Background: an optimization exercise with open tools, aiming at small area. Do not read the settings as production practice.
RTL that was checked went through simulation tests only; none was proved equivalent to the original.
The series may have gaps, and a smaller design here may also do less where the tests do not look.
Only the layout flow was run in runs 6 to 10; the RTL was not checked for function there.

==> design/flow/design.v <==
module gray_converter(
    input [23:0] rgb_in,
    output [7:0] rgb_out 
);
assign rgb_out = (rgb_in[7:0] >> 4) + (rgb_in[15:8] >> 1) + (rgb_in[23:16] >> 2);
endmodule
module line_buffer #(parameter DEPTH = 100, parameter DATA_WIDTH = 8, parameter RESET = 0) (
    input clk,
    input rst_n,
    input shift_en,
    input [DATA_WIDTH-1:0] data_in,
    output logic [DEPTH*DATA_WIDTH-1:0] taps
);
if (RESET) begin : g_rst
    always_ff @(posedge clk or negedge rst_n) begin
        if (!rst_n)
            taps <= '0;
        else if (shift_en)
            taps <= {taps[(DEPTH-1)*DATA_WIDTH-1:0], data_in};
    end
end else begin : g_norst
    always_ff @(posedge clk) begin
        if (shift_en)
            taps <= {taps[(DEPTH-1)*DATA_WIDTH-1:0], data_in};
    end
end
endmodule
module row_fifo_manager #(parameter WIDTH = 100, parameter DATA_WIDTH = 8) (
    input clk,
    input rst_n,
    input shift_en,
    input [DATA_WIDTH-1:0] data_in,
    output logic [DATA_WIDTH-1:0] p11, p12, p13,
    output logic [DATA_WIDTH-1:0] p21, p22, p23,
    output logic [DATA_WIDTH-1:0] p31, p32, p33
);
localparam N = DATA_WIDTH;
logic [3*N-1:0] row3, row2, row1;
logic [(WIDTH-2)*N-1:0] gap1;
logic [(WIDTH-3)*N-1:0] gap2;
logic [7:0] cnt;
logic [N-1:0] to_row2, to_row1;
always_ff @(posedge clk or negedge rst_n) begin
    if (!rst_n)
        cnt <= '0;
    else if (shift_en && cnt != 8'(2*WIDTH+1))
        cnt <= cnt + 8'd1;
end
assign to_row2 = gap1[(WIDTH-2)*N-1 -: N] & {N{cnt > 8'(WIDTH)}};
assign to_row1 = gap2[(WIDTH-3)*N-1 -: N] & {N{cnt > 8'(2*WIDTH)}};
line_buffer #(.DEPTH(3), .DATA_WIDTH(N), .RESET(1)) lb_r3 (.clk, .rst_n, .shift_en,
    .data_in(data_in), .taps(row3));
line_buffer #(.DEPTH(WIDTH-2), .DATA_WIDTH(N), .RESET(0)) lb_g1 (.clk, .rst_n, .shift_en,
    .data_in(row3[3*N-1 -: N]), .taps(gap1));
line_buffer #(.DEPTH(3), .DATA_WIDTH(N), .RESET(1)) lb_r2 (.clk, .rst_n, .shift_en,
    .data_in(to_row2), .taps(row2));
line_buffer #(.DEPTH(WIDTH-3), .DATA_WIDTH(N), .RESET(0)) lb_g2 (.clk, .rst_n, .shift_en,
    .data_in(row2[3*N-1 -: N]), .taps(gap2));
line_buffer #(.DEPTH(3), .DATA_WIDTH(N), .RESET(1)) lb_r1 (.clk, .rst_n, .shift_en,
    .data_in(to_row1), .taps(row1));
assign {p33, p32, p31} = row3;
assign {p23, p22, p21} = row2;
assign {p13, p12, p11} = row1;
endmodule
module pixel_matrix_3x3;
endmodule
module sobel_kernel #(
    parameter THRESHOLD = 350
)(
    input  logic clk,
    input  logic rst_n,
    input  logic [7:0] p11, p12, p13,
    input  logic [7:0] p21, p22, p23,
    input  logic [7:0] p31, p32, p33,
    output logic edge_out
);
    localparam int T = THRESHOLD / 2;
    logic signed [10:0] d, a, b;
    logic signed [10:0] s12, s13, s21, s23, s11, s31, s32, s33;
    logic e1, e2, e3;
    always_comb begin
        s11 = {3'b0, p11}; s12 = {3'b0, p12}; s13 = {3'b0, p13};
        s21 = {3'b0, p21}; s23 = {3'b0, p23};
        s31 = {3'b0, p31}; s32 = {3'b0, p32}; s33 = {3'b0, p33};
        d = s23 - s21;
        a = d + (s12 + s13) - (s31 + s32);
        b = d + (s32 + s33) - (s11 + s12);
    end
    always_ff @(posedge clk or negedge rst_n) begin
        if (!rst_n) begin
            e1 <= 1'b0; e2 <= 1'b0; e3 <= 1'b0; edge_out <= 1'b0;
        end else begin
            e1 <= (a > T) || (a < -T) || (b > T) || (b < -T);
            e2 <= e1;
            e3 <= e2;
            edge_out <= e3;
        end
    end
endmodule
module image_processor #(parameter WIDTH = 100, parameter DATA_WIDTH = 8) (
    input clk,
    input rst_n,
    input shift_en,
    input [3*DATA_WIDTH-1:0] data_in,
    output logic [3*DATA_WIDTH-1:0] out_pixel
);
logic [DATA_WIDTH-1:0] gray_px;
logic [DATA_WIDTH-1:0] p11, p12, p13, p21, p22, p23, p31, p32, p33;
logic edge_px;
gray_converter gc(.rgb_in(data_in), .rgb_out(gray_px));
row_fifo_manager #(.WIDTH(100), .DATA_WIDTH(8)) rfm (.clk(clk), .rst_n(rst_n), .shift_en(shift_en),
                      .data_in(gray_px),
                      .p11(p11), .p12(p12), .p13(p13),
                      .p21(p21), .p22(p22), .p23(p23),
                      .p31(p31), .p32(p32), .p33(p33));
sobel_kernel #(.THRESHOLD(350)) kernel (
        .clk, .rst_n,
        .p11, .p12, .p13, .p21, .p22, .p23, .p31, .p32, .p33,
        .edge_out(edge_px)
    );
assign out_pixel = {3*DATA_WIDTH{edge_px}};
endmodule
==> design/flow/flow/run.sh <==
#!/bin/bash
# Own flow: the standard layout (standard.sh, standard synthesis and
# floorplan/power grid unchanged), with the clock tree built from larger
# sink clusters and without dummy loads, and the ports buffered with the
# smallest buffer. Each step's full log stays in orfs/logs/; make's own
# output goes to standard.log.
set -euo pipefail
cd "$(dirname "$0")/.."
export CTS_ARGS="-sink_clustering_enable -repair_clock_nets -sink_clustering_size ${CTS_SIZE:-30} -sink_clustering_max_diameter ${CTS_DIAM:-60} -dont_use_dummy_load"
export BUFFER_PORTS_ARGS="-buffer_cell sky130_fd_sc_hd__buf_1"
bash standard.sh > standard.log 2>&1
==> design/flow/standard.sh <==
#!/bin/bash
# synth_recipe.tcl (not shown) runs the flow's synth.tcl, then flattens the netlist and writes it again
# the make line also repeats each setting of config.mk as NAME=value (left out here)
make -C /OpenROAD-flow-scripts/flow DESIGN_CONFIG=/design/flow/config.mk WORK_HOME=/design/flow/orfs CLKGATE_MAP_FILE= SYNTH_SCRIPT=/design/flow/synth_recipe.tcl "${@:-finish}"
==> design/flow/config.mk <==
export PLATFORM = sky130hd
export DESIGN_NAME = image_processor
export DESIGN_NICKNAME = image_processor
export VERILOG_FILES = /design/flow/design.v
export SDC_FILE = /design/flow/constraint.sdc
export NUM_CORES = 4
export LEC_CHECK = 0
export CAP_MARGIN = 20
export CORE_MARGIN = 2
export CORE_UTILIZATION = 65
export PLACE_DENSITY = 0.75
export SLEW_MARGIN = 20
==> design/flow/constraint.sdc <==
create_clock -name core_clock -period 6.0 [get_ports {clk}]
set_input_delay 1.2000 -clock core_clock [delete_from_list [all_inputs] [get_ports {clk}]]
set_output_delay 1.2000 -clock core_clock [all_outputs]
set_load 0.01 [all_outputs]
Figure 1. Met2 routing (run 1).
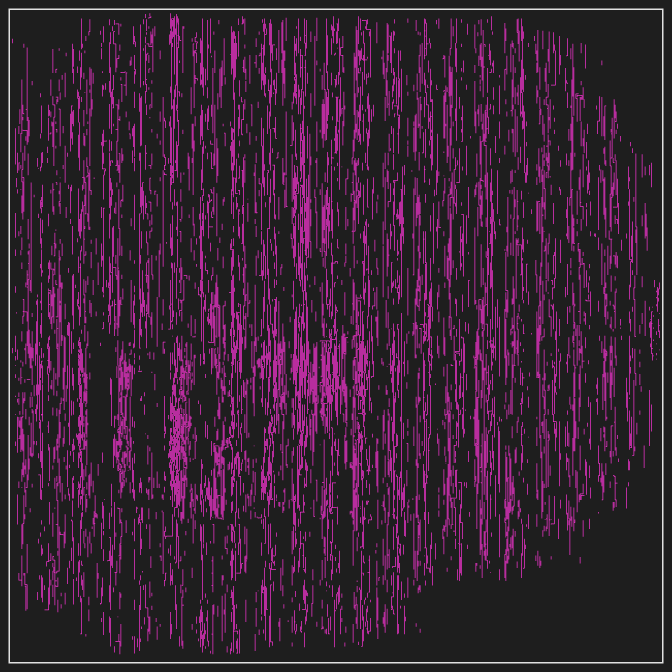
- wire length on this layer: 32.2 mm
- share of all routed wire: 46%
GRT met2 Usage: 25.1%
total wire length: 69500 µm
via count: 19200

Figure 2. Hierarchy map of the flops (run 1).
The bar under the picture is 100 µm long. Other cells in grey.
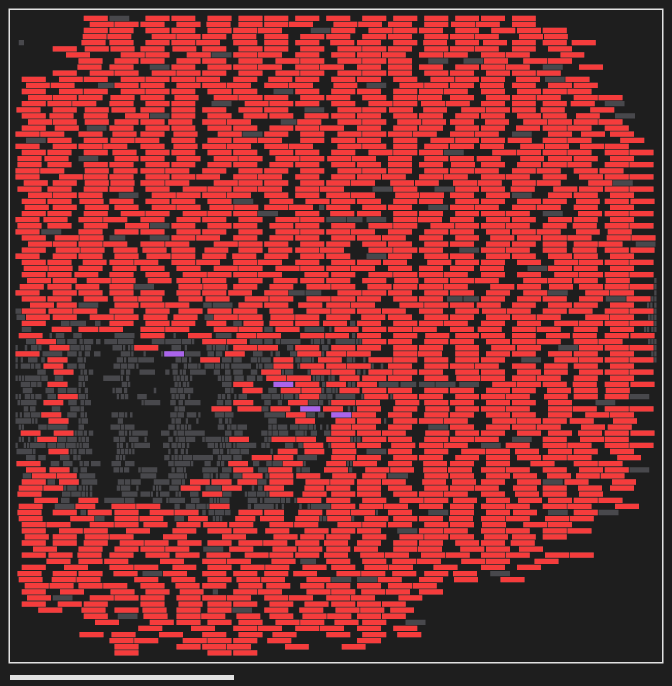
- purple: kernel (sequential cells 4; where middle)
- red: rfm (sequential cells 1640; where spread over the die)
DIE AREA: 0.0845 mm²
Non-Filler Instances: 3404

Figure 3. The whole layout, all layers (run 1).
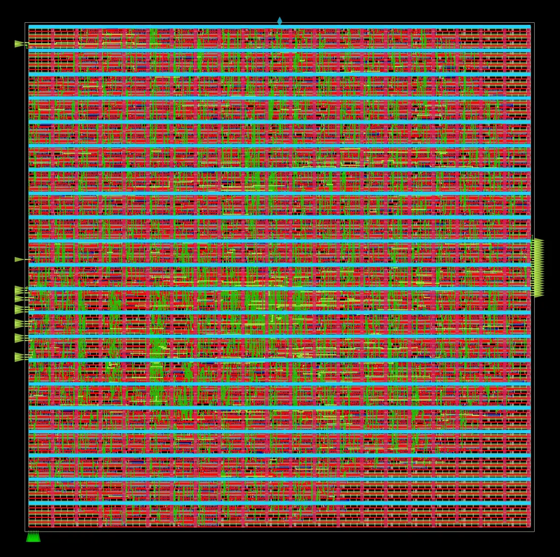
Layout Utilization: 70.0%
Final Cell Area: 0.0572 mm²
DIE WIDTH: 291 µm
die height: 291 µm
Cell Rows: 105

==> flow_metrics.tcl, run 1 <==
set metrics [dict create \
    insertion_delay_ns 0.66 \
    htreeDepth 3 \
    maxSlewHeadroom_pct 24.2 \
    wl_per_cell_um 20.4 \
    multi_input_area_mm2 0.00384 \
    status "finished clean" \
    tns_ns 0 \
    synth_edf_count 1560 \
    grt_max_degree 195 \
    ctsLongestPathBuffers 3 \
    cts_made_buffers 87 \
    syn_inst 2218 \
    critical_path.cell_chain "inv_1, ha_1, inv_1, fa_1, a21o_1, a21oi_1, xor2_1, fa_1, inv_1, ha_1, o21ai_0, o21ai_0, a211oi_1, o21bai_1, a22oi_1, nand2_1, nor3_1, o22ai_1" \
    setup_ws_ns 1.73 \
    gp_congestion 0.801 \
    cp_data_arrival_time_ns 4.73 \
    ys.flop_type "edfxtp_1" \
    max_freq_mhz 234 \
    worstHoldPathType "reg -> reg" \
    first_global_vias 18900 \
    clkSlewWorstSetupHoldPaths_ns 0.10 \
    cts_tree "yes" \
]
run 1: cell usage in the layout, fill, tap and decap left out, types with 3 or more instances in the layout:
cell	instances
xor2_1	18
nor3_1	5
o21ai_0	47
nand2_1	25
ha_1	73
buf_4	6
fa_1	28
nand3_1	6
nand2b_1	7
xnor2_1	29
buf_1	41
a21oi_1	36
inv_1	108
a211oi_2	3
a211oi_1	6
buf_12	13
nor2b_1	3
clkbuf_16	87
a21o_1	17
mux2_2	49
o21a_1	6
edfxtp_1	1560
dfrtp_1	84
o22ai_1	9
o21bai_1	9
nor2_1	25
run 1: logic make-up (layout without fill, tap and decap cells):
family                     Yosys count  count (layout)
xor gates and xnor gates            49              49
muxes                               51              51
and+or+nand+nor                     80              80
adders and majority gates          101             101
buffers and inverters              142             258
DFF                               1644            1644
AOI/OAI and AO/OA                  151             151
run 1: state kept, by name, summed over array words and instances (netlist names):
name / count
rfm.lb_r1.taps: 24
kernel.e3: 1
kernel.e1: 1
kernel.edge_out: 1
rfm.lb_r3.taps: 24
kernel.e2: 1
rfm.lb_g2.taps: 776
rfm.lb_r2.taps: 24
rfm.lb_g1.taps: 784
rfm.cnt: 8
run 1: worst reg2reg max path, cell delays in order (launching register included):
cell and delay [ns]:
dfrtp_1 0.39, inv_1 0.07, ha_1 0.16, inv_1 0.05
fa_1 0.41, a21o_1 0.25, a21oi_1 0.18, xor2_1 0.40
fa_1 0.50, inv_1 0.07, ha_1 0.30, o21ai_0 0.16
o21ai_0 0.16, a211oi_1 0.33, o21bai_1 0.12, a22oi_1 0.21
nand2_1 0.07, nor3_1 0.14, o22ai_1 0.11
run 1: per-layer routing:
layer / vias up / share of wire [%]
li1: 8703 / -
met1: 9966 / 48
met2: 392 / 46
met3: 94 / 4.0
met4: 0 / 2.0
met5: - / 0
run 1: layout make-up:
class,count,area share (%)
multi-input cells,432,6.71
well taps,1070,2.34
flip-flops and latches,1644,85.6
clock buffers,87,3.81
repair buffers,63,0.849
inverters,108,0.709
run 1: how the worst min path moves through the flow:
stage / endpoint / slack [ns] / cells past startpoint
final: rfm.lb_g1.taps[50] / 0.35 / 0
after global routing: rfm.lb_g1.taps[18] / 0.35 / 0
after CTS: rfm.lb_g1.taps[50] / 0.34 / 0
after detailed placement: kernel.edge_out / 0.34 / 0
after global placement: kernel.e3 / 0.34 / 0
after floorplan: kernel.e2 / 0.33 / 0
run 1: per-stage QoR:
stage / util [%] / hold slack [ns]
floorplan: - / 0.331
CTS: 70.0 / 0.344
finish: 70.0 / 0.346
detailed placement: 67.3 / 0.343
global route: 70.0 / 0.352
global placement: 67.3 / 0.339
run 1: cells in the mapped netlist, types with 2 or more instances:
cell,instances
o21ai_1,2
a211oi_2,3
o2111ai_1,2
xor2_1,18
nand2b_1,7
buf_4,24
nand3_1,6
a21oi_1,36
a21o_1,17
ha_1,73
nor2b_1,3
nand4_1,2
nand2_1,25
o21bai_1,9
dfrtp_1,84
o22ai_1,9
o21ai_0,47
inv_1,108
a22oi_1,2
xnor2_1,29
o31a_1,2
a211oi_1,6
o21a_1,6
fa_1,28
nor2_1,25
clkbuf_1,9
nor3_1,5
edfxtp_1,1560
mux2_2,49
mux2i_1,2
==> run 2: changes to the inputs <==
--- a/design/flow/flow/run.sh
+++ b/design/flow/flow/run.sh
@@ -9,3 +9,4 @@
 export CTS_ARGS="-sink_clustering_enable -repair_clock_nets -sink_clustering_size ${CTS_SIZE:-30} -sink_clustering_max_diameter ${CTS_DIAM:-60} -dont_use_dummy_load"
 export BUFFER_PORTS_ARGS="-buffer_cell sky130_fd_sc_hd__buf_1"
 bash standard.sh > standard.log 2>&1
+cp -r orfs/logs flow_logs 2>/dev/null || true
Figure 4. Routed clock nets over the placement (run 2).
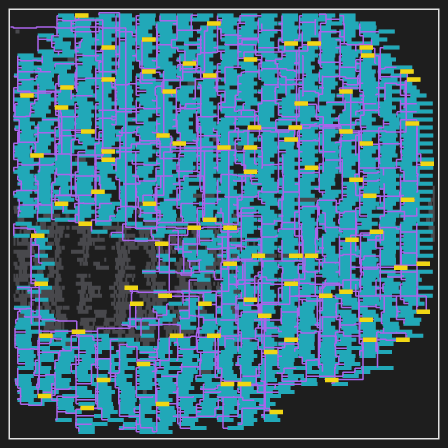
- yellow: cells driving clock nets (count 87)
- purple: clock wires (length 15000 µm)
- cyan: flip-flops (count 1644)
- routed clock nets: 88
Layout Skew: 0.0853 ns
clk latency of the worst-skew pair: 0.66 ns

Figure 5. The clock tree on the layout (run 2).
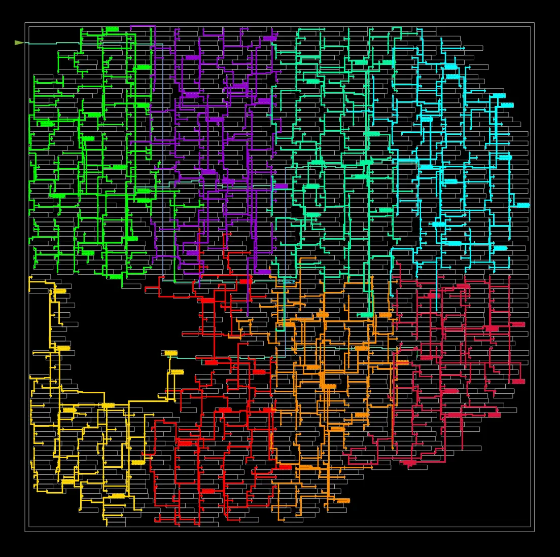
H-tree Lvls: 3
seq_cells: 1644
CTS root buffer: clkbuf_16
clock buffer count from CTS: 87

==> run 2 against run 1 <==
Against the previous run:
- still clean on timing, DRC and antenna
- first-iteration DRC count unchanged
- sequential cell count unchanged
- count of clock-buffer cells in the layout unchanged
- area after synthesis unchanged
- register-to-register slack about the same
- non-clock buffer count unchanged
- sequential share of layout area unchanged
- clock skew unchanged
- highest routed layer unchanged
==> flow_metrics.tcl, run 2 <==
set metrics [dict create \
    fin_util_pct 70.0 \
    antenna_found_initial 1 \
    synth_common_cells "edfxtp_1, inv_1, dfrtp_1" \
    cts_tree "yes" \
    routed_wl_um 69500 \
    fin_crit_sh_pct 71.2 \
    cap_violations 0 \
    multi_input_area_mm2 0.00384 \
    wl_per_cell_um 20.4 \
    syn_inst 2218 \
    die_w_um 291 \
    reg_top3 "rfm.lb_g1.taps (784), rfm.lb_g2.taps (776)" \
    grt_max_degree 195 \
    cpMaxStageDelayCell "fa_1" \
    post_cts_buffers 0 \
    worstHoldPathType "reg -> reg" \
    n_antenna_cell 0 \
    layout.cells.most_common "edfxtp_1" \
    first_global_vias 18900 \
    largest-register "rfm.lb_g1.taps" \
    critical_path.cell_chain "inv_1, ha_1, inv_1, fa_1, a21o_1, a21oi_1, xor2_1, fa_1, inv_1, ha_1, o21ai_0, o21ai_0, a211oi_1, o21bai_1, a22oi_1, nand2_1, nor3_1, o22ai_1" \
    ios 51 \
    status "finished clean" \
    grt_pass1_wl_um 107000 \
    cp_data_arrival_time_ns 4.73 \
    maxSlewHeadroom_pct 24.2 \
    worstMarginPinSlew_ns 1.14 \
    max_freq_mhz 234 \
    critPathLaunch "rfm.lb_r2.taps[16]" \
    synth_edf_count 1560 \
    die_y_um 291 \
    die-area_mm2 0.0845 \
    tns_ns 0 \
    async_flop_share_pct 5.11 \
    rows 105 \
    final_cell_mix "edfxtp_1, inv_1, clkbuf_16" \
    yosys.cell_count.top_type "edfxtp_1" \
    ys.flop_type "edfxtp_1" \
    end_kind "flop" \
    post-route-drc-count 0 \
    cts_resized 0 \
    vias 19200 \
    largest_reg_flops 784 \
    viasPerCell 5.63 \
    ctsLongestPathBuffers 3 \
    clkSlewWorstSetupHoldPaths_ns 0.10 \
    ys_warn_count 5 \
]
Figure 6. Where the registers sit (run 2).
The bar under the picture is 100 µm long. Other sequential cells in the stronger grey, the rest of the logic in the fainter grey.
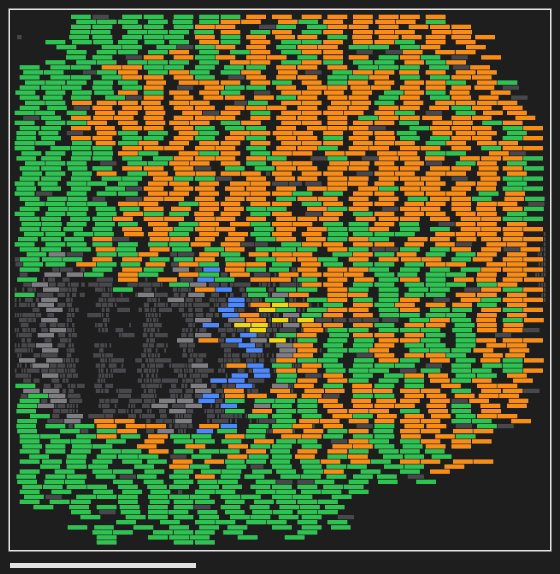
- yellow: rfm.cnt (sequential cells 8; where middle)
- orange: rfm.lb_g2.taps (sequential cells 776; where spread over the die)
- blue: rfm.lb_r2.taps (sequential cells 24)
- green: rfm.lb_g1.taps (sequential cells 784; where spread over the die)
- not coloured: 52
Sequential Area: 0.0489 mm²
Seq area share: 85.6%

## run 2: cell counts in the layout (fill, tap and decap cells not counted)
Identical to the previous run, type by type.
## run 2: critical path, delay by kind of cell, from the launching register on
family / cells / cell delay, ns
adders and majority gates: 4 / 1.37
AOI/OAI and AO/OA: 8 / 1.52
DFF: 1 / 0.39
buffers and inverters: 3 / 0.19
and+or+nand+nor: 2 / 0.21
xor gates and xnor gates: 1 / 0.40
## run 2: cell type report
type	instances	share of cell area, %
sequential	1644	85.6
clock buffer	87	3.81
tap	1070	2.34
multi-input combinational	432	6.71
timing repair buffer	63	0.849
inverter	108	0.709
## run 2: path summary, 6_finish.rpt
kind                                            to  depth (start not counted)
max in group asynchronous       rfm.lb_r1.taps[17]                          2
min in group asynchronous       rfm.lb_r3.taps[23]                          2
worst max register to register           kernel.e1                         18
worst min register to register  rfm.lb_g1.taps[50]                          0
worst max-delay path                     kernel.e1                         18
worst min-delay path            rfm.lb_g1.taps[50]                          0
## run 2: stage by stage
stage | std cells | worst slack (ns) | area (µm²) | hold slack [ns]
after global placement | 3317 | 1.83 | 55000 | 0.339
after floorplan | 2218 | 2.31 | 53400 | 0.331
after CTS | 3404 | 1.72 | 57200 | 0.344
after detailed placement | 3317 | 1.79 | 55000 | 0.343
final | 3404 | 1.73 | 57200 | 0.346
after global routing | 3404 | 1.39 | 57200 | 0.352
## run 2: layer usage
layer	part of all wire (%)	vias up	wire, µm	global-route usage, %
met2	46	392	32200	25.1
met5	0	-	0	0
met3	4.0	94	2760	2.55
met1	48	9966	33100	25.7
met4	2.0	0	1370	4.04
li1	-	8703	-	-
## run 2: kinds of logic after synthesis
logic type      share of synthesized area, %
compound gates                          1.83
xor+xnor                               0.832
fa+ha+maj                               2.76
buf+inv                                 1.17
flops                                   91.6
mux                                     1.07
simple gates                           0.696
==> run 3: changes to the inputs <==
--- a/design/flow/config.mk
+++ b/design/flow/config.mk
@@ -7,6 +7,5 @@
 export LEC_CHECK = 0
 export CAP_MARGIN = 20
 export CORE_MARGIN = 2
-export CORE_UTILIZATION = 65
-export PLACE_DENSITY = 0.75
+export CORE_UTILIZATION = 40
 export SLEW_MARGIN = 20
Figure 7. Met2 routing (run 3).
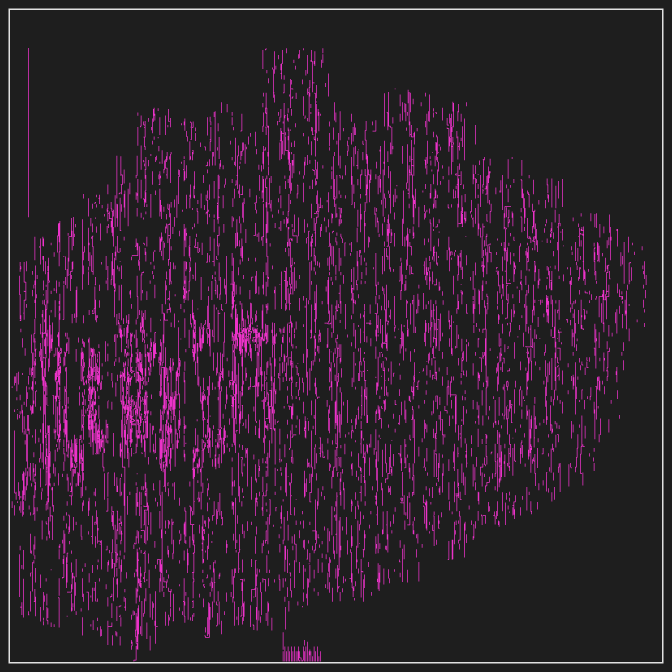
- main direction: vertical
- wire length on this layer: 26.4 mm
- longest straight run: 95.7 µm
- nets with wire on the layer: 2327
- share of all routed wire: 41%
total wire length: 64000 µm
via count: 19000

Figure 8. Hierarchy map of the flops (run 3).
The bar under the picture is 100 µm long. Other cells in grey.
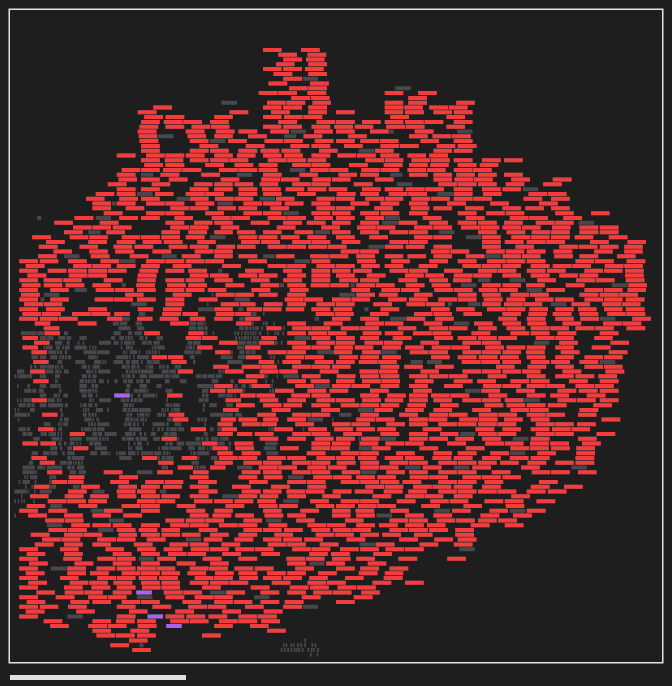
- purple: kernel (sequential cells 4; where bottom left)
- red: rfm (sequential cells 1640; where spread over the die)
DIE AREA: 0.136 mm²
Layout Utilization: 43.9%
Non-Filler Instances: 4121

==> run 3 against run 2 <==
Against the previous run:
- still clean
- global-route usage down 7.2 points
- register-to-register slack about the same
- via count is 0.78% lower
- sequential cell count stayed put
- design area is 2.1% higher
- critical path depth unchanged
- critical path type unchanged
- largest cell class unchanged
- highest routed layer unchanged
==> flow_metrics.tcl, run 3 <==
set metrics [dict create \
    status "finished clean" \
    viasPerCell 4.61 \
    cts_resized 0 \
    worst_r2r_path_depth 18 \
    antenna_found_initial 3 \
    post-route-drc-count 0 \
    grt_max_degree 157 \
    worstPathBufferInverterCount 3 \
    max_freq_mhz 234 \
    synth_common_cells "edfxtp_1, inv_1, dfrtp_1" \
    largest-register "rfm.lb_g1.taps" \
    r2r-end "kernel.e1" \
    root_buffer "clkbuf_16" \
    largest_reg_flops 784 \
    grt_pass1_wl_um 102000 \
    worstMarginPinSlew_ns 0.989 \
    cpLargestDelayFamily "compound AO/OA/AOI/OAI gates" \
    ios 51 \
    cts_made_buffers 94 \
    cpMaxStageDelayCell "fa_1" \
    r2r_setup_slack_ns 1.73 \
    worstHoldPathType "in -> async" \
    n_antenna_cell 0 \
    critical_path.cell_chain "inv_1, ha_1, inv_1, fa_1, a21o_1, a21oi_1, xor2_1, fa_1, inv_1, ha_1, o21ai_0, o21ai_0, a211oi_1, o21bai_1, a22oi_1, nand2_1, nor3_1, o22ai_1" \
    wl_per_cell_um 15.5 \
    cts_tree "yes" \
    first_global_vias 18700 \
    clkSlewWorstSetupHoldPaths_ns 0.08 \
    syn_inst 2218 \
    gp_congestion 0.793 \
    reg_top3 "rfm.lb_g1.taps (784), rfm.lb_g2.taps (776)" \
    maxSlewHeadroom_pct 34.1 \
    htreeDepth 3 \
    ys_warn_count 5 \
    layout.cells.most_common "edfxtp_1" \
    yosys.cell_count.top_type "edfxtp_1" \
    fin_crit_sh_pct 71.2 \
    end_kind "flop" \
    post_cts_buffers 0 \
    synth_edf_count 1560 \
    async_flop_share_pct 5.11 \
    cap_violations 0 \
    final_cell_mix "edfxtp_1, inv_1, clkbuf_16" \
    ctsLongestPathBuffers 3 \
]
Figure 9. The whole layout, all layers (run 3).
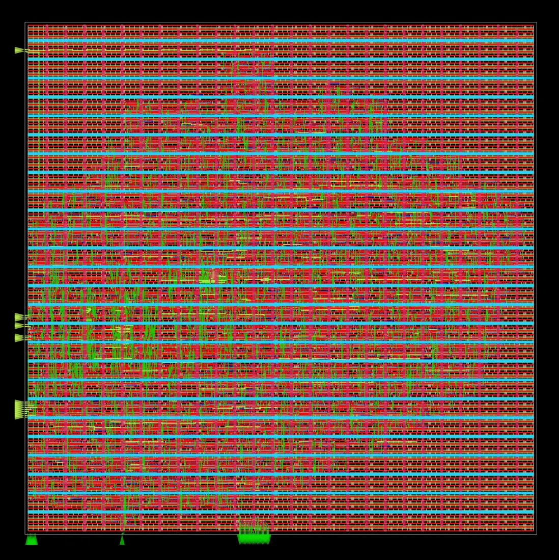
DIE WIDTH: 369 µm
Final Cell Area: 0.0584 mm²
Cell Rows: 134

Figure 10. Routed clock nets over the placement (run 3).
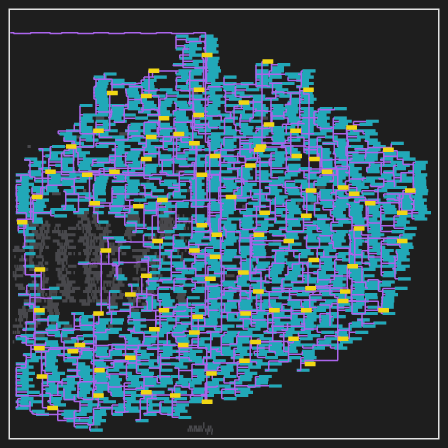
- cyan: flip-flops (count 1644)
- purple: clock wires (length 15800 µm)
- yellow: cells driving clock nets (count 94)
- flops lie: spread over the die
- routed clock nets: 95
clk latency of the worst-skew pair: 0.67 ns
Layout Skew: 0.0531 ns

[run 3: how the worst max path moves through the flow]
stage | from | endpoint | slack [ns] | depth (start not counted)
floorplan | rfm.lb_r2.taps[16] | kernel.e1 | 2.31 | 17
global placement | rfm.lb_r1.taps[8] | kernel.e1 | 1.76 | 19
detailed placement | rfm.lb_r1.taps[8] | kernel.e1 | 1.82 | 19
CTS | rfm.lb_r2.taps[16] | kernel.e1 | 1.76 | 18
global route | rfm.lb_r2.taps[16] | kernel.e1 | 1.35 | 18
finish | rfm.lb_r2.taps[16] | kernel.e1 | 1.73 | 18
[run 3: kinds of logic after synthesis]
| family | Yosys count | share of synthesized area (%) |
|---|---|---|
| mux | 51 | 1.07 |
| xor+xnor | 49 | 0.832 |
| fa+ha+maj | 101 | 2.76 |
| compound gates | 151 | 1.83 |
| flops | 1644 | 91.6 |
| simple gates | 80 | 0.696 |
| buf+inv | 142 | 1.17 |
[run 3: cell type report]
type / instances / area (µm²)
Fill cell: 11000 / 74500
Sequential cell: 1644 / 48900
Multi-Input combinational cell: 432 / 3840
Clock buffer: 94 / 2350
Tap cell: 1768 / 2210
Timing Repair Buffer: 75 / 651
Inverter: 108 / 405
[run 3: metrics by stage]
| step | utilization [%] | hold slack, ns | instance area [µm²] | setup WS [ns] | instances |
|---|---|---|---|---|---|
| finish | 43.9 | 0.338 | 58400 | 1.73 | 4121 |
| global route | 43.9 | 0.279 | 58400 | 1.35 | 4121 |
| detailed placement | 42.2 | 0.345 | 56100 | 1.82 | 4027 |
| floorplan | - | 0.331 | 53400 | 2.31 | 2218 |
| global placement | 42.2 | 0.341 | 56100 | 1.76 | 4027 |
| CTS | 43.9 | 0.268 | 58400 | 1.76 | 4121 |
[run 3: per-layer routing]
| layer | track usage, % | share of wire, % |
|---|---|---|
| met1 | 14.6 | 52 |
| met4 | 3.12 | 2.8 |
| met3 | 2.03 | 4.2 |
| met5 | 0 | 0 |
| met2 | 12.6 | 41 |
==> run 4: changes to the inputs <==
==> design/flow/run.sh (new file) <==
#!/bin/bash
# synth_recipe.tcl (not shown) runs the flow's synth.tcl, then flattens the netlist and writes it again
# the make line also repeats each setting of config.mk as NAME=value (left out here)
make -C /OpenROAD-flow-scripts/flow DESIGN_CONFIG=/design/flow/config.mk WORK_HOME=/design/flow/orfs CLKGATE_MAP_FILE= SYNTH_SCRIPT=/design/flow/synth_recipe.tcl finish
--- a/design/flow/config.mk
+++ b/design/flow/config.mk
@@ -8,4 +8,6 @@
 export CAP_MARGIN = 20
 export CORE_MARGIN = 2
 export CORE_UTILIZATION = 40
+export CTS_CLUSTER_DIAMETER = 40
+export CTS_CLUSTER_SIZE = 40
 export SLEW_MARGIN = 20
removed: design/flow/flow/run.sh
removed: design/flow/standard.sh
Figure 11. Where the registers sit (run 4).
The bar under the picture is 100 µm long. Other sequential cells in the stronger grey, the rest of the logic in the fainter grey.
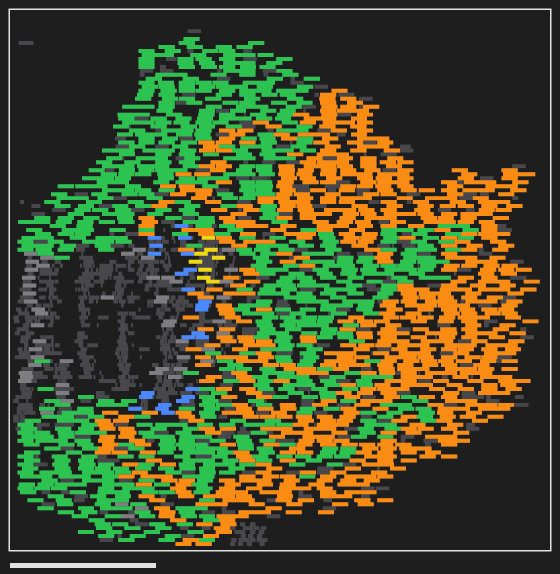
- blue: rfm.lb_r2.taps (sequential cells 24)
- orange: rfm.lb_g2.taps (sequential cells 776)
- green: rfm.lb_g1.taps (sequential cells 784)
- yellow: rfm.cnt (sequential cells 8)
Layout Utilization: 46.6%
Seq area share: 79.0%

Figure 12. The whole layout, all layers (run 4).
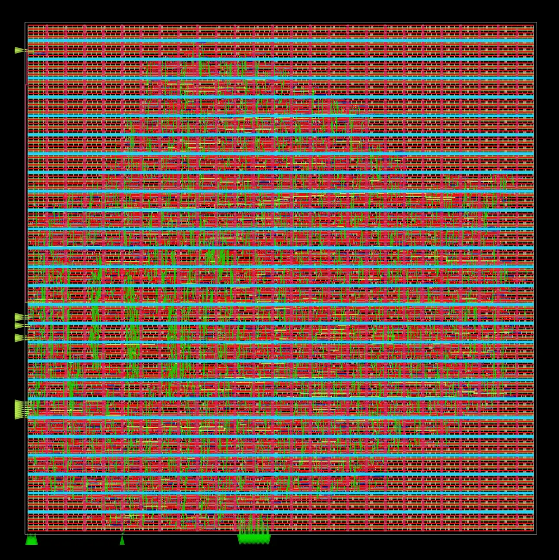
total wire length: 67000 µm
die height: 369 µm
I/O pin count: 51

==> run 4 against run 3 <==
Against the previous run:
- maximum frequency down 0.92%
- worst setup slack got worse by 0.040 ns
- synthesized cell count did not move
- worst hold slack worse by 0.12 ns
- cell count grew 4.5%
- area after synthesis stayed put
- largest cell class unchanged
- highest routed layer unchanged
==> flow_metrics.tcl, run 4 <==
set metrics [dict create \
    post-route-drc-count 0 \
    cts_tree "yes" \
    first_global_vias 19700 \
    fin_cells 4307 \
    status "finished clean" \
    gp_congestion 0.731 \
    holdWs_ns 0.214 \
    tns_ns 0 \
    register_area_mm2 0.0489 \
    max_freq_mhz 232 \
    n_antenna_cell 0 \
    cts_resized 0 \
    multi_input_area_mm2 0.00384 \
    yosys.cell_count.top_type "edfxtp_1" \
    async_flop_share_pct 5.11 \
    rows 134 \
    maxSlewHeadroom_pct 26.7 \
    worstMarginPinSlew_ns 1.10 \
    final_cell_mix "edfxtp_1, clkbuf_16, inv_1" \
    ys_warn_count 5 \
    largest_reg_flops 784 \
    die-area_mm2 0.136 \
]
Figure 13. The clock tree on the layout (run 4).
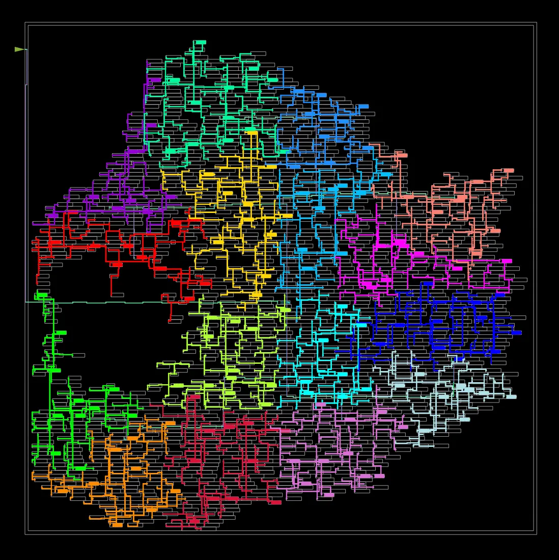
CTS Sinks: 1644
clock buffer count from CTS: 162
H-tree Lvls: 4

Figure 14. Met2 routing (run 4).
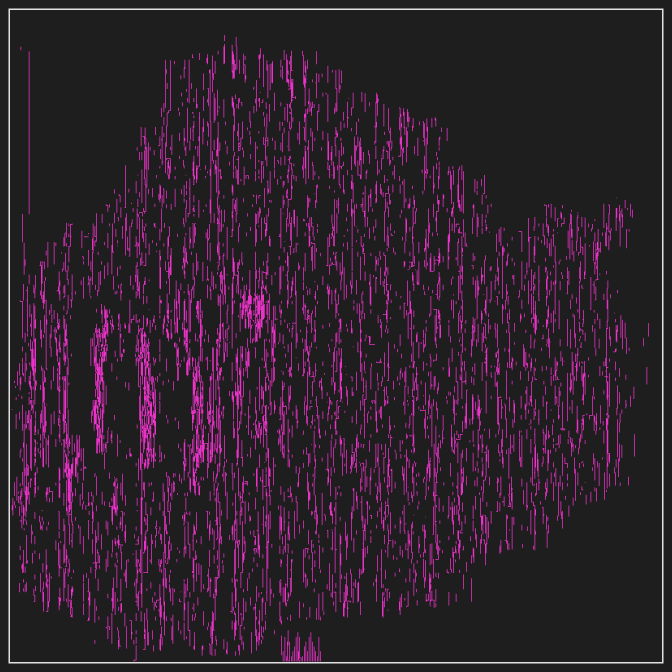
- main direction: vertical
- longest straight run: 92.1 µm
- share of all routed wire: 41%
via count: 19600
GRT met2 Usage: 13.0%

==> run 4: path summary, 6_finish.rpt <==
kind	cells past startpoint	start	to	slack, ns
max in group asynchronous	2	rst_n	rfm.lb_r1.taps[15]	4.79
worst max-delay path	18	rfm.lb_r2.taps[17]	kernel.e1	1.69
worst min register to register	0	kernel.e3	kernel.edge_out	0.36
worst min-delay path	1	rst_n	kernel.e3	0.21
worst max register to register	18	rfm.lb_r2.taps[17]	kernel.e1	1.69
min in group core_clock	0	kernel.e3	kernel.edge_out	0.36
==> run 4: per-layer routing <==
layer / track usage, % / vias up / part of all wire, %
li1: - / 9009 / -
met1: 15.1 / 10100 / 51
met2: 13.0 / 286 / 41
met3: 2.84 / 145 / 4.5
met4: 3.88 / 0 / 2.6
met5: 0 / - / 0
==> run 4: logic make-up (layout without fill, tap and decap cells) <==
kind of cell / count (synthesis) / in the layout / synth area share, %
flip-flops: 1644 / 1644 / 91.6
multiplexers: 51 / 51 / 1.07
XOR/XNOR: 49 / 49 / 0.832
AND/OR/NAND/NOR: 80 / 80 / 0.696
adder cells (fa/ha/maj): 101 / 101 / 2.76
AO/OA/AOI/OAI: 151 / 151 / 1.83
buffers and inverters: 142 / 463 / 1.17
==> run 4: metrics by stage <==
step | setup WS, ns | cell area, µm²
floorplan | 2.31 | 53400
global placement | 1.72 | 56100
finish | 1.69 | 61900
CTS | 1.68 | 61900
global route | 1.33 | 61900
detailed placement | 1.70 | 56100
==> run 4: critical path, stage by stage (launching register included) <==
cell and delay, ns:
dfrtp_1 0.43, ha_1 0.31, nor2b_1 0.13, o21ai_0 0.28, a21oi_1 0.16, o21ai_0 0.18, nand2b_1 0.11, a21o_2 0.23
a21oi_1 0.17, xor2_1 0.39, fa_1 0.47, inv_1 0.07, ha_1 0.26, o21a_1 0.18, o31a_1 0.11, nor2_1 0.13
a2bb2oi_1 0.27, and4_1 0.23, o22ai_1 0.07
==> run 4: area by class of cell <==
| type | count | share of cell area, % |
|---|---|---|
| Inverter | 108 | 0.655 |
| Sequential cell | 1644 | 79.0 |
| Multi-Input combinational cell | 432 | 6.20 |
| Tap cell | 1768 | 3.57 |
| Clock buffer | 174 | 6.84 |
| Timing Repair Buffer | 57 | 1.12 |
| Clock inverter | 124 | 2.59 |
==> run 5: changes to the inputs <==
--- a/design/flow/config.mk
+++ b/design/flow/config.mk
@@ -8,6 +8,6 @@
 export CAP_MARGIN = 20
 export CORE_MARGIN = 2
 export CORE_UTILIZATION = 40
-export CTS_CLUSTER_DIAMETER = 40
-export CTS_CLUSTER_SIZE = 40
+export CTS_CLUSTER_DIAMETER = 60
+export CTS_CLUSTER_SIZE = 30
 export SLEW_MARGIN = 20
Figure 15. The clock tree on the layout (run 5).
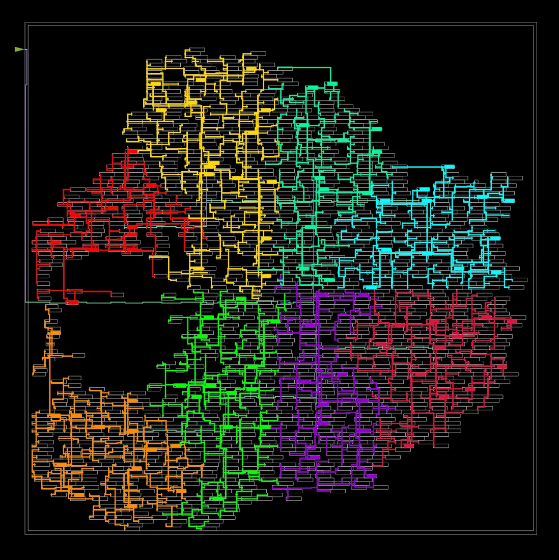
H-tree Lvls: 3
clock buffer count from CTS: 101

Figure 16. Where the registers sit (run 5).
The bar under the picture is 100 µm long. Other sequential cells in the stronger grey, the rest of the logic in the fainter grey.
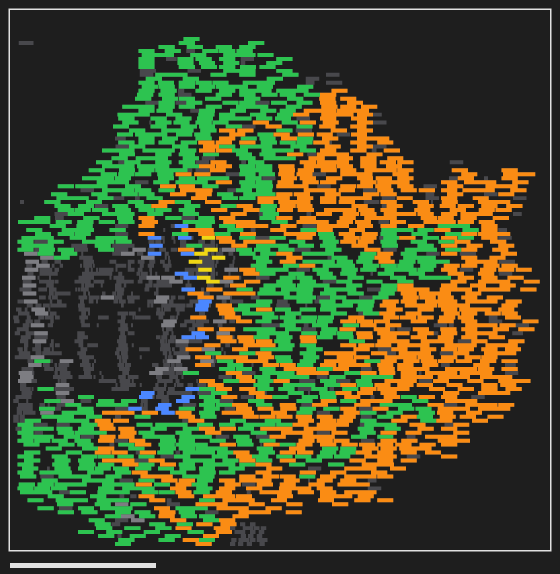
- orange: rfm.lb_g2.taps (sequential cells 776)
- yellow: rfm.cnt (sequential cells 8)
- blue: rfm.lb_r2.taps (sequential cells 24)
- green: rfm.lb_g1.taps (sequential cells 784)
Seq area share: 81.7%
Layout Utilization: 45.0%

==> run 5 against run 4 <==
Against the previous run:
- die area did not move
- critical path depth did not move
- sequential share of layout area rose by 2.7 points
- worst hold slack improved by 0.056 ns
- count of clock-buffer cells in the layout fell by 69
- utilization fell by 1.5 points
- synthesized cell count did not move
- via count fell by 2.2%
- first-iteration DRC count rose by 2.4%
- critical path type unchanged
- largest cell class unchanged
==> flow_metrics.tcl, run 5 <==
set metrics [dict create \
    cts_tree "yes" \
    viasPerCell 4.55 \
    layout.cells.most_common "edfxtp_1" \
    die-area_mm2 0.136 \
    die_w_um 369 \
    reg_top3 "rfm.lb_g1.taps (784), rfm.lb_g2.taps (776)" \
    cts_resized 0 \
    n_antenna_cell 0 \
    track_usage_pct 9.46 \
    grt_pass1_wl_um 104000 \
    maxSlewHeadroom_pct 25.6 \
    final_cell_mix "edfxtp_1, inv_1, clkbuf_16" \
    gp_congestion 0.731 \
    ys_warn_count 5 \
    wl_per_cell_um 15.6 \
    async_flop_share_pct 5.11 \
    largest-register "rfm.lb_g1.taps" \
    cap_violations 0 \
    clkSlewWorstSetupHoldPaths_ns 0.09 \
    ctsLongestPathBuffers 3 \
    fin_crit_sh_pct 72.1 \
    tns_ns 0 \
    status "finished clean" \
    worst_r2r_path_depth 18 \
    post_cts_buffers 0 \
    yosys.cell_count.top_type "edfxtp_1" \
    first_global_vias 18900 \
    worstHoldPathType "in -> async" \
    synth_common_cells "edfxtp_1, inv_1, dfrtp_1" \
    largest_reg_flops 784 \
    max_freq_mhz 231 \
    cp_data_arrival_time_ns 4.89 \
    die_y_um 369 \
    vias 19100 \
    synth_edf_count 1560 \
    ys.flop_type "edfxtp_1" \
]
Figure 17. The whole layout, all layers (run 5).
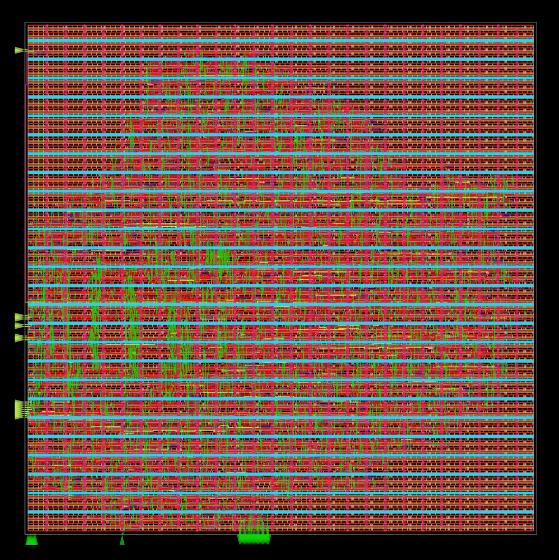
Final Cell Area: 0.0599 mm²
total wire length: 65600 µm
Non-Filler Instances: 4199

Figure 18. Routed clock nets over the placement (run 5).
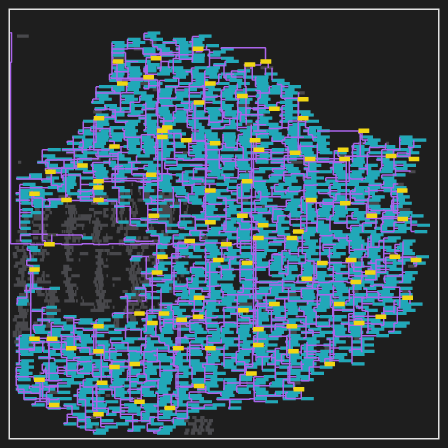
- cyan: flip-flops (count 1644)
- purple: clock wires (length 16500 µm)
- yellow: cells driving clock nets (count 101)
- routed clock nets: 102
clk latency of the worst-skew pair: 0.73 ns
Layout Skew: 0.0433 ns

==> run 5: cell counts after synthesis <==
No cell type changed its count.
==> run 5: stage by stage <==
stage | hold WS (ns) | instances | worst slack [ns] | cell area [µm²]
6_report | 0.270 | 4199 | 1.68 | 59900
5_1_grt | 0.213 | 4199 | 1.32 | 59900
4_1_cts | 0.194 | 4199 | 1.64 | 59900
3_5_place_dp | 0.336 | 4009 | 1.70 | 56100
3_3_place_gp | 0.337 | 4009 | 1.72 | 56100
2_1_floorplan | 0.331 | 2218 | 2.31 | 53400
==> run 5: critical path, stage by stage (launching register included) <==
cell and delay, ns:
dfrtp_1 0.44, ha_1 0.31, nor2b_1 0.13, o21ai_0 0.29, a21oi_1 0.16, o21ai_0 0.18
nand2b_1 0.11, a21o_2 0.23, a21oi_1 0.17, xor2_1 0.39, fa_1 0.47, inv_1 0.07
ha_1 0.26, o21a_1 0.18, o31a_1 0.11, nor2_1 0.12, a2bb2oi_1 0.27, and4_1 0.23
o22ai_1 0.07
==> run 5: final timing paths <==
kind                                     from  slack (ns)                  to
setup / recovery           rfm.lb_r2.taps[17]        1.68           kernel.e1
hold / removal                          rst_n        0.27     kernel.edge_out
setup reg to reg           rfm.lb_r2.taps[17]        1.68           kernel.e1
hold reg to reg                     kernel.e3        0.36     kernel.edge_out
max in group asynchronous               rst_n        4.72  rfm.lb_r1.taps[14]
min in group core_clock             kernel.e3        0.36     kernel.edge_out
==> run 5: cell type report <==
class                      count  area (µm²)
clock inverter                85        1200
sequential                  1644       48900
fill                       10900       73100
timing repair buffer          57         692
multi-input combinational    432        3840
tap                         1768        2210
inverter                     108         405
clock buffer                 105        2580
==> run 5: metal layers <==
layer	global-route usage, %	vias up	part of all wire (%)
met2	12.7	215	41
met1	15.1	9975	53
met4	3.15	0	2.5
li1	-	8825	-
met3	2.09	110	3.4
met5	0	-	0
==> run 5: logic make-up after synthesis <==
kind of cell             after synthesis  share of synthesized area [%]
XOR/XNOR                              49                          0.832
AO/OA/AOI/OAI                        151                           1.83
buffers and inverters                142                           1.17
adder cells (fa/ha/maj)              101                           2.76
multiplexers                          51                           1.07
flip-flops                          1644                           91.6
AND/OR/NAND/NOR                       80                          0.696
==> run 6: changes to the inputs <==
--- a/design/flow/design.v
+++ b/design/flow/design.v
@@ -76,15 +76,11 @@
 );
     localparam int T = THRESHOLD / 2;
     logic signed [10:0] d, a, b;
-    logic signed [10:0] s12, s13, s21, s23, s11, s31, s32, s33;
     logic e1, e2, e3;
     always_comb begin
-        s11 = {3'b0, p11}; s12 = {3'b0, p12}; s13 = {3'b0, p13};
-        s21 = {3'b0, p21}; s23 = {3'b0, p23};
-        s31 = {3'b0, p31}; s32 = {3'b0, p32}; s33 = {3'b0, p33};
-        d = s23 - s21;
-        a = d + (s12 + s13) - (s31 + s32);
-        b = d + (s32 + s33) - (s11 + s12);
+        d = $signed({3'b0, p23}) - $signed({3'b0, p21});
+        a = d + $signed({2'b0, {1'b0, p12} + {1'b0, p13}}) - $signed({2'b0, {1'b0, p31} + {1'b0, p32}});
+        b = d + $signed({2'b0, {1'b0, p32} + {1'b0, p33}}) - $signed({2'b0, {1'b0, p11} + {1'b0, p12}});
     end
     always_ff @(posedge clk or negedge rst_n) begin
         if (!rst_n) begin
--- a/design/flow/config.mk
+++ b/design/flow/config.mk
@@ -8,6 +8,4 @@
 export CAP_MARGIN = 20
 export CORE_MARGIN = 2
 export CORE_UTILIZATION = 40
-export CTS_CLUSTER_DIAMETER = 60
-export CTS_CLUSTER_SIZE = 30
 export SLEW_MARGIN = 20
Figure 19. The whole layout, all layers (run 6).
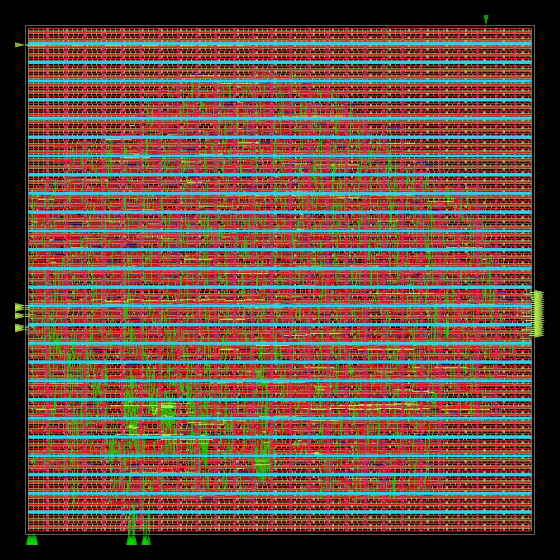
Non-Filler Instances: 4290
Final Cell Area: 0.0609 mm²
Layout Utilization: 45.8%

Figure 20. Met2 routing (run 6).
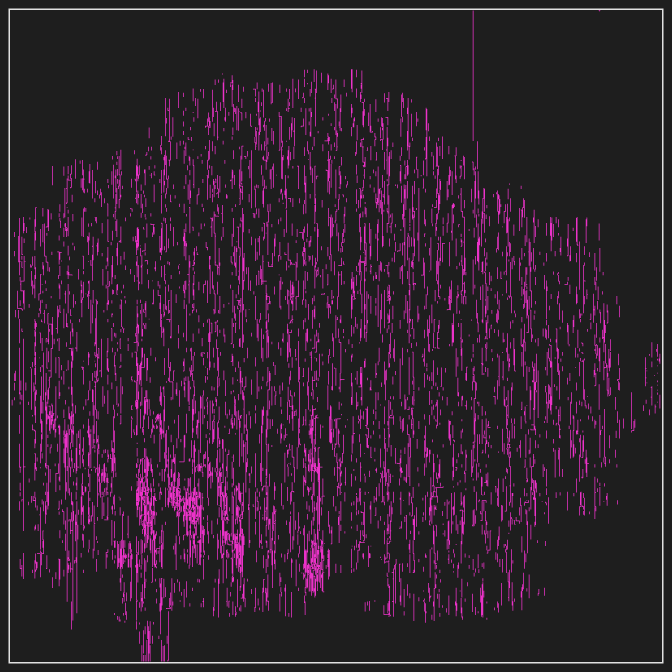
- main direction: vertical
- longest straight run: 109 µm
- share of all routed wire: 41%
via count: 19500
total wire length: 66500 µm
GRT met2 Usage: 12.8%

==> run 6 against run 5 <==
Against the previous run:
- first-iteration DRC count increased by 4.8%
- sequential share of layout area shrank 1.4 points
- design area is 1.7% higher
- via count up 1.8%
- die area hardly changed
- count of clock-buffer cells in the layout grew 87
- synthesized cell count is essentially flat
==> flow_metrics.tcl, run 6 <==
set metrics [dict create \
    htreeDepth 4 \
    layout.cells.most_common "edfxtp_1" \
    worstMarginPinSlew_ns 1.02 \
    fin_crit_sh_pct 72.0 \
    ys_warn_count 5 \
    cap_violations 0 \
    cp_data_arrival_time_ns 4.92 \
    largest-register "rfm.lb_g1.taps" \
    viasPerCell 4.54 \
    tns_ns 0 \
    ctsLongestPathBuffers 3 \
    largest_reg_flops 784 \
    critical_path.cell_chain "ha_1, fa_1, a21oi_1, nor2_1, nor2_1, o21bai_1, a21oi_1, xnor2_1, fa_1, inv_1, ha_1, o21a_1, a211oi_1, o21bai_1, a22oi_1, nand2_1, nor3_1, o22ai_1" \
    dpl-instance-area_mm2 0.0561 \
    holdWs_ns 0.364 \
    max_freq_mhz 231 \
    cts_resized 0 \
    n_antenna_cell 0 \
    gp_congestion 0.769 \
    ys.flop_type "edfxtp_1" \
    root_buffer "clkbuf_16" \
    antenna_found_initial 0 \
    post_cts_buffers 0 \
    wl_per_cell_um 15.5 \
    clkSlewWorstSetupHoldPaths_ns 0.06 \
    first_global_vias 19500 \
    synth_edf_count 1560 \
    track_usage_pct 9.72 \
    status "finished clean" \
    worstPathBufferInverterCount 1 \
]
Figure 21. Routed clock nets over the placement (run 6).
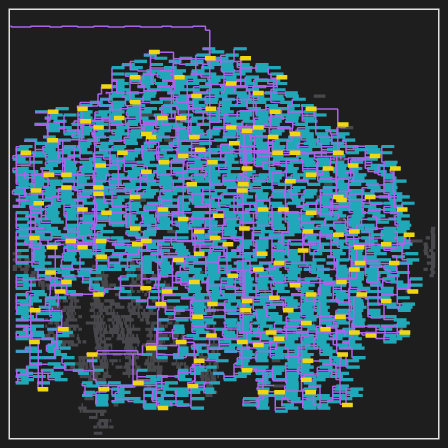
- purple: clock wires (length 17600 µm)
- cyan: flip-flops (count 1644)
- yellow: cells driving clock nets (count 153)
- routed clock nets: 154
Layout Skew: 0.0196 ns

Figure 22. Where the registers sit (run 6).
The bar under the picture is 100 µm long. Other sequential cells in the stronger grey, the rest of the logic in the fainter grey.
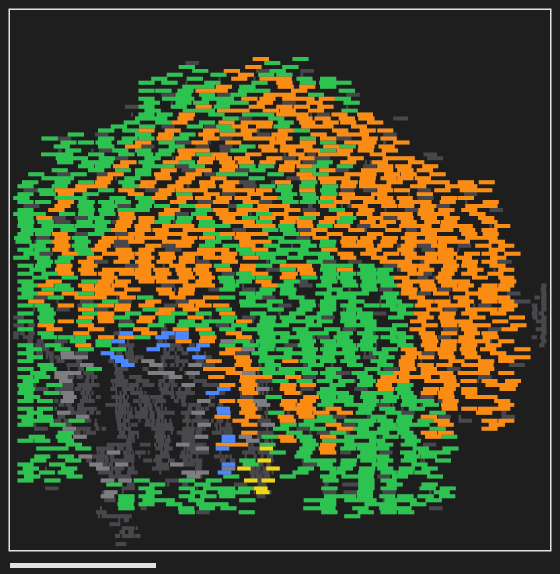
- green: rfm.lb_g1.taps (sequential cells 784; where spread over the die)
- yellow: rfm.cnt (sequential cells 8; where bottom middle)
- orange: rfm.lb_g2.taps (sequential cells 776)
- blue: rfm.lb_r2.taps (sequential cells 24)
- not coloured: 52
Seq area share: 80.3%

-- run 6: kinds of logic after synthesis --
| kind of cell | synth area share [%] |
|---|---|
| fa+ha+maj | 2.76 |
| compound gates | 1.83 |
| flops | 91.6 |
| xor+xnor | 0.848 |
| mux | 1.07 |
| buf+inv | 1.17 |
| simple gates | 0.675 |
-- run 6: stage by stage --
stage | setup slack (ns) | std cells | util [%]
after floorplan | 2.30 | 2217 | -
after global placement | 1.80 | 4011 | 42.2
after detailed placement | 1.72 | 4011 | 42.2
after CTS | 1.68 | 4290 | 45.8
after global routing | 1.31 | 4290 | 45.8
final | 1.68 | 4290 | 45.8
-- run 6: per-layer routing --
| layer | part of all wire [%] | global-route usage, % |
|---|---|---|
| met1 | 52 | 15.1 |
| met2 | 41 | 12.8 |
| met3 | 4.5 | 2.47 |
| met4 | 2.8 | 4.37 |
| met5 | 0 | 0 |
-- run 6: path summary, 6_finish.rpt --
check,from,end,slack [ns],depth (start not counted)
min reg2reg,kernel.e3,kernel.edge_out,0.36,0
min,kernel.e3,kernel.edge_out,0.36,0
max,rfm.lb_r3.taps[8],kernel.e1,1.68,18
max in group asynchronous,rst_n,rfm.lb_r2.taps[22],4.93,1
max reg2reg,rfm.lb_r3.taps[8],kernel.e1,1.68,18
min in group asynchronous,rst_n,rfm.lb_r3.taps[0],0.51,1
-- run 6: area by class of cell --
| class | count | area (µm²) | area share (%) |
|---|---|---|---|
| multi-input cells | 431 | 3840 | 6.30 |
| inverters | 108 | 405 | 0.665 |
| clock buffers | 192 | 4000 | 6.56 |
| well taps | 1768 | 2210 | 3.63 |
| repair buffers | 60 | 677 | 1.11 |
| flip-flops and latches | 1644 | 48900 | 80.3 |
| clock inverters | 87 | 843 | 1.38 |
==> run 7: changes to the inputs <==
==> design/flow/design.v (replaced) <==
module gray_converter(
    input [23:0] rgb_in,
    output [7:0] rgb_out 
);
assign rgb_out = (rgb_in[7:0] >> 4) + (rgb_in[15:8] >> 1) + (rgb_in[23:16] >> 2);
endmodule
module line_buffer #(parameter DEPTH = 204, parameter DATA_WIDTH = 8) (
    input clk,
    input shift_en,
    input [DATA_WIDTH-1:0] data_in,
    output logic [DEPTH*DATA_WIDTH-1:0] taps
);
always_ff @(posedge clk) begin
    if (shift_en)
        taps <= {taps[(DEPTH-1)*DATA_WIDTH-1:0], data_in};
end
endmodule
module row_fifo_manager #(parameter WIDTH = 100, parameter DATA_WIDTH = 8) (
    input clk,
    input rst_n,
    input shift_en,
    input [DATA_WIDTH-1:0] data_in,
    output logic [DATA_WIDTH-1:0] p11, p12, p13,
    output logic [DATA_WIDTH-1:0] p21, p22, p23,
    output logic [DATA_WIDTH-1:0] p31, p32, p33
);
localparam DEPTH = 2*WIDTH + 4;
logic [DEPTH*DATA_WIDTH-1:0] taps;
logic [7:0] cnt;
line_buffer #(.DEPTH(DEPTH), .DATA_WIDTH(DATA_WIDTH)) lb (.clk(clk), .shift_en(shift_en),
                .data_in(data_in), .taps(taps));
always_ff @(posedge clk or negedge rst_n) begin
    if (!rst_n)
        cnt <= '0;
    else if (shift_en && cnt != DEPTH)
        cnt <= cnt + 8'd1;
end
function automatic [DATA_WIDTH-1:0] tap(input integer k);
    tap = taps[k*DATA_WIDTH +: DATA_WIDTH] & {DATA_WIDTH{cnt > k}};
endfunction
assign p31 = tap(0);
assign p32 = tap(1);
assign p33 = tap(2);
assign p21 = tap(WIDTH+1);
assign p22 = tap(WIDTH+2);
assign p23 = tap(WIDTH+3);
assign p11 = tap(2*WIDTH+1);
assign p12 = tap(2*WIDTH+2);
assign p13 = tap(2*WIDTH+3);
endmodule
module pixel_matrix_3x3;
endmodule
module sobel_kernel #(
    parameter THRESHOLD = 350
)(
    input  logic clk,
    input  logic rst_n,
    input  logic [7:0] p11, p12, p13,
    input  logic [7:0] p21, p22, p23,
    input  logic [7:0] p31, p32, p33,
    output logic edge_out
);
    logic signed [10:0] Gx, Gy;
    logic [10:0] abs_gx, abs_gy;
    logic [11:0] sum;
    logic e1, e2, e3;
    always_comb begin
        Gx = (p13 + (p23 << 1) + p33) - (p11 + (p21 << 1) + p31);
        Gy = (p11 + (p12 << 1) + p13) - (p31 + (p32 << 1) + p33);
        abs_gx = (Gx < 0) ? -Gx : Gx;
        abs_gy = (Gy < 0) ? -Gy : Gy;
        sum = abs_gx + abs_gy;
    end
    always_ff @(posedge clk or negedge rst_n) begin
        if (!rst_n) begin
            e1 <= 1'b0; e2 <= 1'b0; e3 <= 1'b0; edge_out <= 1'b0;
        end else begin
            e1 <= (sum > THRESHOLD);
            e2 <= e1;
            e3 <= e2;
            edge_out <= e3;
        end
    end
endmodule
module image_processor #(parameter WIDTH = 100, parameter DATA_WIDTH = 8) (
    input clk,
    input rst_n,
    input shift_en,
    input [3*DATA_WIDTH-1:0] data_in,
    output logic [3*DATA_WIDTH-1:0] out_pixel
);
logic [DATA_WIDTH-1:0] gray_px;
logic [DATA_WIDTH-1:0] p11, p12, p13, p21, p22, p23, p31, p32, p33;
logic edge_px;
gray_converter gc(.rgb_in(data_in), .rgb_out(gray_px));
row_fifo_manager #(.WIDTH(100), .DATA_WIDTH(8)) rfm (.clk(clk), .rst_n(rst_n), .shift_en(shift_en),
                      .data_in(gray_px),
                      .p11(p11), .p12(p12), .p13(p13),
                      .p21(p21), .p22(p22), .p23(p23),
                      .p31(p31), .p32(p32), .p33(p33));
sobel_kernel #(.THRESHOLD(350)) kernel (
        .clk, .rst_n,
        .p11, .p12, .p13, .p21, .p22, .p23, .p31, .p32, .p33,
        .edge_out(edge_px)
    );
assign out_pixel = {3*DATA_WIDTH{edge_px}};
endmodule
Figure 23. Routed clock nets over the placement (run 7).
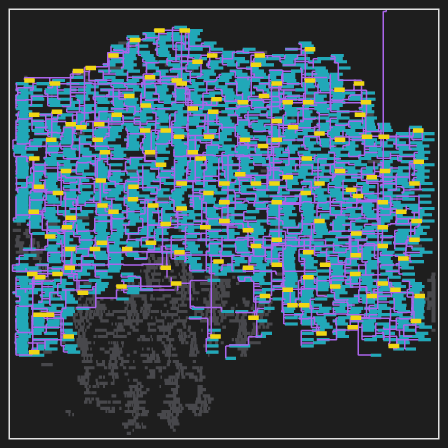
- purple: clock wires (length 17000 µm)
- cyan: flip-flops (count 1644)
- yellow: cells driving clock nets (count 149)
- routed clock nets: 150
clk latency of the worst-skew pair: 0.75 ns

Figure 24. Where the registers sit (run 7).
The bar under the picture is 100 µm long. Other sequential cells in the stronger grey, the rest of the logic in the fainter grey.
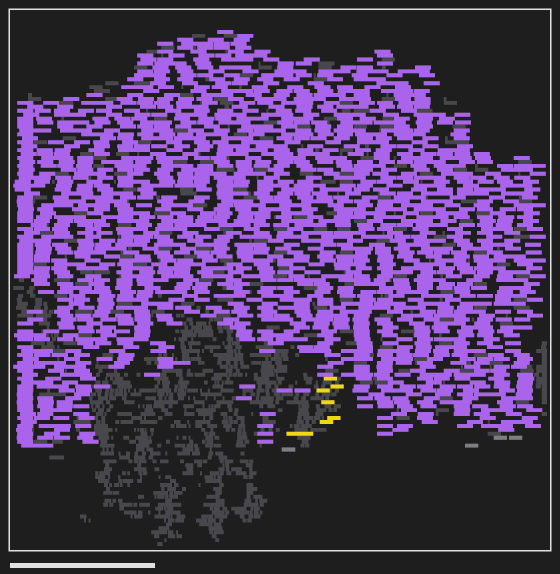
- yellow: rfm.cnt (sequential cells 8; where bottom middle)
- purple: rfm.lb.taps (sequential cells 1632)
Sequential Area: 0.0493 mm²
Seq area share: 76.9%

==> run 7 against run 6 <==
Against the previous run:
- now fails the layout checks on negative setup slack
- synthesized cell count rose by 4.6%
- worst hold slack got worse by 0.015 ns
- non-clock buffer count rose by 205
- count of clock-buffer cells in the layout fell by 17
- sequential cell count did not move
==> flow_metrics.tcl, run 7 <==
set metrics [dict create \
    cap_violations 0 \
    root_buffer "clkbuf_16" \
    placed_cells 4319 \
    multi_input_area_mm2 0.00519 \
    fin_crit_sh_pct 114 \
    ios 51 \
    wl_per_cell_um 16.0 \
    htreeDepth 4 \
    ys.flop_type "edfxtp_1" \
    tns_ns -0.837 \
    cp_data_arrival_time_ns 7.49 \
    gp_congestion 0.792 \
    maxSlewHeadroom_pct 25.4 \
    cts_tree "yes" \
    worst_path_most_repeated_cell "ha_4" \
    end_kind "flop" \
    antenna_found_initial 3 \
    setup_ws_ns -0.837 \
    status "finished with violations" \
    largest-register "rfm.lb.taps" \
    finalSetupViolCount 1 \
    track_usage_pct 10.4 \
    n_antenna_cell 0 \
    async_flop_share_pct 0.730 \
    syn_inst 2320 \
    synth_edf_count 1632 \
    ctsLongestPathBuffers 3 \
    clkSinkCount 1644 \
    synth_common_cells "edfxtp_1, inv_1, ha_1" \
    vias 21000 \
    routed_wl_um 73600 \
    grt_pass1_wl_um 116000 \
    so_faults "negative setup slack" \
    fillers 10900 \
    ys_warn_count 3 \
    yosys.cell_count.top_type "edfxtp_1" \
]
Figure 25. The whole layout, all layers (run 7).
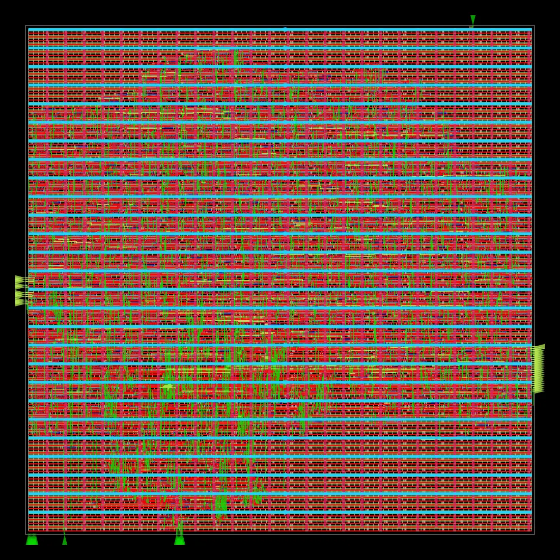
Non-Filler Instances: 4601
DIE WIDTH: 373 µm
Cell Rows: 135
Final Cell Area: 0.0641 mm²

Figure 26. Hierarchy map of the flops (run 7).
The bar under the picture is 100 µm long. Other cells in grey.
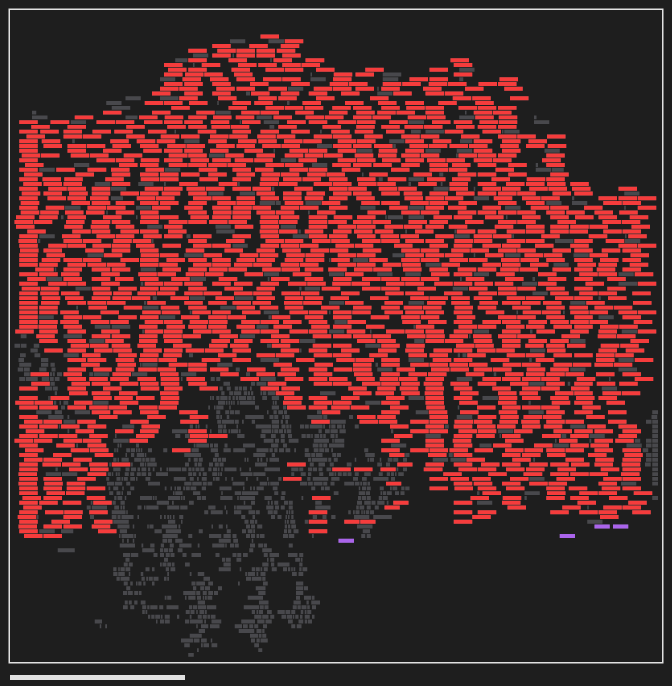
- red: rfm (sequential cells 1640)
- purple: kernel (sequential cells 4; where bottom right)
Layout Utilization: 47.4%
DIE AREA: 0.139 mm²

[run 7: per-stage QoR]
stage	setup WS (ns)	utilization, %	area (µm²)
2_1_floorplan	-0.460	-	54700
3_3_place_gp	-1.10	43.4	58700
3_5_place_dp	-1.21	43.4	58700
4_1_cts	-0.956	47.0	63600
5_1_grt	-1.18	47.4	64100
6_report	-0.837	47.4	64100
[run 7: layout make-up]
type | instances | area share, %
clock buffer | 175 | 6.00
tap | 1781 | 3.48
multi-input combinational | 541 | 8.09
inverter | 105 | 0.615
timing repair buffer | 265 | 3.47
clock inverter | 90 | 1.42
sequential | 1644 | 76.9
[run 7: kinds of logic (layout without fill, tap and decap cells)]
kind of cell    count (synthesis)  count (layout)  share of synthesized area (%)
flops                        1644            1644                           90.6
simple gates                  192             192                           1.82
compound gates                153             153                           1.89
buf+inv                       135             635                           1.11
fa+ha+maj                     122             122                           3.36
xor+xnor                       74              74                           1.20
[run 7: final timing paths]
| kind | to | depth (start not counted) | startpoint | slack [ns] |
|---|---|---|---|---|
| max reg2reg | kernel.e1 | 31 | rfm.cnt[0] | -0.84 |
| min in group asynchronous | kernel.edge_out | 1 | rst_n | 0.92 |
| max in group asynchronous | rfm.cnt[5] | 1 | rst_n | 4.56 |
| max | kernel.e1 | 31 | rfm.cnt[0] | -0.84 |
| min reg2reg | kernel.edge_out | 0 | kernel.e3 | 0.35 |
| min | kernel.edge_out | 0 | kernel.e3 | 0.35 |
[run 7: routing by layer]
| layer | global-route usage, % | share of wire [%] | routed length [µm] |
|---|---|---|---|
| met5 | 0 | 0 | 0 |
| met1 | 16.2 | 52 | 38200 |
| met3 | 2.77 | 4.6 | 3370 |
| met2 | 14.0 | 41 | 30500 |
| met4 | 3.94 | 2.2 | 1610 |
[run 7: timing repair]
item,in CTS,in global routing
buffers inserted,5,12
cloned,1,0
setup endpoints to repair,1,1
pin swaps,14,78
gates resized for setup,16,86
[run 7: critical path: cells and delay by family, from the launching register on]
kind | cells | cell delay (ns)
XOR/XNOR | 3 | 0.67
adder cells (fa/ha/maj) | 7 | 1.98
AO/OA/AOI/OAI | 10 | 1.78
flip-flops | 1 | 0.42
AND/OR/NAND/NOR | 8 | 1.67
buffers and inverters | 3 | 0.24
==> run 8: changes to the inputs <==
--- a/design/flow/design.v
+++ b/design/flow/design.v
@@ -60,22 +60,21 @@
     input  logic [7:0] p31, p32, p33,
     output logic edge_out
 );
-    logic signed [10:0] Gx, Gy;
-    logic [10:0] abs_gx, abs_gy;
-    logic [11:0] sum;
+    localparam logic [9:0] T = THRESHOLD / 2;
+    logic [9:0] a_pos, a_neg, b_pos, b_neg;
     logic e1, e2, e3;
     always_comb begin
-        Gx = (p13 + (p23 << 1) + p33) - (p11 + (p21 << 1) + p31);
-        Gy = (p11 + (p12 << 1) + p13) - (p31 + (p32 << 1) + p33);
-        abs_gx = (Gx < 0) ? -Gx : Gx;
-        abs_gy = (Gy < 0) ? -Gy : Gy;
-        sum = abs_gx + abs_gy;
+        a_pos = p12 + p13 + p23;
+        a_neg = p21 + p31 + p32;
+        b_pos = p23 + p32 + p33;
+        b_neg = p11 + p12 + p21;
     end
     always_ff @(posedge clk or negedge rst_n) begin
         if (!rst_n) begin
             e1 <= 1'b0; e2 <= 1'b0; e3 <= 1'b0; edge_out <= 1'b0;
         end else begin
-            e1 <= (sum > THRESHOLD);
+            e1 <= ({1'b0, a_pos} > a_neg + T) || ({1'b0, a_neg} > a_pos + T) ||
+                  ({1'b0, b_pos} > b_neg + T) || ({1'b0, b_neg} > b_pos + T);
             e2 <= e1;
             e3 <= e2;
             edge_out <= e3;
Figure 27. The whole layout, all layers (run 8).
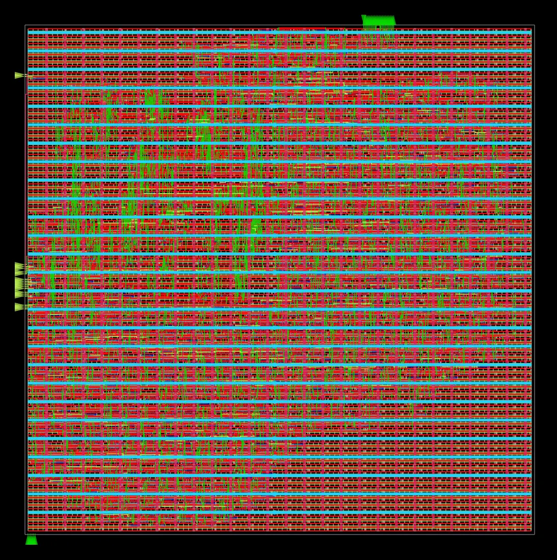
Layout Utilization: 46.7%
Final Cell Area: 0.0640 mm²
Non-Filler Instances: 4646

Figure 28. Routed clock nets over the placement (run 8).
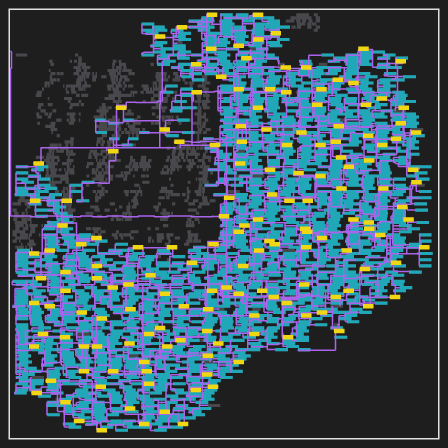
- purple: clock wires (length 17900 µm)
- cyan: flip-flops (count 1644)
- yellow: cells driving clock nets (count 159)
- flops lie: spread over the die
clk latency of the worst-skew pair: 0.76 ns
Layout Skew: 0.0274 ns

==> run 8 against run 7 <==
Against the previous run:
- now clean on timing, DRC and antenna
- die area is 1.4% higher
- worst hold slack better by 0.012 ns
- non-clock buffer count is 90 lower
- clock skew is 0.00099 ns higher
- cell count is 0.98% higher
- sequential share of layout area is 0.10 points higher
- highest routed layer unchanged
==> flow_metrics.tcl, run 8 <==
set metrics [dict create \
    end_kind "flop" \
    cap_violations 0 \
    cpLargestDelayFamily "compound AO/OA/AOI/OAI gates" \
    largest_reg_flops 1632 \
    grt_max_degree 190 \
    worstPathBufferInverterCount 4 \
    syn_inst 2430 \
    placed_cells 4361 \
    grt_pass1_wl_um 122000 \
    ys.flop_type "edfxtp_1" \
    ys_warn_count 3 \
    clkSinkCount 1644 \
    wl_per_cell_um 16.8 \
    grt-busiest-layer "met1" \
    r2r_setup_slack_ns 0.28 \
    dpl-instance-area_mm2 0.0587 \
    r2r-start "rfm.cnt[7]" \
    n_antenna_cell 0 \
    hold_depth 0 \
    synth_edf_count 1632 \
    track_usage_pct 10.9 \
    worst_r2r_path_depth 29 \
    die_y_um 375 \
    grt_use_met3_pct 2.90 \
    globalRouteMet2Util_pct 15.1 \
    largest-register "rfm.lb.taps" \
    die_w_um 375 \
    gp_congestion 0.801 \
    fin_crit_sh_pct 95.3 \
    min-delay-start "kernel.e3" \
    viasPerCell 4.70 \
    grt_use_met1_pct 16.7 \
    ctsLongestPathBuffers 3 \
    cp_data_arrival_time_ns 6.35 \
    worstHoldPathType "reg -> reg" \
    ios 51 \
    max_freq_mhz 175 \
    first_global_vias 21800 \
    cts_tree "yes" \
    final_cell_mix "edfxtp_1, clkbuf_16, buf_4" \
    holdPathEnd "kernel.edge_out" \
    vias 21800 \
    r2r-end "kernel.e1" \
    worstMarginPinSlew_ns 1.01 \
    root_buffer "clkbuf_16" \
    finalSetupViolCount 0 \
    status "finished clean" \
    layout.cells.most_common "edfxtp_1" \
    post-route-drc-count 0 \
]
Figure 29. The clock tree on the layout (run 8).
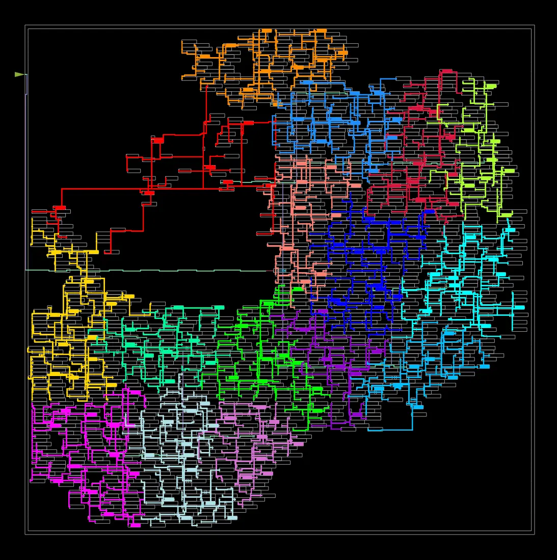
H-tree Lvls: 4
clock buffer count from CTS: 159

Figure 30. Hierarchy map of the flops (run 8).
The bar under the picture is 100 µm long. Other cells in grey.
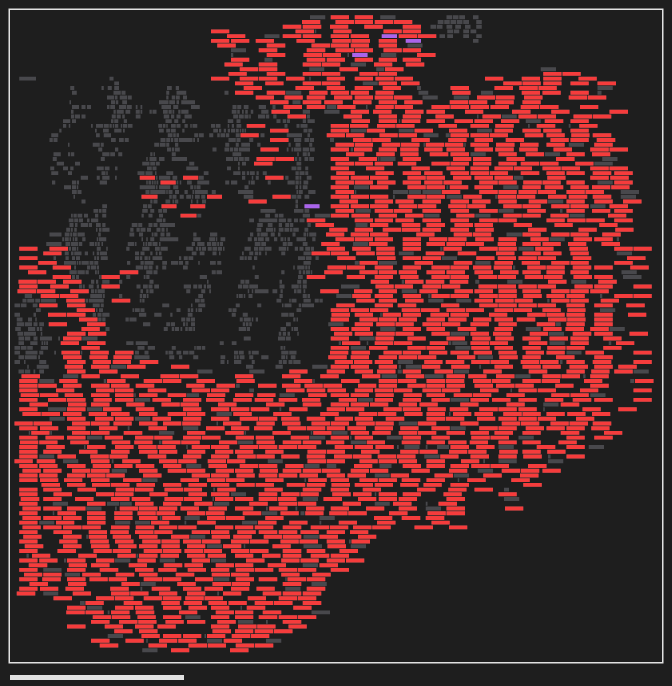
- red: rfm (sequential cells 1640; where spread over the die)
- purple: kernel (sequential cells 4; where top middle)
DIE AREA: 0.141 mm²

[run 8: cell count changes after synthesis, sizes merged, moves of 15 or more]
cell   change
inv       -42
ha        +26
xnor2     +15
o21ai     +18
fa        -31
o21a      +21
nand2     -26
[run 8: per-stage QoR]
step                setup slack [ns]  hold slack (ns)  setup TNS [ns]  utilization [%]
floorplan                      0.373            0.331               0                -
detailed placement           -0.0161            0.346         -0.0161             42.8
global route                 -0.0129            0.373         -0.0129             46.7
finish                         0.283            0.360               0             46.7
global placement              0.0354            0.349               0             42.8
CTS                           0.0317            0.358               0             46.5
[run 8: repair_timing]
action | in CTS | in global routing
gates cloned | 0 | 0
resized for setup | 2 | 48
pin swaps | 0 | 8
setup buffers | 0 | 1
endpoints found under the setup margin | 1 | 1
[run 8: worst reg2reg max path, delay by kind of cell (launching register included)]
family | cells | cell delay (ns)
buffers and inverters | 4 | 0.59
AO/OA/AOI/OAI | 9 | 1.55
adder cells (fa/ha/maj) | 4 | 0.99
flip-flops | 1 | 0.44
multiplexers | 1 | 0.15
XOR/XNOR | 2 | 0.35
AND/OR/NAND/NOR | 9 | 1.53
[run 8: kinds of logic after synthesis]
group	count (synthesis)	share of synthesized area [%]
buffers and inverters	100	0.877
AO/OA/AOI/OAI	236	2.95
multiplexers	7	0.152
flip-flops	1644	89.3
XOR/XNOR	96	1.57
adder cells (fa/ha/maj)	120	2.83
AND/OR/NAND/NOR	227	2.27
[run 8: layout make-up]
type / count / area, µm²
Clock inverter: 80 / 902
Clock buffer: 204 / 4200
Multi-Input combinational cell: 686 / 5600
Inverter: 63 / 236
Timing Repair Buffer: 175 / 1530
Fill cell: 11200 / 73100
Tap cell: 1794 / 2240
Sequential cell: 1644 / 49300
[run 8: routing by layer]
metal	wire, µm	vias to the layer above
met3	3220	141
met1	40200	11200
met5	0	-
met2	32900	334
met4	1750	0
li1	-	10200
[run 8: how the worst max path moves through the flow]
stage	startpoint	end	slack [ns]	depth (start not counted)
floorplan	rfm.cnt[1]	kernel.e1	0.37	28
global placement	rfm.cnt[5]	kernel.e1	0.04	27
detailed placement	rfm.cnt[0]	kernel.e1	-0.02	28
CTS	rfm.cnt[0]	kernel.e1	0.03	28
global route	rfm.cnt[2]	kernel.e1	-0.01	27
finish	rfm.cnt[7]	kernel.e1	0.28	29
==> run 9: changes to the inputs <==
--- a/design/flow/config.mk
+++ b/design/flow/config.mk
@@ -5,7 +5,8 @@
 export SDC_FILE = /design/flow/constraint.sdc
 export NUM_CORES = 4
 export LEC_CHECK = 0
-export CAP_MARGIN = 20
+export CAP_MARGIN = 0
 export CORE_MARGIN = 2
 export CORE_UTILIZATION = 40
-export SLEW_MARGIN = 20
+export CTS_BUF_LIST = sky130_fd_sc_hd__clkbuf_4 sky130_fd_sc_hd__clkbuf_8
+export SLEW_MARGIN = 0
Figure 31. Where the registers sit (run 9).
The bar under the picture is 100 µm long. Other sequential cells in the stronger grey, the rest of the logic in the fainter grey.
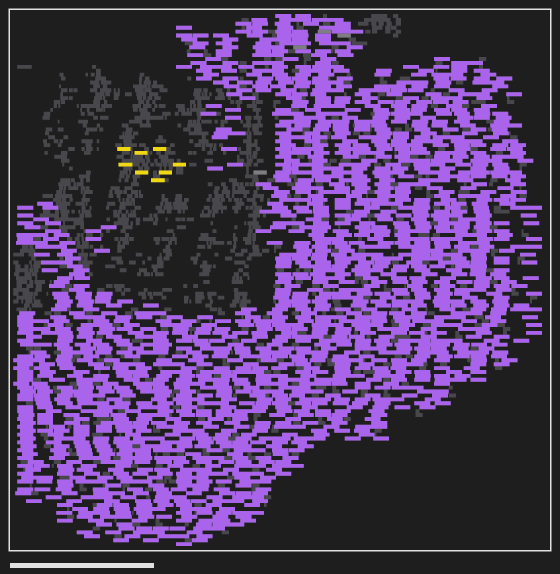
- purple: rfm.lb.taps (sequential cells 1632; where spread over the die)
- yellow: rfm.cnt (sequential cells 8)
- not coloured: 4
Seq area share: 77.1%
Layout Utilization: 46.6%
Sequential Area: 0.0493 mm²

Figure 32. The clock tree on the layout (run 9).
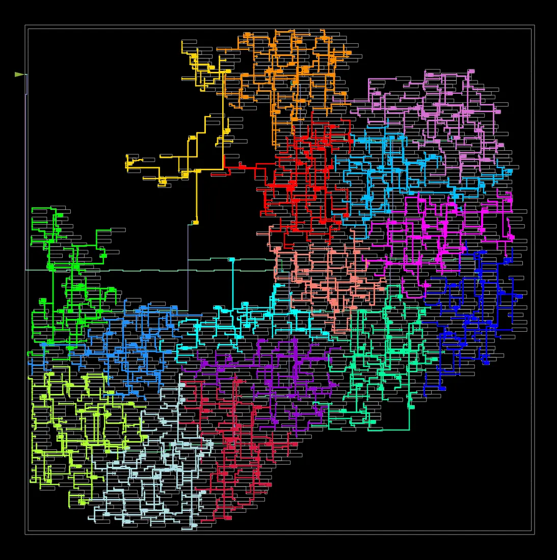
clock buffer count from CTS: 278
CTS root buffer: clkbuf_8
H-tree Lvls: 5

==> run 9 against run 8 <==
Against the previous run:
- design area down 0.13%
- non-clock buffer count is 1 lower
- wire length grew 2.7%
- die area is the same
==> flow_metrics.tcl, run 9 <==
set metrics [dict create \
    grt_pass1_wl_um 125000 \
    maxSlewHeadroom_pct 31.9 \
    grt_max_degree 190 \
    multi_input_area_mm2 0.00556 \
    antenna_found_initial 5 \
    final_cell_mix "edfxtp_1, clkbuf_8, buf_4" \
    worstHoldPathType "reg -> reg" \
    cp_data_arrival_time_ns 6.51 \
    gp_congestion 0.801 \
    async_flop_share_pct 0.730 \
    worstMarginPinSlew_ns 1.02 \
    yosys.cell_count.top_type "edfxtp_1" \
    syn_inst 2430 \
    cts_tree "yes" \
    dp_worst_setup_slack_ns -0.0161 \
    ctsLongestPathBuffers 4 \
    setup_ws_ns 0.290 \
    largest-register "rfm.lb.taps" \
    reg_top3 "rfm.lb.taps (1632), rfm.cnt (8)" \
    post-route-drc-count 0 \
    slowest_delay_ns 0.42 \
    track_usage_pct 11.2 \
    cts_resized 0 \
    fin_crit_sh_pct 95.2 \
    rows 136 \
    die_y_um 375 \
    clkSinkCount 1644 \
    die-area_mm2 0.141 \
    ios 51 \
    viasPerCell 4.68 \
    cap_violations 0 \
    ys.flop_type "edfxtp_1" \
    largest_reg_flops 1632 \
    post_cts_buffers 0 \
    synth_edf_count 1632 \
    status "finished clean" \
    clkSlewWorstSetupHoldPaths_ns 0.07 \
]
Figure 33. Routed clock nets over the placement (run 9).
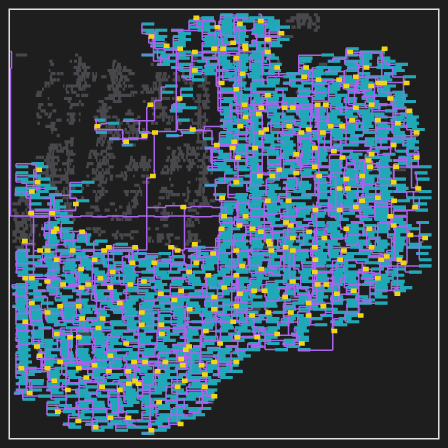
- purple: clock wires (length 20.1 mm)
- yellow: cells driving clock nets (count 278)
- cyan: flip-flops (count 1644)
- routed clock nets: 279
- flops lie: spread over the die
Layout Skew: 0.0817 ns
clk latency of the worst-skew pair: 0.92 ns

Figure 34. Met2 routing (run 9).
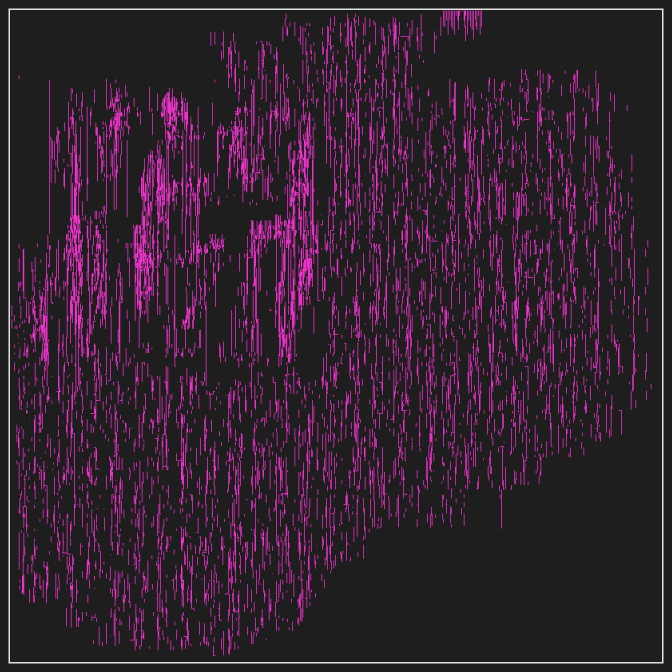
- main direction: vertical
- longest straight run: 88.4 µm
- share of all routed wire: 42%
via count: 22600
total wire length: 80200 µm
GRT met2 Usage: 15.3%

[run 9: cell counts after synthesis]
Identical to the previous run, type by type.
[run 9: worst max-delay path, delay by kind of cell (launching register included)]
kind / cells / cell delay (ns)
AND/OR/NAND/NOR: 8 / 1.19
flip-flops: 1 / 0.38
AO/OA/AOI/OAI: 10 / 1.77
adder cells (fa/ha/maj): 5 / 1.22
multiplexers: 1 / 0.15
buffers and inverters: 4 / 0.61
XOR/XNOR: 2 / 0.36
[run 9: kinds of logic (layout without fill, tap and decap cells)]
family	count (synthesis)	in the layout	share of synthesized area, %
buffers and inverters	100	694	0.877
flip-flops	1644	1644	89.3
XOR/XNOR	96	96	1.57
other	0	2	0
adder cells (fa/ha/maj)	120	120	2.83
AND/OR/NAND/NOR	227	227	2.27
multiplexers	7	7	0.152
AO/OA/AOI/OAI	236	236	2.95
[run 9: final timing paths]
path | startpoint | slack [ns] | cells after the start | end
worst max-delay path | rfm.cnt[1] | 0.29 | 30 | kernel.e1
max in group asynchronous | rst_n | 4.55 | 1 | rfm.cnt[7]
min in group asynchronous | rst_n | 0.77 | 1 | kernel.e3
worst min register to register | kernel.e2 | 0.36 | 0 | kernel.e3
worst min-delay path | kernel.e2 | 0.36 | 0 | kernel.e3
worst max register to register | rfm.cnt[1] | 0.29 | 30 | kernel.e1
[run 9: per-layer routing]
layer / wire length, µm / track usage [%] / share of wire [%] / up-vias
met4: 2360 / 5.31 / 2.9 / 0
met2: 33900 / 15.3 / 42 / 458
met1: 40600 / 16.7 / 51 / 11500
li1: - / - / - / 10400
met5: 0 / 0 / 0 / -
met3: 3360 / 3.00 / 4.2 / 202
[run 9: layout make-up]
class / instances / share of cell area, %
Clock buffer: 368 / 7.13
Multi-Input combinational cell: 686 / 8.70
Timing Repair Buffer: 174 / 2.38
Inverter: 63 / 0.370
Clock inverter: 89 / 0.787
Antenna cell: 2 / 0.00783
Tap cell: 1794 / 3.51
Sequential cell: 1644 / 77.1
[run 9: metrics by stage]
step | setup TNS, ns | hold WS (ns) | util (%) | cells
after CTS | 0 | 0.359 | 46.5 | 4818
after global placement | 0 | 0.349 | 42.8 | 4361
after floorplan | 0 | 0.331 | - | 2430
final | 0 | 0.359 | 46.6 | 4820
after global routing | -0.0243 | 0.372 | 46.6 | 4820
after detailed placement | -0.0161 | 0.346 | 42.8 | 4361
==> run 10: changes to the inputs <==
--- a/design/flow/design.v
+++ b/design/flow/design.v
@@ -60,21 +60,47 @@
     input  logic [7:0] p31, p32, p33,
     output logic edge_out
 );
-    localparam logic [9:0] T = THRESHOLD / 2;
-    logic [9:0] a_pos, a_neg, b_pos, b_neg;
+    localparam int T = THRESHOLD / 2;
+    function automatic [8:0] sub8(input [7:0] u, input [7:0] v);
+        logic c;
+        c = 1'b1;
+        for (int i = 0; i < 8; i++) begin
+            sub8[i] = u[i] ^ ~v[i] ^ c;
+            c = (u[i] & ~v[i]) | (c & (u[i] ^ ~v[i]));
+        end
+        sub8[8] = ~c;
+    endfunction
+    function automatic [10:0] add3(input [8:0] u, input [8:0] v, input [8:0] w, input ci);
+        logic [10:0] su, cy, uu, vv, ww;
+        logic c;
+        uu = {{2{u[8]}}, u}; vv = {{2{v[8]}}, v}; ww = {{2{w[8]}}, w};
+        su = uu ^ vv ^ ww;
+        cy = {(uu & vv) | (uu & ww) | (vv & ww), ci};
+        c = 1'b0;
+        for (int i = 0; i < 11; i++) begin
+            add3[i] = su[i] ^ cy[i] ^ c;
+            c = (su[i] & cy[i]) | (c & (su[i] ^ cy[i]));
+        end
+    endfunction
+    logic [8:0] d, x, y, z;
+    logic [10:0] a, b;
+    logic big_a, big_b;
     logic e1, e2, e3;
     always_comb begin
-        a_pos = p12 + p13 + p23;
-        a_neg = p21 + p31 + p32;
-        b_pos = p23 + p32 + p33;
-        b_neg = p11 + p12 + p21;
+        d = sub8(p23, p21);
+        x = sub8(p12, p32);
+        y = sub8(p13, p31);
+        z = sub8(p33, p11);
+        a = add3(d, x, y, 1'b0);
+        b = add3(d, ~x, z, 1'b1);    
+        big_a = a[10] ? (a[9:0] < 10'(1024 - T)) : (a[9:0] > 10'(T));
+        big_b = b[10] ? (b[9:0] < 10'(1024 - T)) : (b[9:0] > 10'(T));
     end
     always_ff @(posedge clk or negedge rst_n) begin
         if (!rst_n) begin
             e1 <= 1'b0; e2 <= 1'b0; e3 <= 1'b0; edge_out <= 1'b0;
         end else begin
-            e1 <= ({1'b0, a_pos} > a_neg + T) || ({1'b0, a_neg} > a_pos + T) ||
-                  ({1'b0, b_pos} > b_neg + T) || ({1'b0, b_neg} > b_pos + T);
+            e1 <= big_a | big_b;
             e2 <= e1;
             e3 <= e2;
             edge_out <= e3;
==> design/flow/flow/run.sh (new file) <==
#!/bin/bash
# Own flow: the standard layout (standard.sh, standard synthesis and
# floorplan/power grid unchanged), with the clock tree built from larger
# sink clusters and without dummy loads, and the ports buffered with the
# smallest buffer. Each step's full log stays in orfs/logs/; make's own
# output goes to standard.log.
set -euo pipefail
cd "$(dirname "$0")/.."
export CTS_ARGS="-sink_clustering_enable -repair_clock_nets -sink_clustering_size ${CTS_SIZE:-30} -sink_clustering_max_diameter ${CTS_DIAM:-60} -dont_use_dummy_load"
export BUFFER_PORTS_ARGS="-buffer_cell sky130_fd_sc_hd__buf_1"
bash standard.sh > standard.log 2>&1
==> design/flow/standard.sh (new file) <==
#!/bin/bash
# synth_recipe.tcl (not shown) runs the flow's synth.tcl, then flattens the netlist and writes it again
# the make line also repeats each setting of config.mk as NAME=value (left out here)
make -C /OpenROAD-flow-scripts/flow DESIGN_CONFIG=/design/flow/config.mk WORK_HOME=/design/flow/orfs CLKGATE_MAP_FILE= SYNTH_SCRIPT=/design/flow/synth_recipe.tcl "${@:-finish}"
==> design/flow/config.mk (replaced) <==
export PLATFORM = sky130hd
export DESIGN_NAME = image_processor
export DESIGN_NICKNAME = image_processor
export VERILOG_FILES = /design/flow/design.v
export SDC_FILE = /design/flow/constraint.sdc
export NUM_CORES = 4
export LEC_CHECK = 0
export CAP_MARGIN = 20
export CORE_MARGIN = 2
export CORE_UTILIZATION = 65
export PLACE_DENSITY = 0.75
export SLEW_MARGIN = 20
removed: design/flow/run.sh
Figure 35. Routed clock nets over the placement (run 10).
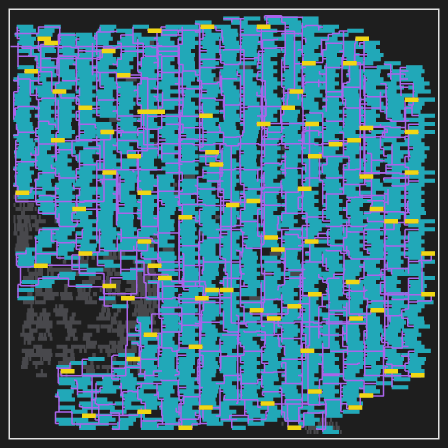
- purple: clock wires (length 14700 µm)
- yellow: cells driving clock nets (count 82)
- cyan: flip-flops (count 1644)
- flops lie: spread over the die
- routed clock nets: 83
Layout Skew: 0.0647 ns
clk latency of the worst-skew pair: 0.65 ns

Figure 36. The clock tree on the layout (run 10).
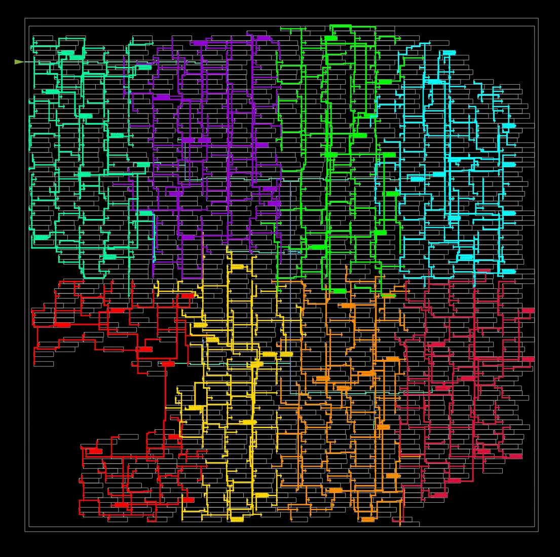
CTS root buffer: clkbuf_16
H-tree Lvls: 3
clock buffer count from CTS: 82

==> run 10 against run 9 <==
Against the previous run:
- the layout now fails its checks (negative setup slack)
- register-to-register slack lost 0.65 ns
- utilization grew 24 points
- first-iteration DRC count grew 9.2%
- critical path type unchanged
- largest cell class unchanged
- highest routed layer unchanged
==> flow_metrics.tcl, run 10 <==
set metrics [dict create \
    register_area_mm2 0.0493 \
    largest-register "rfm.lb.taps" \
    first_global_vias 17400 \
    tns_ns -0.364 \
    gp_congestion 0.805 \
    die_w_um 287 \
    post-route-drc-count 0 \
    grt_pass1_wl_um 103000 \
    ios 51 \
    end_kind "flop" \
    finalSetupViolCount 1 \
    min_period_ns 6.36 \
    r2r-start "rfm.cnt[0]" \
    synth_edf_count 1632 \
    cp_data_arrival_time_ns 6.83 \
    hold_depth 0 \
    so_faults "negative setup slack" \
    cts_tree "yes" \
    fin_crit_sh_pct 106 \
    multi_input_area_mm2 0.00268 \
    ys.flop_type "edfxtp_1" \
    ys_warn_count 3 \
    yosys.cell_count.top_type "edfxtp_1" \
    synthXorXnorAreaFrac_pct 0.633 \
    max_freq_mhz 157 \
    dp_worst_setup_slack_ns -0.644 \
    synth_compound_area_share_pct 0.461 \
    maxSlewHeadroom_pct 31.7 \
    min-delay-start "rfm.lb.taps[823]" \
    yosys.area_share.simple_pct 1.07 \
    synth_top_family_by_area "adder cells" \
    ctsLongestPathBuffers 3 \
    antenna_found_initial 2 \
    status "finished with violations" \
    r2r_setup_slack_ns -0.36 \
    holdPathEnd "rfm.lb.taps[831]" \
    synth_fa_ha_area_share_pct 2.69 \
    grt_max_degree 195 \
    die_y_um 287 \
    worstMarginPinSlew_ns 1.02 \
    r2r-end "kernel.e1" \
    rows 103 \
    layout.cells.most_common "edfxtp_1" \
    ys_top_cells_by_area "edfxtp_1, fa_1, ha_1" \
    cap_violations 0 \
    placed_cells 3097 \
    viasPerCell 5.51 \
    wl_per_cell_um 21.6 \
    core-area_mm2 0.0793 \
    final_cell_mix "edfxtp_1, clkbuf_16, buf_4" \
    synthMuxAreaShare_pct 0 \
    worstHoldPathType "reg -> reg" \
    setup_ws_ns -0.364 \
    synth_common_cells "edfxtp_1, fa_1, nand2_1" \
    async_flop_share_pct 0.730 \
    syn_inst 1971 \
]
Figure 37. Met2 routing (run 10).
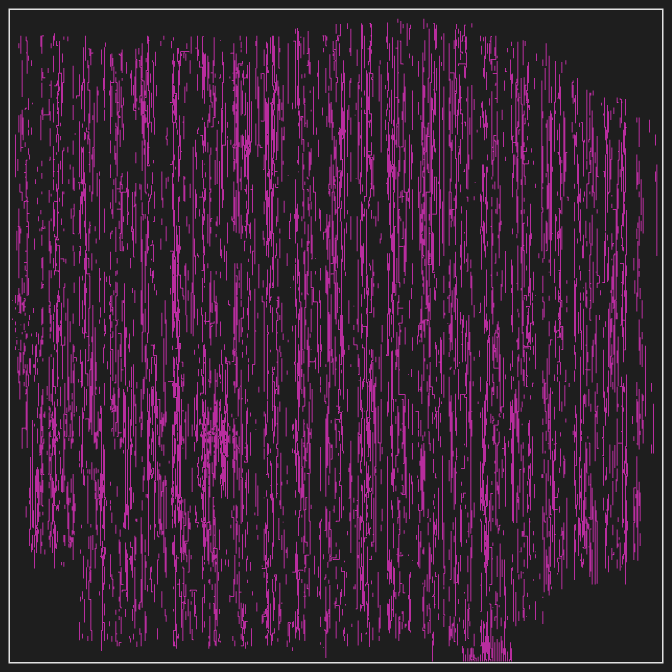
- longest straight run: 101 µm
- main direction: vertical
- nets with wire on the layer: 2101
total wire length: 68900 µm
GRT met2 Usage: 26.7%
via count: 17500

Figure 38. Hierarchy map of the flops (run 10).
The bar under the picture is 100 µm long. Other cells in grey.
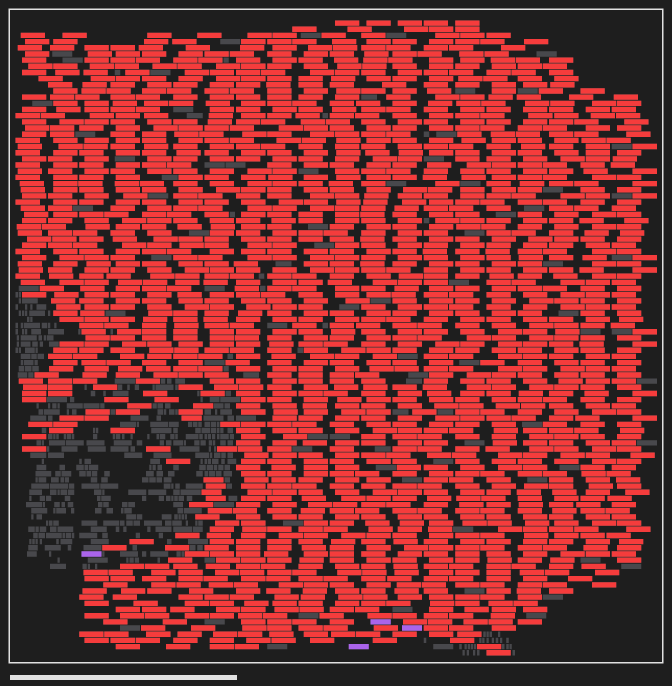
- red: rfm (sequential cells 1640; where spread over the die)
- purple: kernel (sequential cells 4; where bottom middle)
Non-Filler Instances: 3185
Layout Utilization: 71.0%
DIE AREA: 0.0825 mm²

## run 10: cell types whose count changed after synthesis, moves of 12 or more
cell and change:
o21ai_0 -30, o21a_1 -25, a21oi_1 -35, and3_1 -14, xor2_1 -25, xnor2_1 -34
nor2b_1 -24, fa_1 +40, nand3_1 -12, a21o_1 -14, nand4_1 -12, ha_1 -80
nor2_1 -32, inv_1 -25
## run 10: stage by stage
stage | cell area [µm²]
global placement | 54100
finish | 56200
detailed placement | 54100
CTS | 56200
floorplan | 52200
global route | 56200
## run 10: worst max-delay path, cell delays in order (launching register included)
cell and delay, ns:
dfrtp_1 0.42, ha_2 0.23, nor2_4 0.12, a21o_1 0.15
a31o_4 0.17, and2_1 0.12, ha_1 0.14, inv_1 0.05
fa_2 0.35, fa_2 0.35, fa_2 0.35, fa_2 0.34
fa_2 0.34, fa_2 0.34, inv_1 0.07, fa_1 0.45
inv_1 0.09, ha_1 0.26, xor2_2 0.19, fa_2 0.39
inv_2 0.06, fa_1 0.16, inv_1 0.05, fa_1 0.49
nor3b_2 0.18, o211ai_1 0.11, o21ai_1 0.15, o21ai_1 0.08
## run 10: layer usage
layer	routed length [µm]	share of wire, %	GRT usage [%]
met5	0	0	0
met4	1380	2.0	4.23
met3	2420	3.5	2.72
met2	33400	48	26.7
met1	31700	46	25.2
## run 10: final cells by class
cell class,count,area share [%]
Sequential cell,1644,87.7
Multi-Input combinational cell,267,4.77
Clock buffer,82,3.65
Tap cell,1050,2.34
Timing Repair Buffer,106,1.34
Inverter,35,0.234
Antenna cell,1,0.00445
## run 10: logic make-up after synthesis
group | after synthesis
AOI/OAI and AO/OA | 39
xor gates and xnor gates | 36
adders and majority gates | 84
buffers and inverters | 60
DFF | 1644
and+or+nand+nor | 108
## run 10: how the worst max path moves through the flow
stage,start,end,slack [ns]
2_1_floorplan,rfm.cnt[7],kernel.e1,-0.45
3_3_place_gp,rfm.cnt[7],kernel.e1,-0.62
3_5_place_dp,rfm.cnt[0],kernel.e1,-0.64
4_1_cts,rfm.cnt[1],kernel.e1,-0.38
5_1_grt,rfm.cnt[0],kernel.e1,-0.72
6_report,rfm.cnt[0],kernel.e1,-0.36
## run 10: repair_timing
| action | 4_1_cts | 5_1_grt |
|---|---|---|
| endpoints found under the setup margin | 1 | 1 |
| pin swaps | 17 | 0 |
| endpoints found under the hold margin | 0 | 0 |
| gates cloned | 0 | 0 |
| setup buffers | 5 | 0 |
| resized for setup | 27 | 0 |
==> run 11: changes to the inputs <==
--- a/design/flow/design.v
+++ b/design/flow/design.v
@@ -25,28 +25,36 @@
     output logic [DATA_WIDTH-1:0] p31, p32, p33
 );
 localparam DEPTH = 2*WIDTH + 4;
-logic [DEPTH*DATA_WIDTH-1:0] taps;
-logic [7:0] cnt;
-line_buffer #(.DEPTH(DEPTH), .DATA_WIDTH(DATA_WIDTH)) lb (.clk(clk), .shift_en(shift_en),
+localparam N = DATA_WIDTH;
+logic [DEPTH*N-1:0] taps;
+logic [7:0] cnt;             
+logic [2:0] v3, v2, v1;      
+line_buffer #(.DEPTH(DEPTH), .DATA_WIDTH(N)) lb (.clk(clk), .shift_en(shift_en),
                 .data_in(data_in), .taps(taps));
 always_ff @(posedge clk or negedge rst_n) begin
-    if (!rst_n)
+    if (!rst_n) begin
         cnt <= '0;
-    else if (shift_en && cnt != DEPTH)
-        cnt <= cnt + 8'd1;
+        v3 <= '0; v2 <= '0; v1 <= '0;
+    end else if (shift_en) begin
+        if (cnt != 8'(2*WIDTH+1))
+            cnt <= cnt + 8'd1;
+        v3 <= {v3[1:0], 1'b1};
+        v2 <= {v2[1:0], v2[0] | (cnt == 8'(WIDTH+1))};
+        v1 <= {v1[1:0], v1[0] | (cnt == 8'(2*WIDTH+1))};
+    end
 end
-function automatic [DATA_WIDTH-1:0] tap(input integer k);
-    tap = taps[k*DATA_WIDTH +: DATA_WIDTH] & {DATA_WIDTH{cnt > k}};
+function automatic [N-1:0] tap(input integer k, input logic valid);
+    tap = taps[k*N +: N] & {N{valid}};
 endfunction
-assign p31 = tap(0);
-assign p32 = tap(1);
-assign p33 = tap(2);
-assign p21 = tap(WIDTH+1);
-assign p22 = tap(WIDTH+2);
-assign p23 = tap(WIDTH+3);
-assign p11 = tap(2*WIDTH+1);
-assign p12 = tap(2*WIDTH+2);
-assign p13 = tap(2*WIDTH+3);
+assign p31 = tap(0, v3[0]);
+assign p32 = tap(1, v3[1]);
+assign p33 = tap(2, v3[2]);
+assign p21 = tap(WIDTH+1, v2[0]);
+assign p22 = tap(WIDTH+2, v2[1]);
+assign p23 = tap(WIDTH+3, v2[2]);
+assign p11 = tap(2*WIDTH+1, v1[0]);
+assign p12 = tap(2*WIDTH+2, v1[1]);
+assign p13 = tap(2*WIDTH+3, v1[2]);
 endmodule
 module pixel_matrix_3x3;
 endmodule
Figure 39. Where the registers sit (run 11).
The bar under the picture is 100 µm long. Other sequential cells in the stronger grey, the rest of the logic in the fainter grey.
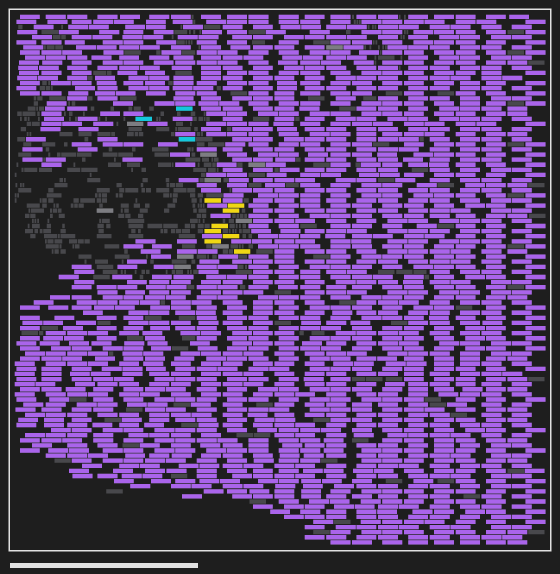
- purple: rfm.lb.taps (sequential cells 1632; where spread over the die)
- cyan: rfm.v3 (sequential cells 3)
- yellow: rfm.cnt (sequential cells 8; where middle)
- not coloured: 10
Seq area share: 87.8%
Sequential Area: 0.0495 mm²
Layout Utilization: 70.4%

Figure 40. The whole layout, all layers (run 11).
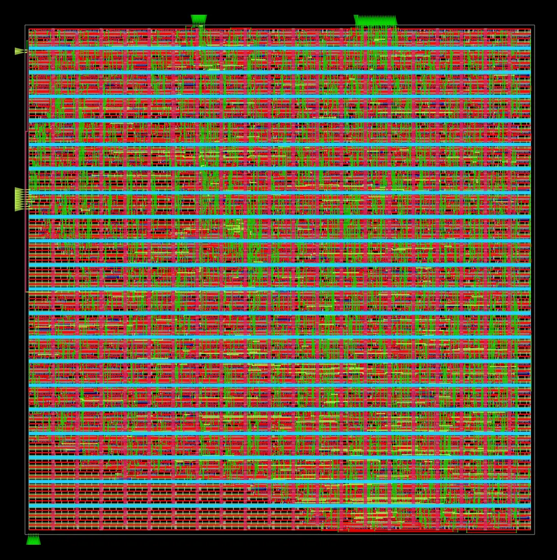
DIE WIDTH: 288 µm
Final Cell Area: 0.0564 mm²
Non-Filler Instances: 3192
total wire length: 78100 µm
die height: 288 µm

==> run 11 against run 10 <==
Against the previous run:
- the run now finishes clean
- non-clock buffer count down 10
- wire length up 13%
- sequential share of layout area up 0.10 points
- utilization down 0.56 points
- count of clock-buffer cells in the layout up 5
- largest cell class unchanged
- die area up 0.40%
- highest routed layer unchanged
- register-to-register slack better by 0.45 ns
- worst hold slack worse by 0.0044 ns
- first-iteration DRC count up 8.2%
==> flow_metrics.tcl, run 11 <==
set metrics [dict create \
    clkSlewWorstSetupHoldPaths_ns 0.11 \
    ys_top_cells_by_area "edfxtp_1, fa_1, dfrtp_1" \
    holdWs_ns 0.346 \
    wl_per_cell_um 24.5 \
    skew_ns 0.0787 \
    max_freq_mhz 169 \
    ctsLongestPathBuffers 3 \
    insertion_delay_ns 0.65 \
    setup_ws_ns 0.0863 \
    critical_path.cell_chain "nand2_1, ha_1, inv_1, fa_1, fa_1, fa_1, fa_1, fa_1, fa_1, fa_1, xnor2_1, xnor2_1, fa_2, inv_1, fa_1, inv_1, fa_1, nand3b_1, nor2b_1, a221o_1" \
    gp_congestion 0.769 \
    layout.cells.most_common "edfxtp_1" \
    tns_ns 0 \
    die-area_mm2 0.0829 \
    track_usage_pct 19.1 \
    worstPathBufferInverterCount 3 \
    core-area_mm2 0.0802 \
    cap_violations 0 \
    cpLargestDelayFamily "adder cells" \
    synth_edf_count 1632 \
    end_kind "flop" \
    n_antenna_cell 0 \
    viasPerCell 5.63 \
    dpl.hpwl_um 37900 \
    reg_top3 "rfm.lb.taps (1632), rfm.cnt (8)" \
    ios 51 \
    rows 104 \
    htreeDepth 3 \
    dp_worst_setup_slack_ns -0.0963 \
    grt_pass1_wl_um 114000 \
    syn_inst 1978 \
    post-route-drc-count 0 \
    maxSlewHeadroom_pct 31.2 \
    yosys.cell_count.top_type "edfxtp_1" \
    placed_cells 3102 \
    largest-register "rfm.lb.taps" \
    first_global_vias 17700 \
    grt_max_degree 182 \
    root_buffer "clkbuf_16" \
    ys.flop_type "edfxtp_1" \
    worst_path_most_repeated_cell "fa_1" \
    status "finished clean" \
    cts_tree "yes" \
    ys_warn_count 3 \
    min_period_ns 5.91 \
    async_flop_share_pct 1.27 \
    largest_reg_flops 1632 \
    finalSetupViolCount 0 \
]
Figure 41. Met2 routing (run 11).
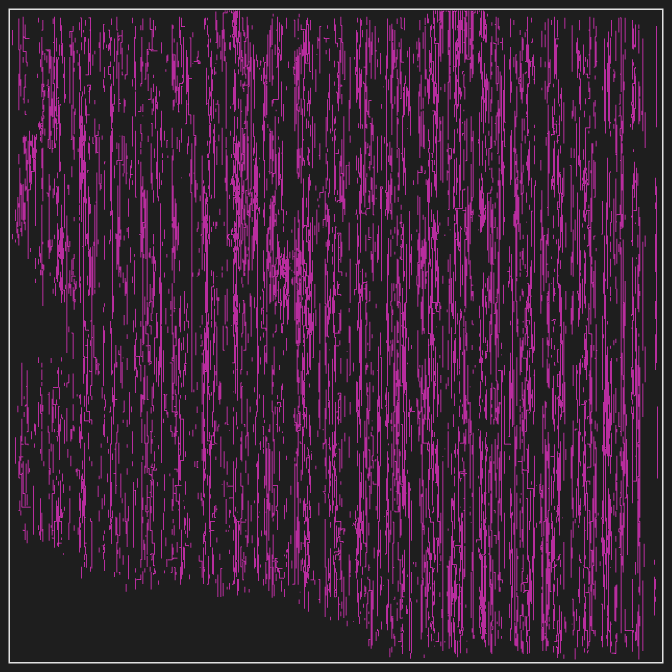
- longest straight run: 90.8 µm
- share of all routed wire: 49%
- nets with wire on the layer: 2103
- main direction: vertical
via count: 18000
GRT met2 Usage: 29.5%

Figure 42. The clock tree on the layout (run 11).
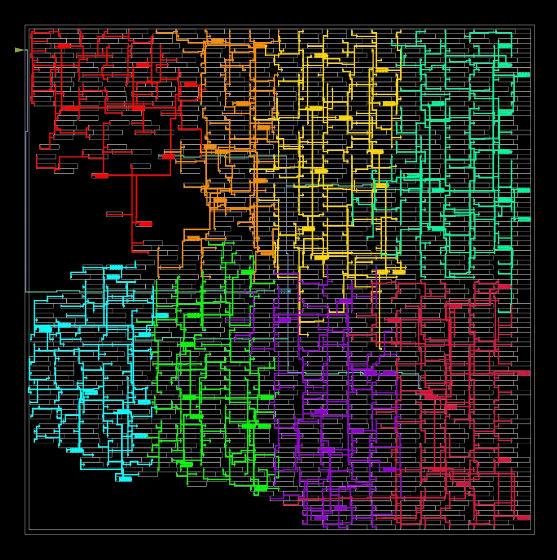
CTS Sinks: 1653
seq_cells: 1653
clock buffer count from CTS: 87

## run 11: final timing paths
path / slack, ns / from / cells after the start / to
max in group asynchronous: 5.08 / rst_n / 2 / kernel.e1
min: 0.35 / kernel.e1 / 0 / kernel.e2
min reg2reg: 0.35 / kernel.e1 / 0 / kernel.e2
max reg2reg: 0.09 / rfm.lb.taps[1624] / 20 / kernel.e1
max: 0.09 / rfm.lb.taps[1624] / 20 / kernel.e1
min in group asynchronous: 0.52 / rst_n / 2 / kernel.edge_out
## run 11: layout make-up
class	count	area (µm²)
Fill cell	4476	23700
Timing Repair Buffer	96	701
Multi-Input combinational cell	260	2560
Sequential cell	1653	49500
Clock buffer	87	2180
Tap cell	1060	1330
Inverter	36	135
## run 11: cells by family after synthesis
group	share of synthesized area (%)
simple gates	1.00
flops	94.6
fa+ha+maj	2.63
buf+inv	0.638
compound gates	0.409
xor+xnor	0.619
mux	0.129
## run 11: routing by layer
| metal | track usage, % | vias to the layer above | routed length, µm |
|---|---|---|---|
| met5 | 0 | - | 0 |
| met4 | 4.75 | 0 | 1700 |
| met3 | 2.76 | 107 | 3770 |
| met2 | 29.5 | 467 | 38000 |
| met1 | 29.5 | 9450 | 34600 |
| li1 | - | 7952 | - |
## run 11: metrics by stage
step	cell area (µm²)
after floorplan	52400
after global placement	54200
after detailed placement	54200
after CTS	56400
after global routing	56400
final	56400
## run 11: what timing repair did
action	4_1_cts	5_1_grt
pin swaps	4	11
endpoints found under the setup margin	1	1
buffers inserted	2	1
hold endpoints to repair	0	0
gates resized for setup	11	11

==> gallery <==
Met2 routing.
Plate I
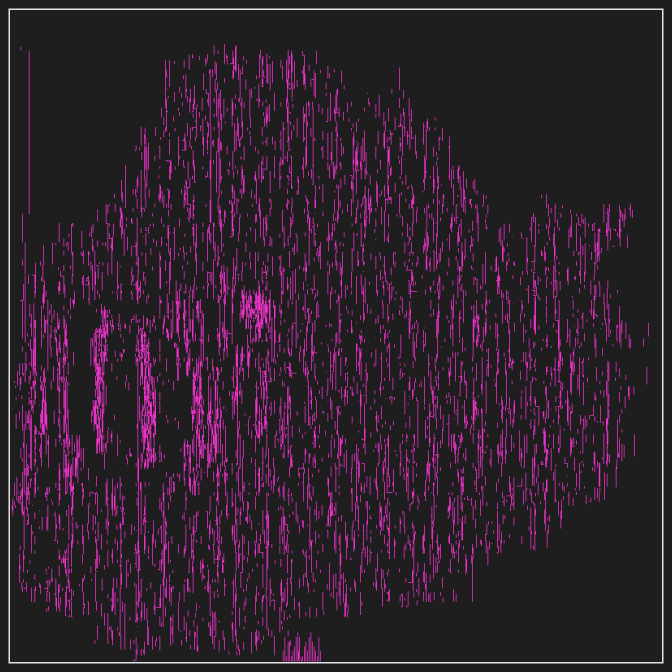
Plate II
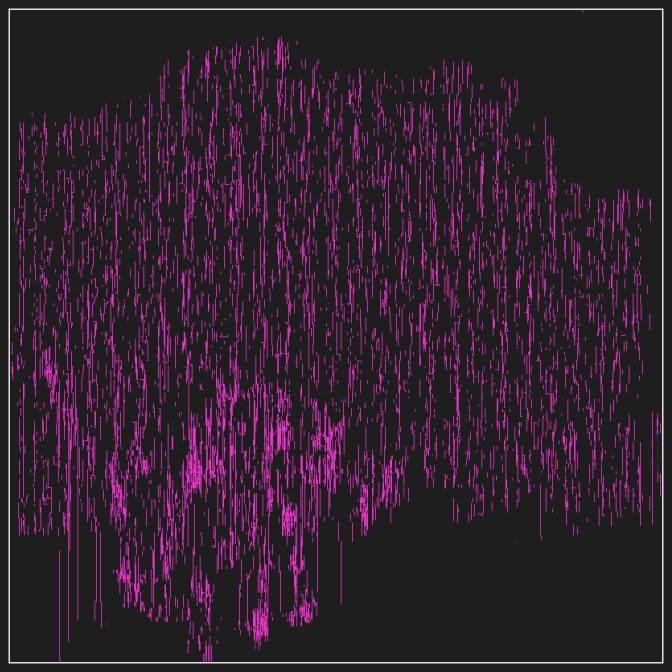
Plate III
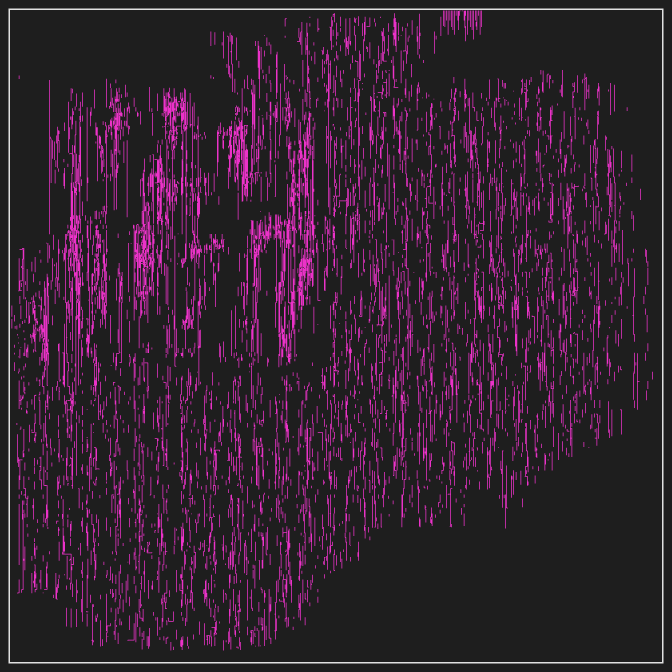
Plate II is run 7.
Plate I is run 5.
Plate III is run 8.

Key to Plate I:
- wire length on this layer: 27.2 mm
- share of all routed wire: 41%


==> gallery <==
Where the registers sit.
The bar under the picture is 100 µm long. Other sequential cells in the stronger grey, the rest of the logic in the fainter grey.
(a)
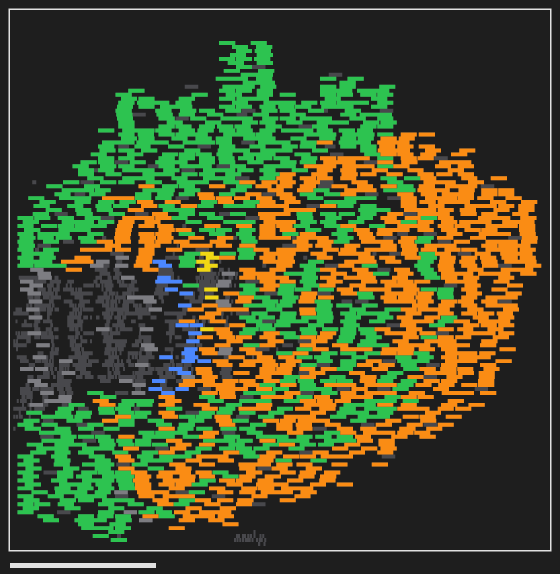
(b)
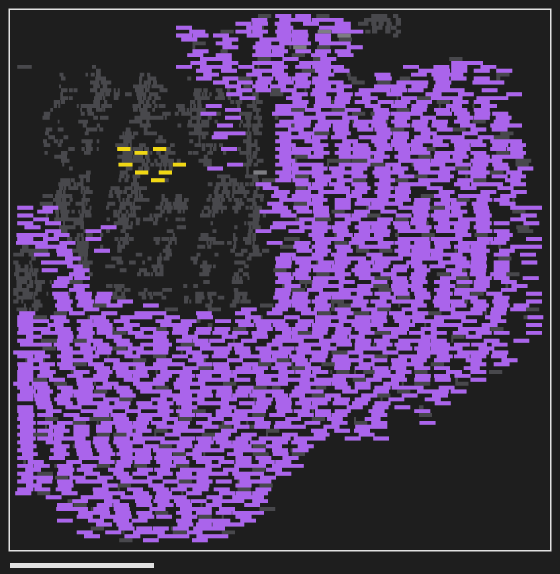
(c)
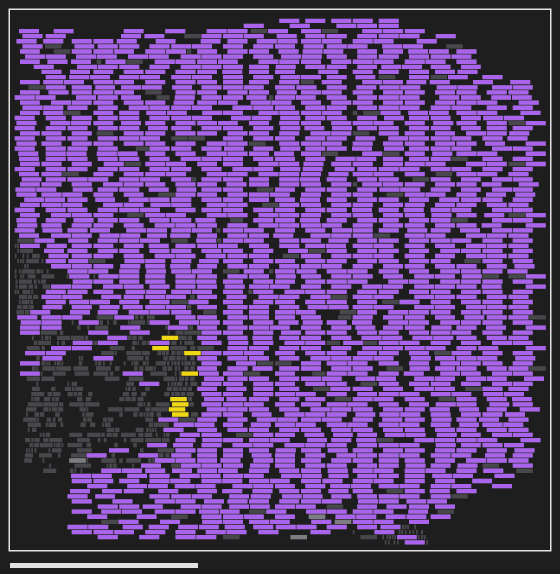
Run 10 is (c).
Run 3 is (a).
Run 8 is (b).
- fewest cells: (c)

Key to (c):
- yellow: rfm.cnt (sequential cells 8)
- purple: rfm.lb.taps (sequential cells 1632; where spread over the die)
- not coloured: 4

afterwards: timing with drivers on the ports:
The results above use ideal ports. As a check the final layouts listed here were re-extracted and re-timed, cells and wires unchanged.
Step 1, drivers: a clkbuf_16 drives clk and a buf_2 each remaining input, both assumed.
Step 2 times the ports against the registers' clock, not the clock port: input delays grow and output delays shrink by t, the midpoint of the rising clock arrivals with the driver on.
Slacks: ideal ports / drivers / drivers and shift; pairs: ideal ports / drivers.
run | t (ns) | slack for setup (ns) | worst setup path after step 2 | latest minus earliest clock arrival (ns)
run 1 | 0.681 | 1.730 / 1.730 / 1.730 | register to register | 0.103 / 0.103
run 2 | 0.681 | 1.730 / 1.730 / 1.730 | register to register | 0.103 / 0.103
run 3 | 0.719 | 1.727 / 1.727 / 1.727 | register to register | 0.099 / 0.100
run 4 | 0.815 | 1.687 / 1.687 / 1.687 | register to register | 0.037 / 0.037
run 5 | 0.774 | 1.676 / 1.676 / 1.676 | register to register | 0.049 / 0.049
run 6 | 0.815 | 1.680 / 1.680 / 1.680 | register to register | 0.029 / 0.029
run 7 | 0.805 | -0.837 / -0.837 / -0.837 | register to register | 0.034 / 0.034
run 8 | 0.817 | 0.283 / 0.283 / 0.283 | register to register | 0.036 / 0.037
run 9 | 0.955 | 0.290 / 0.290 / 0.290 | register to register | 0.112 / 0.111
run 10 | 0.691 | -0.364 / -0.364 / -0.364 | register to register | 0.076 / 0.076
run 11 | 0.682 | 0.086 / 0.086 / 0.086 | register to register | 0.099 / 0.099
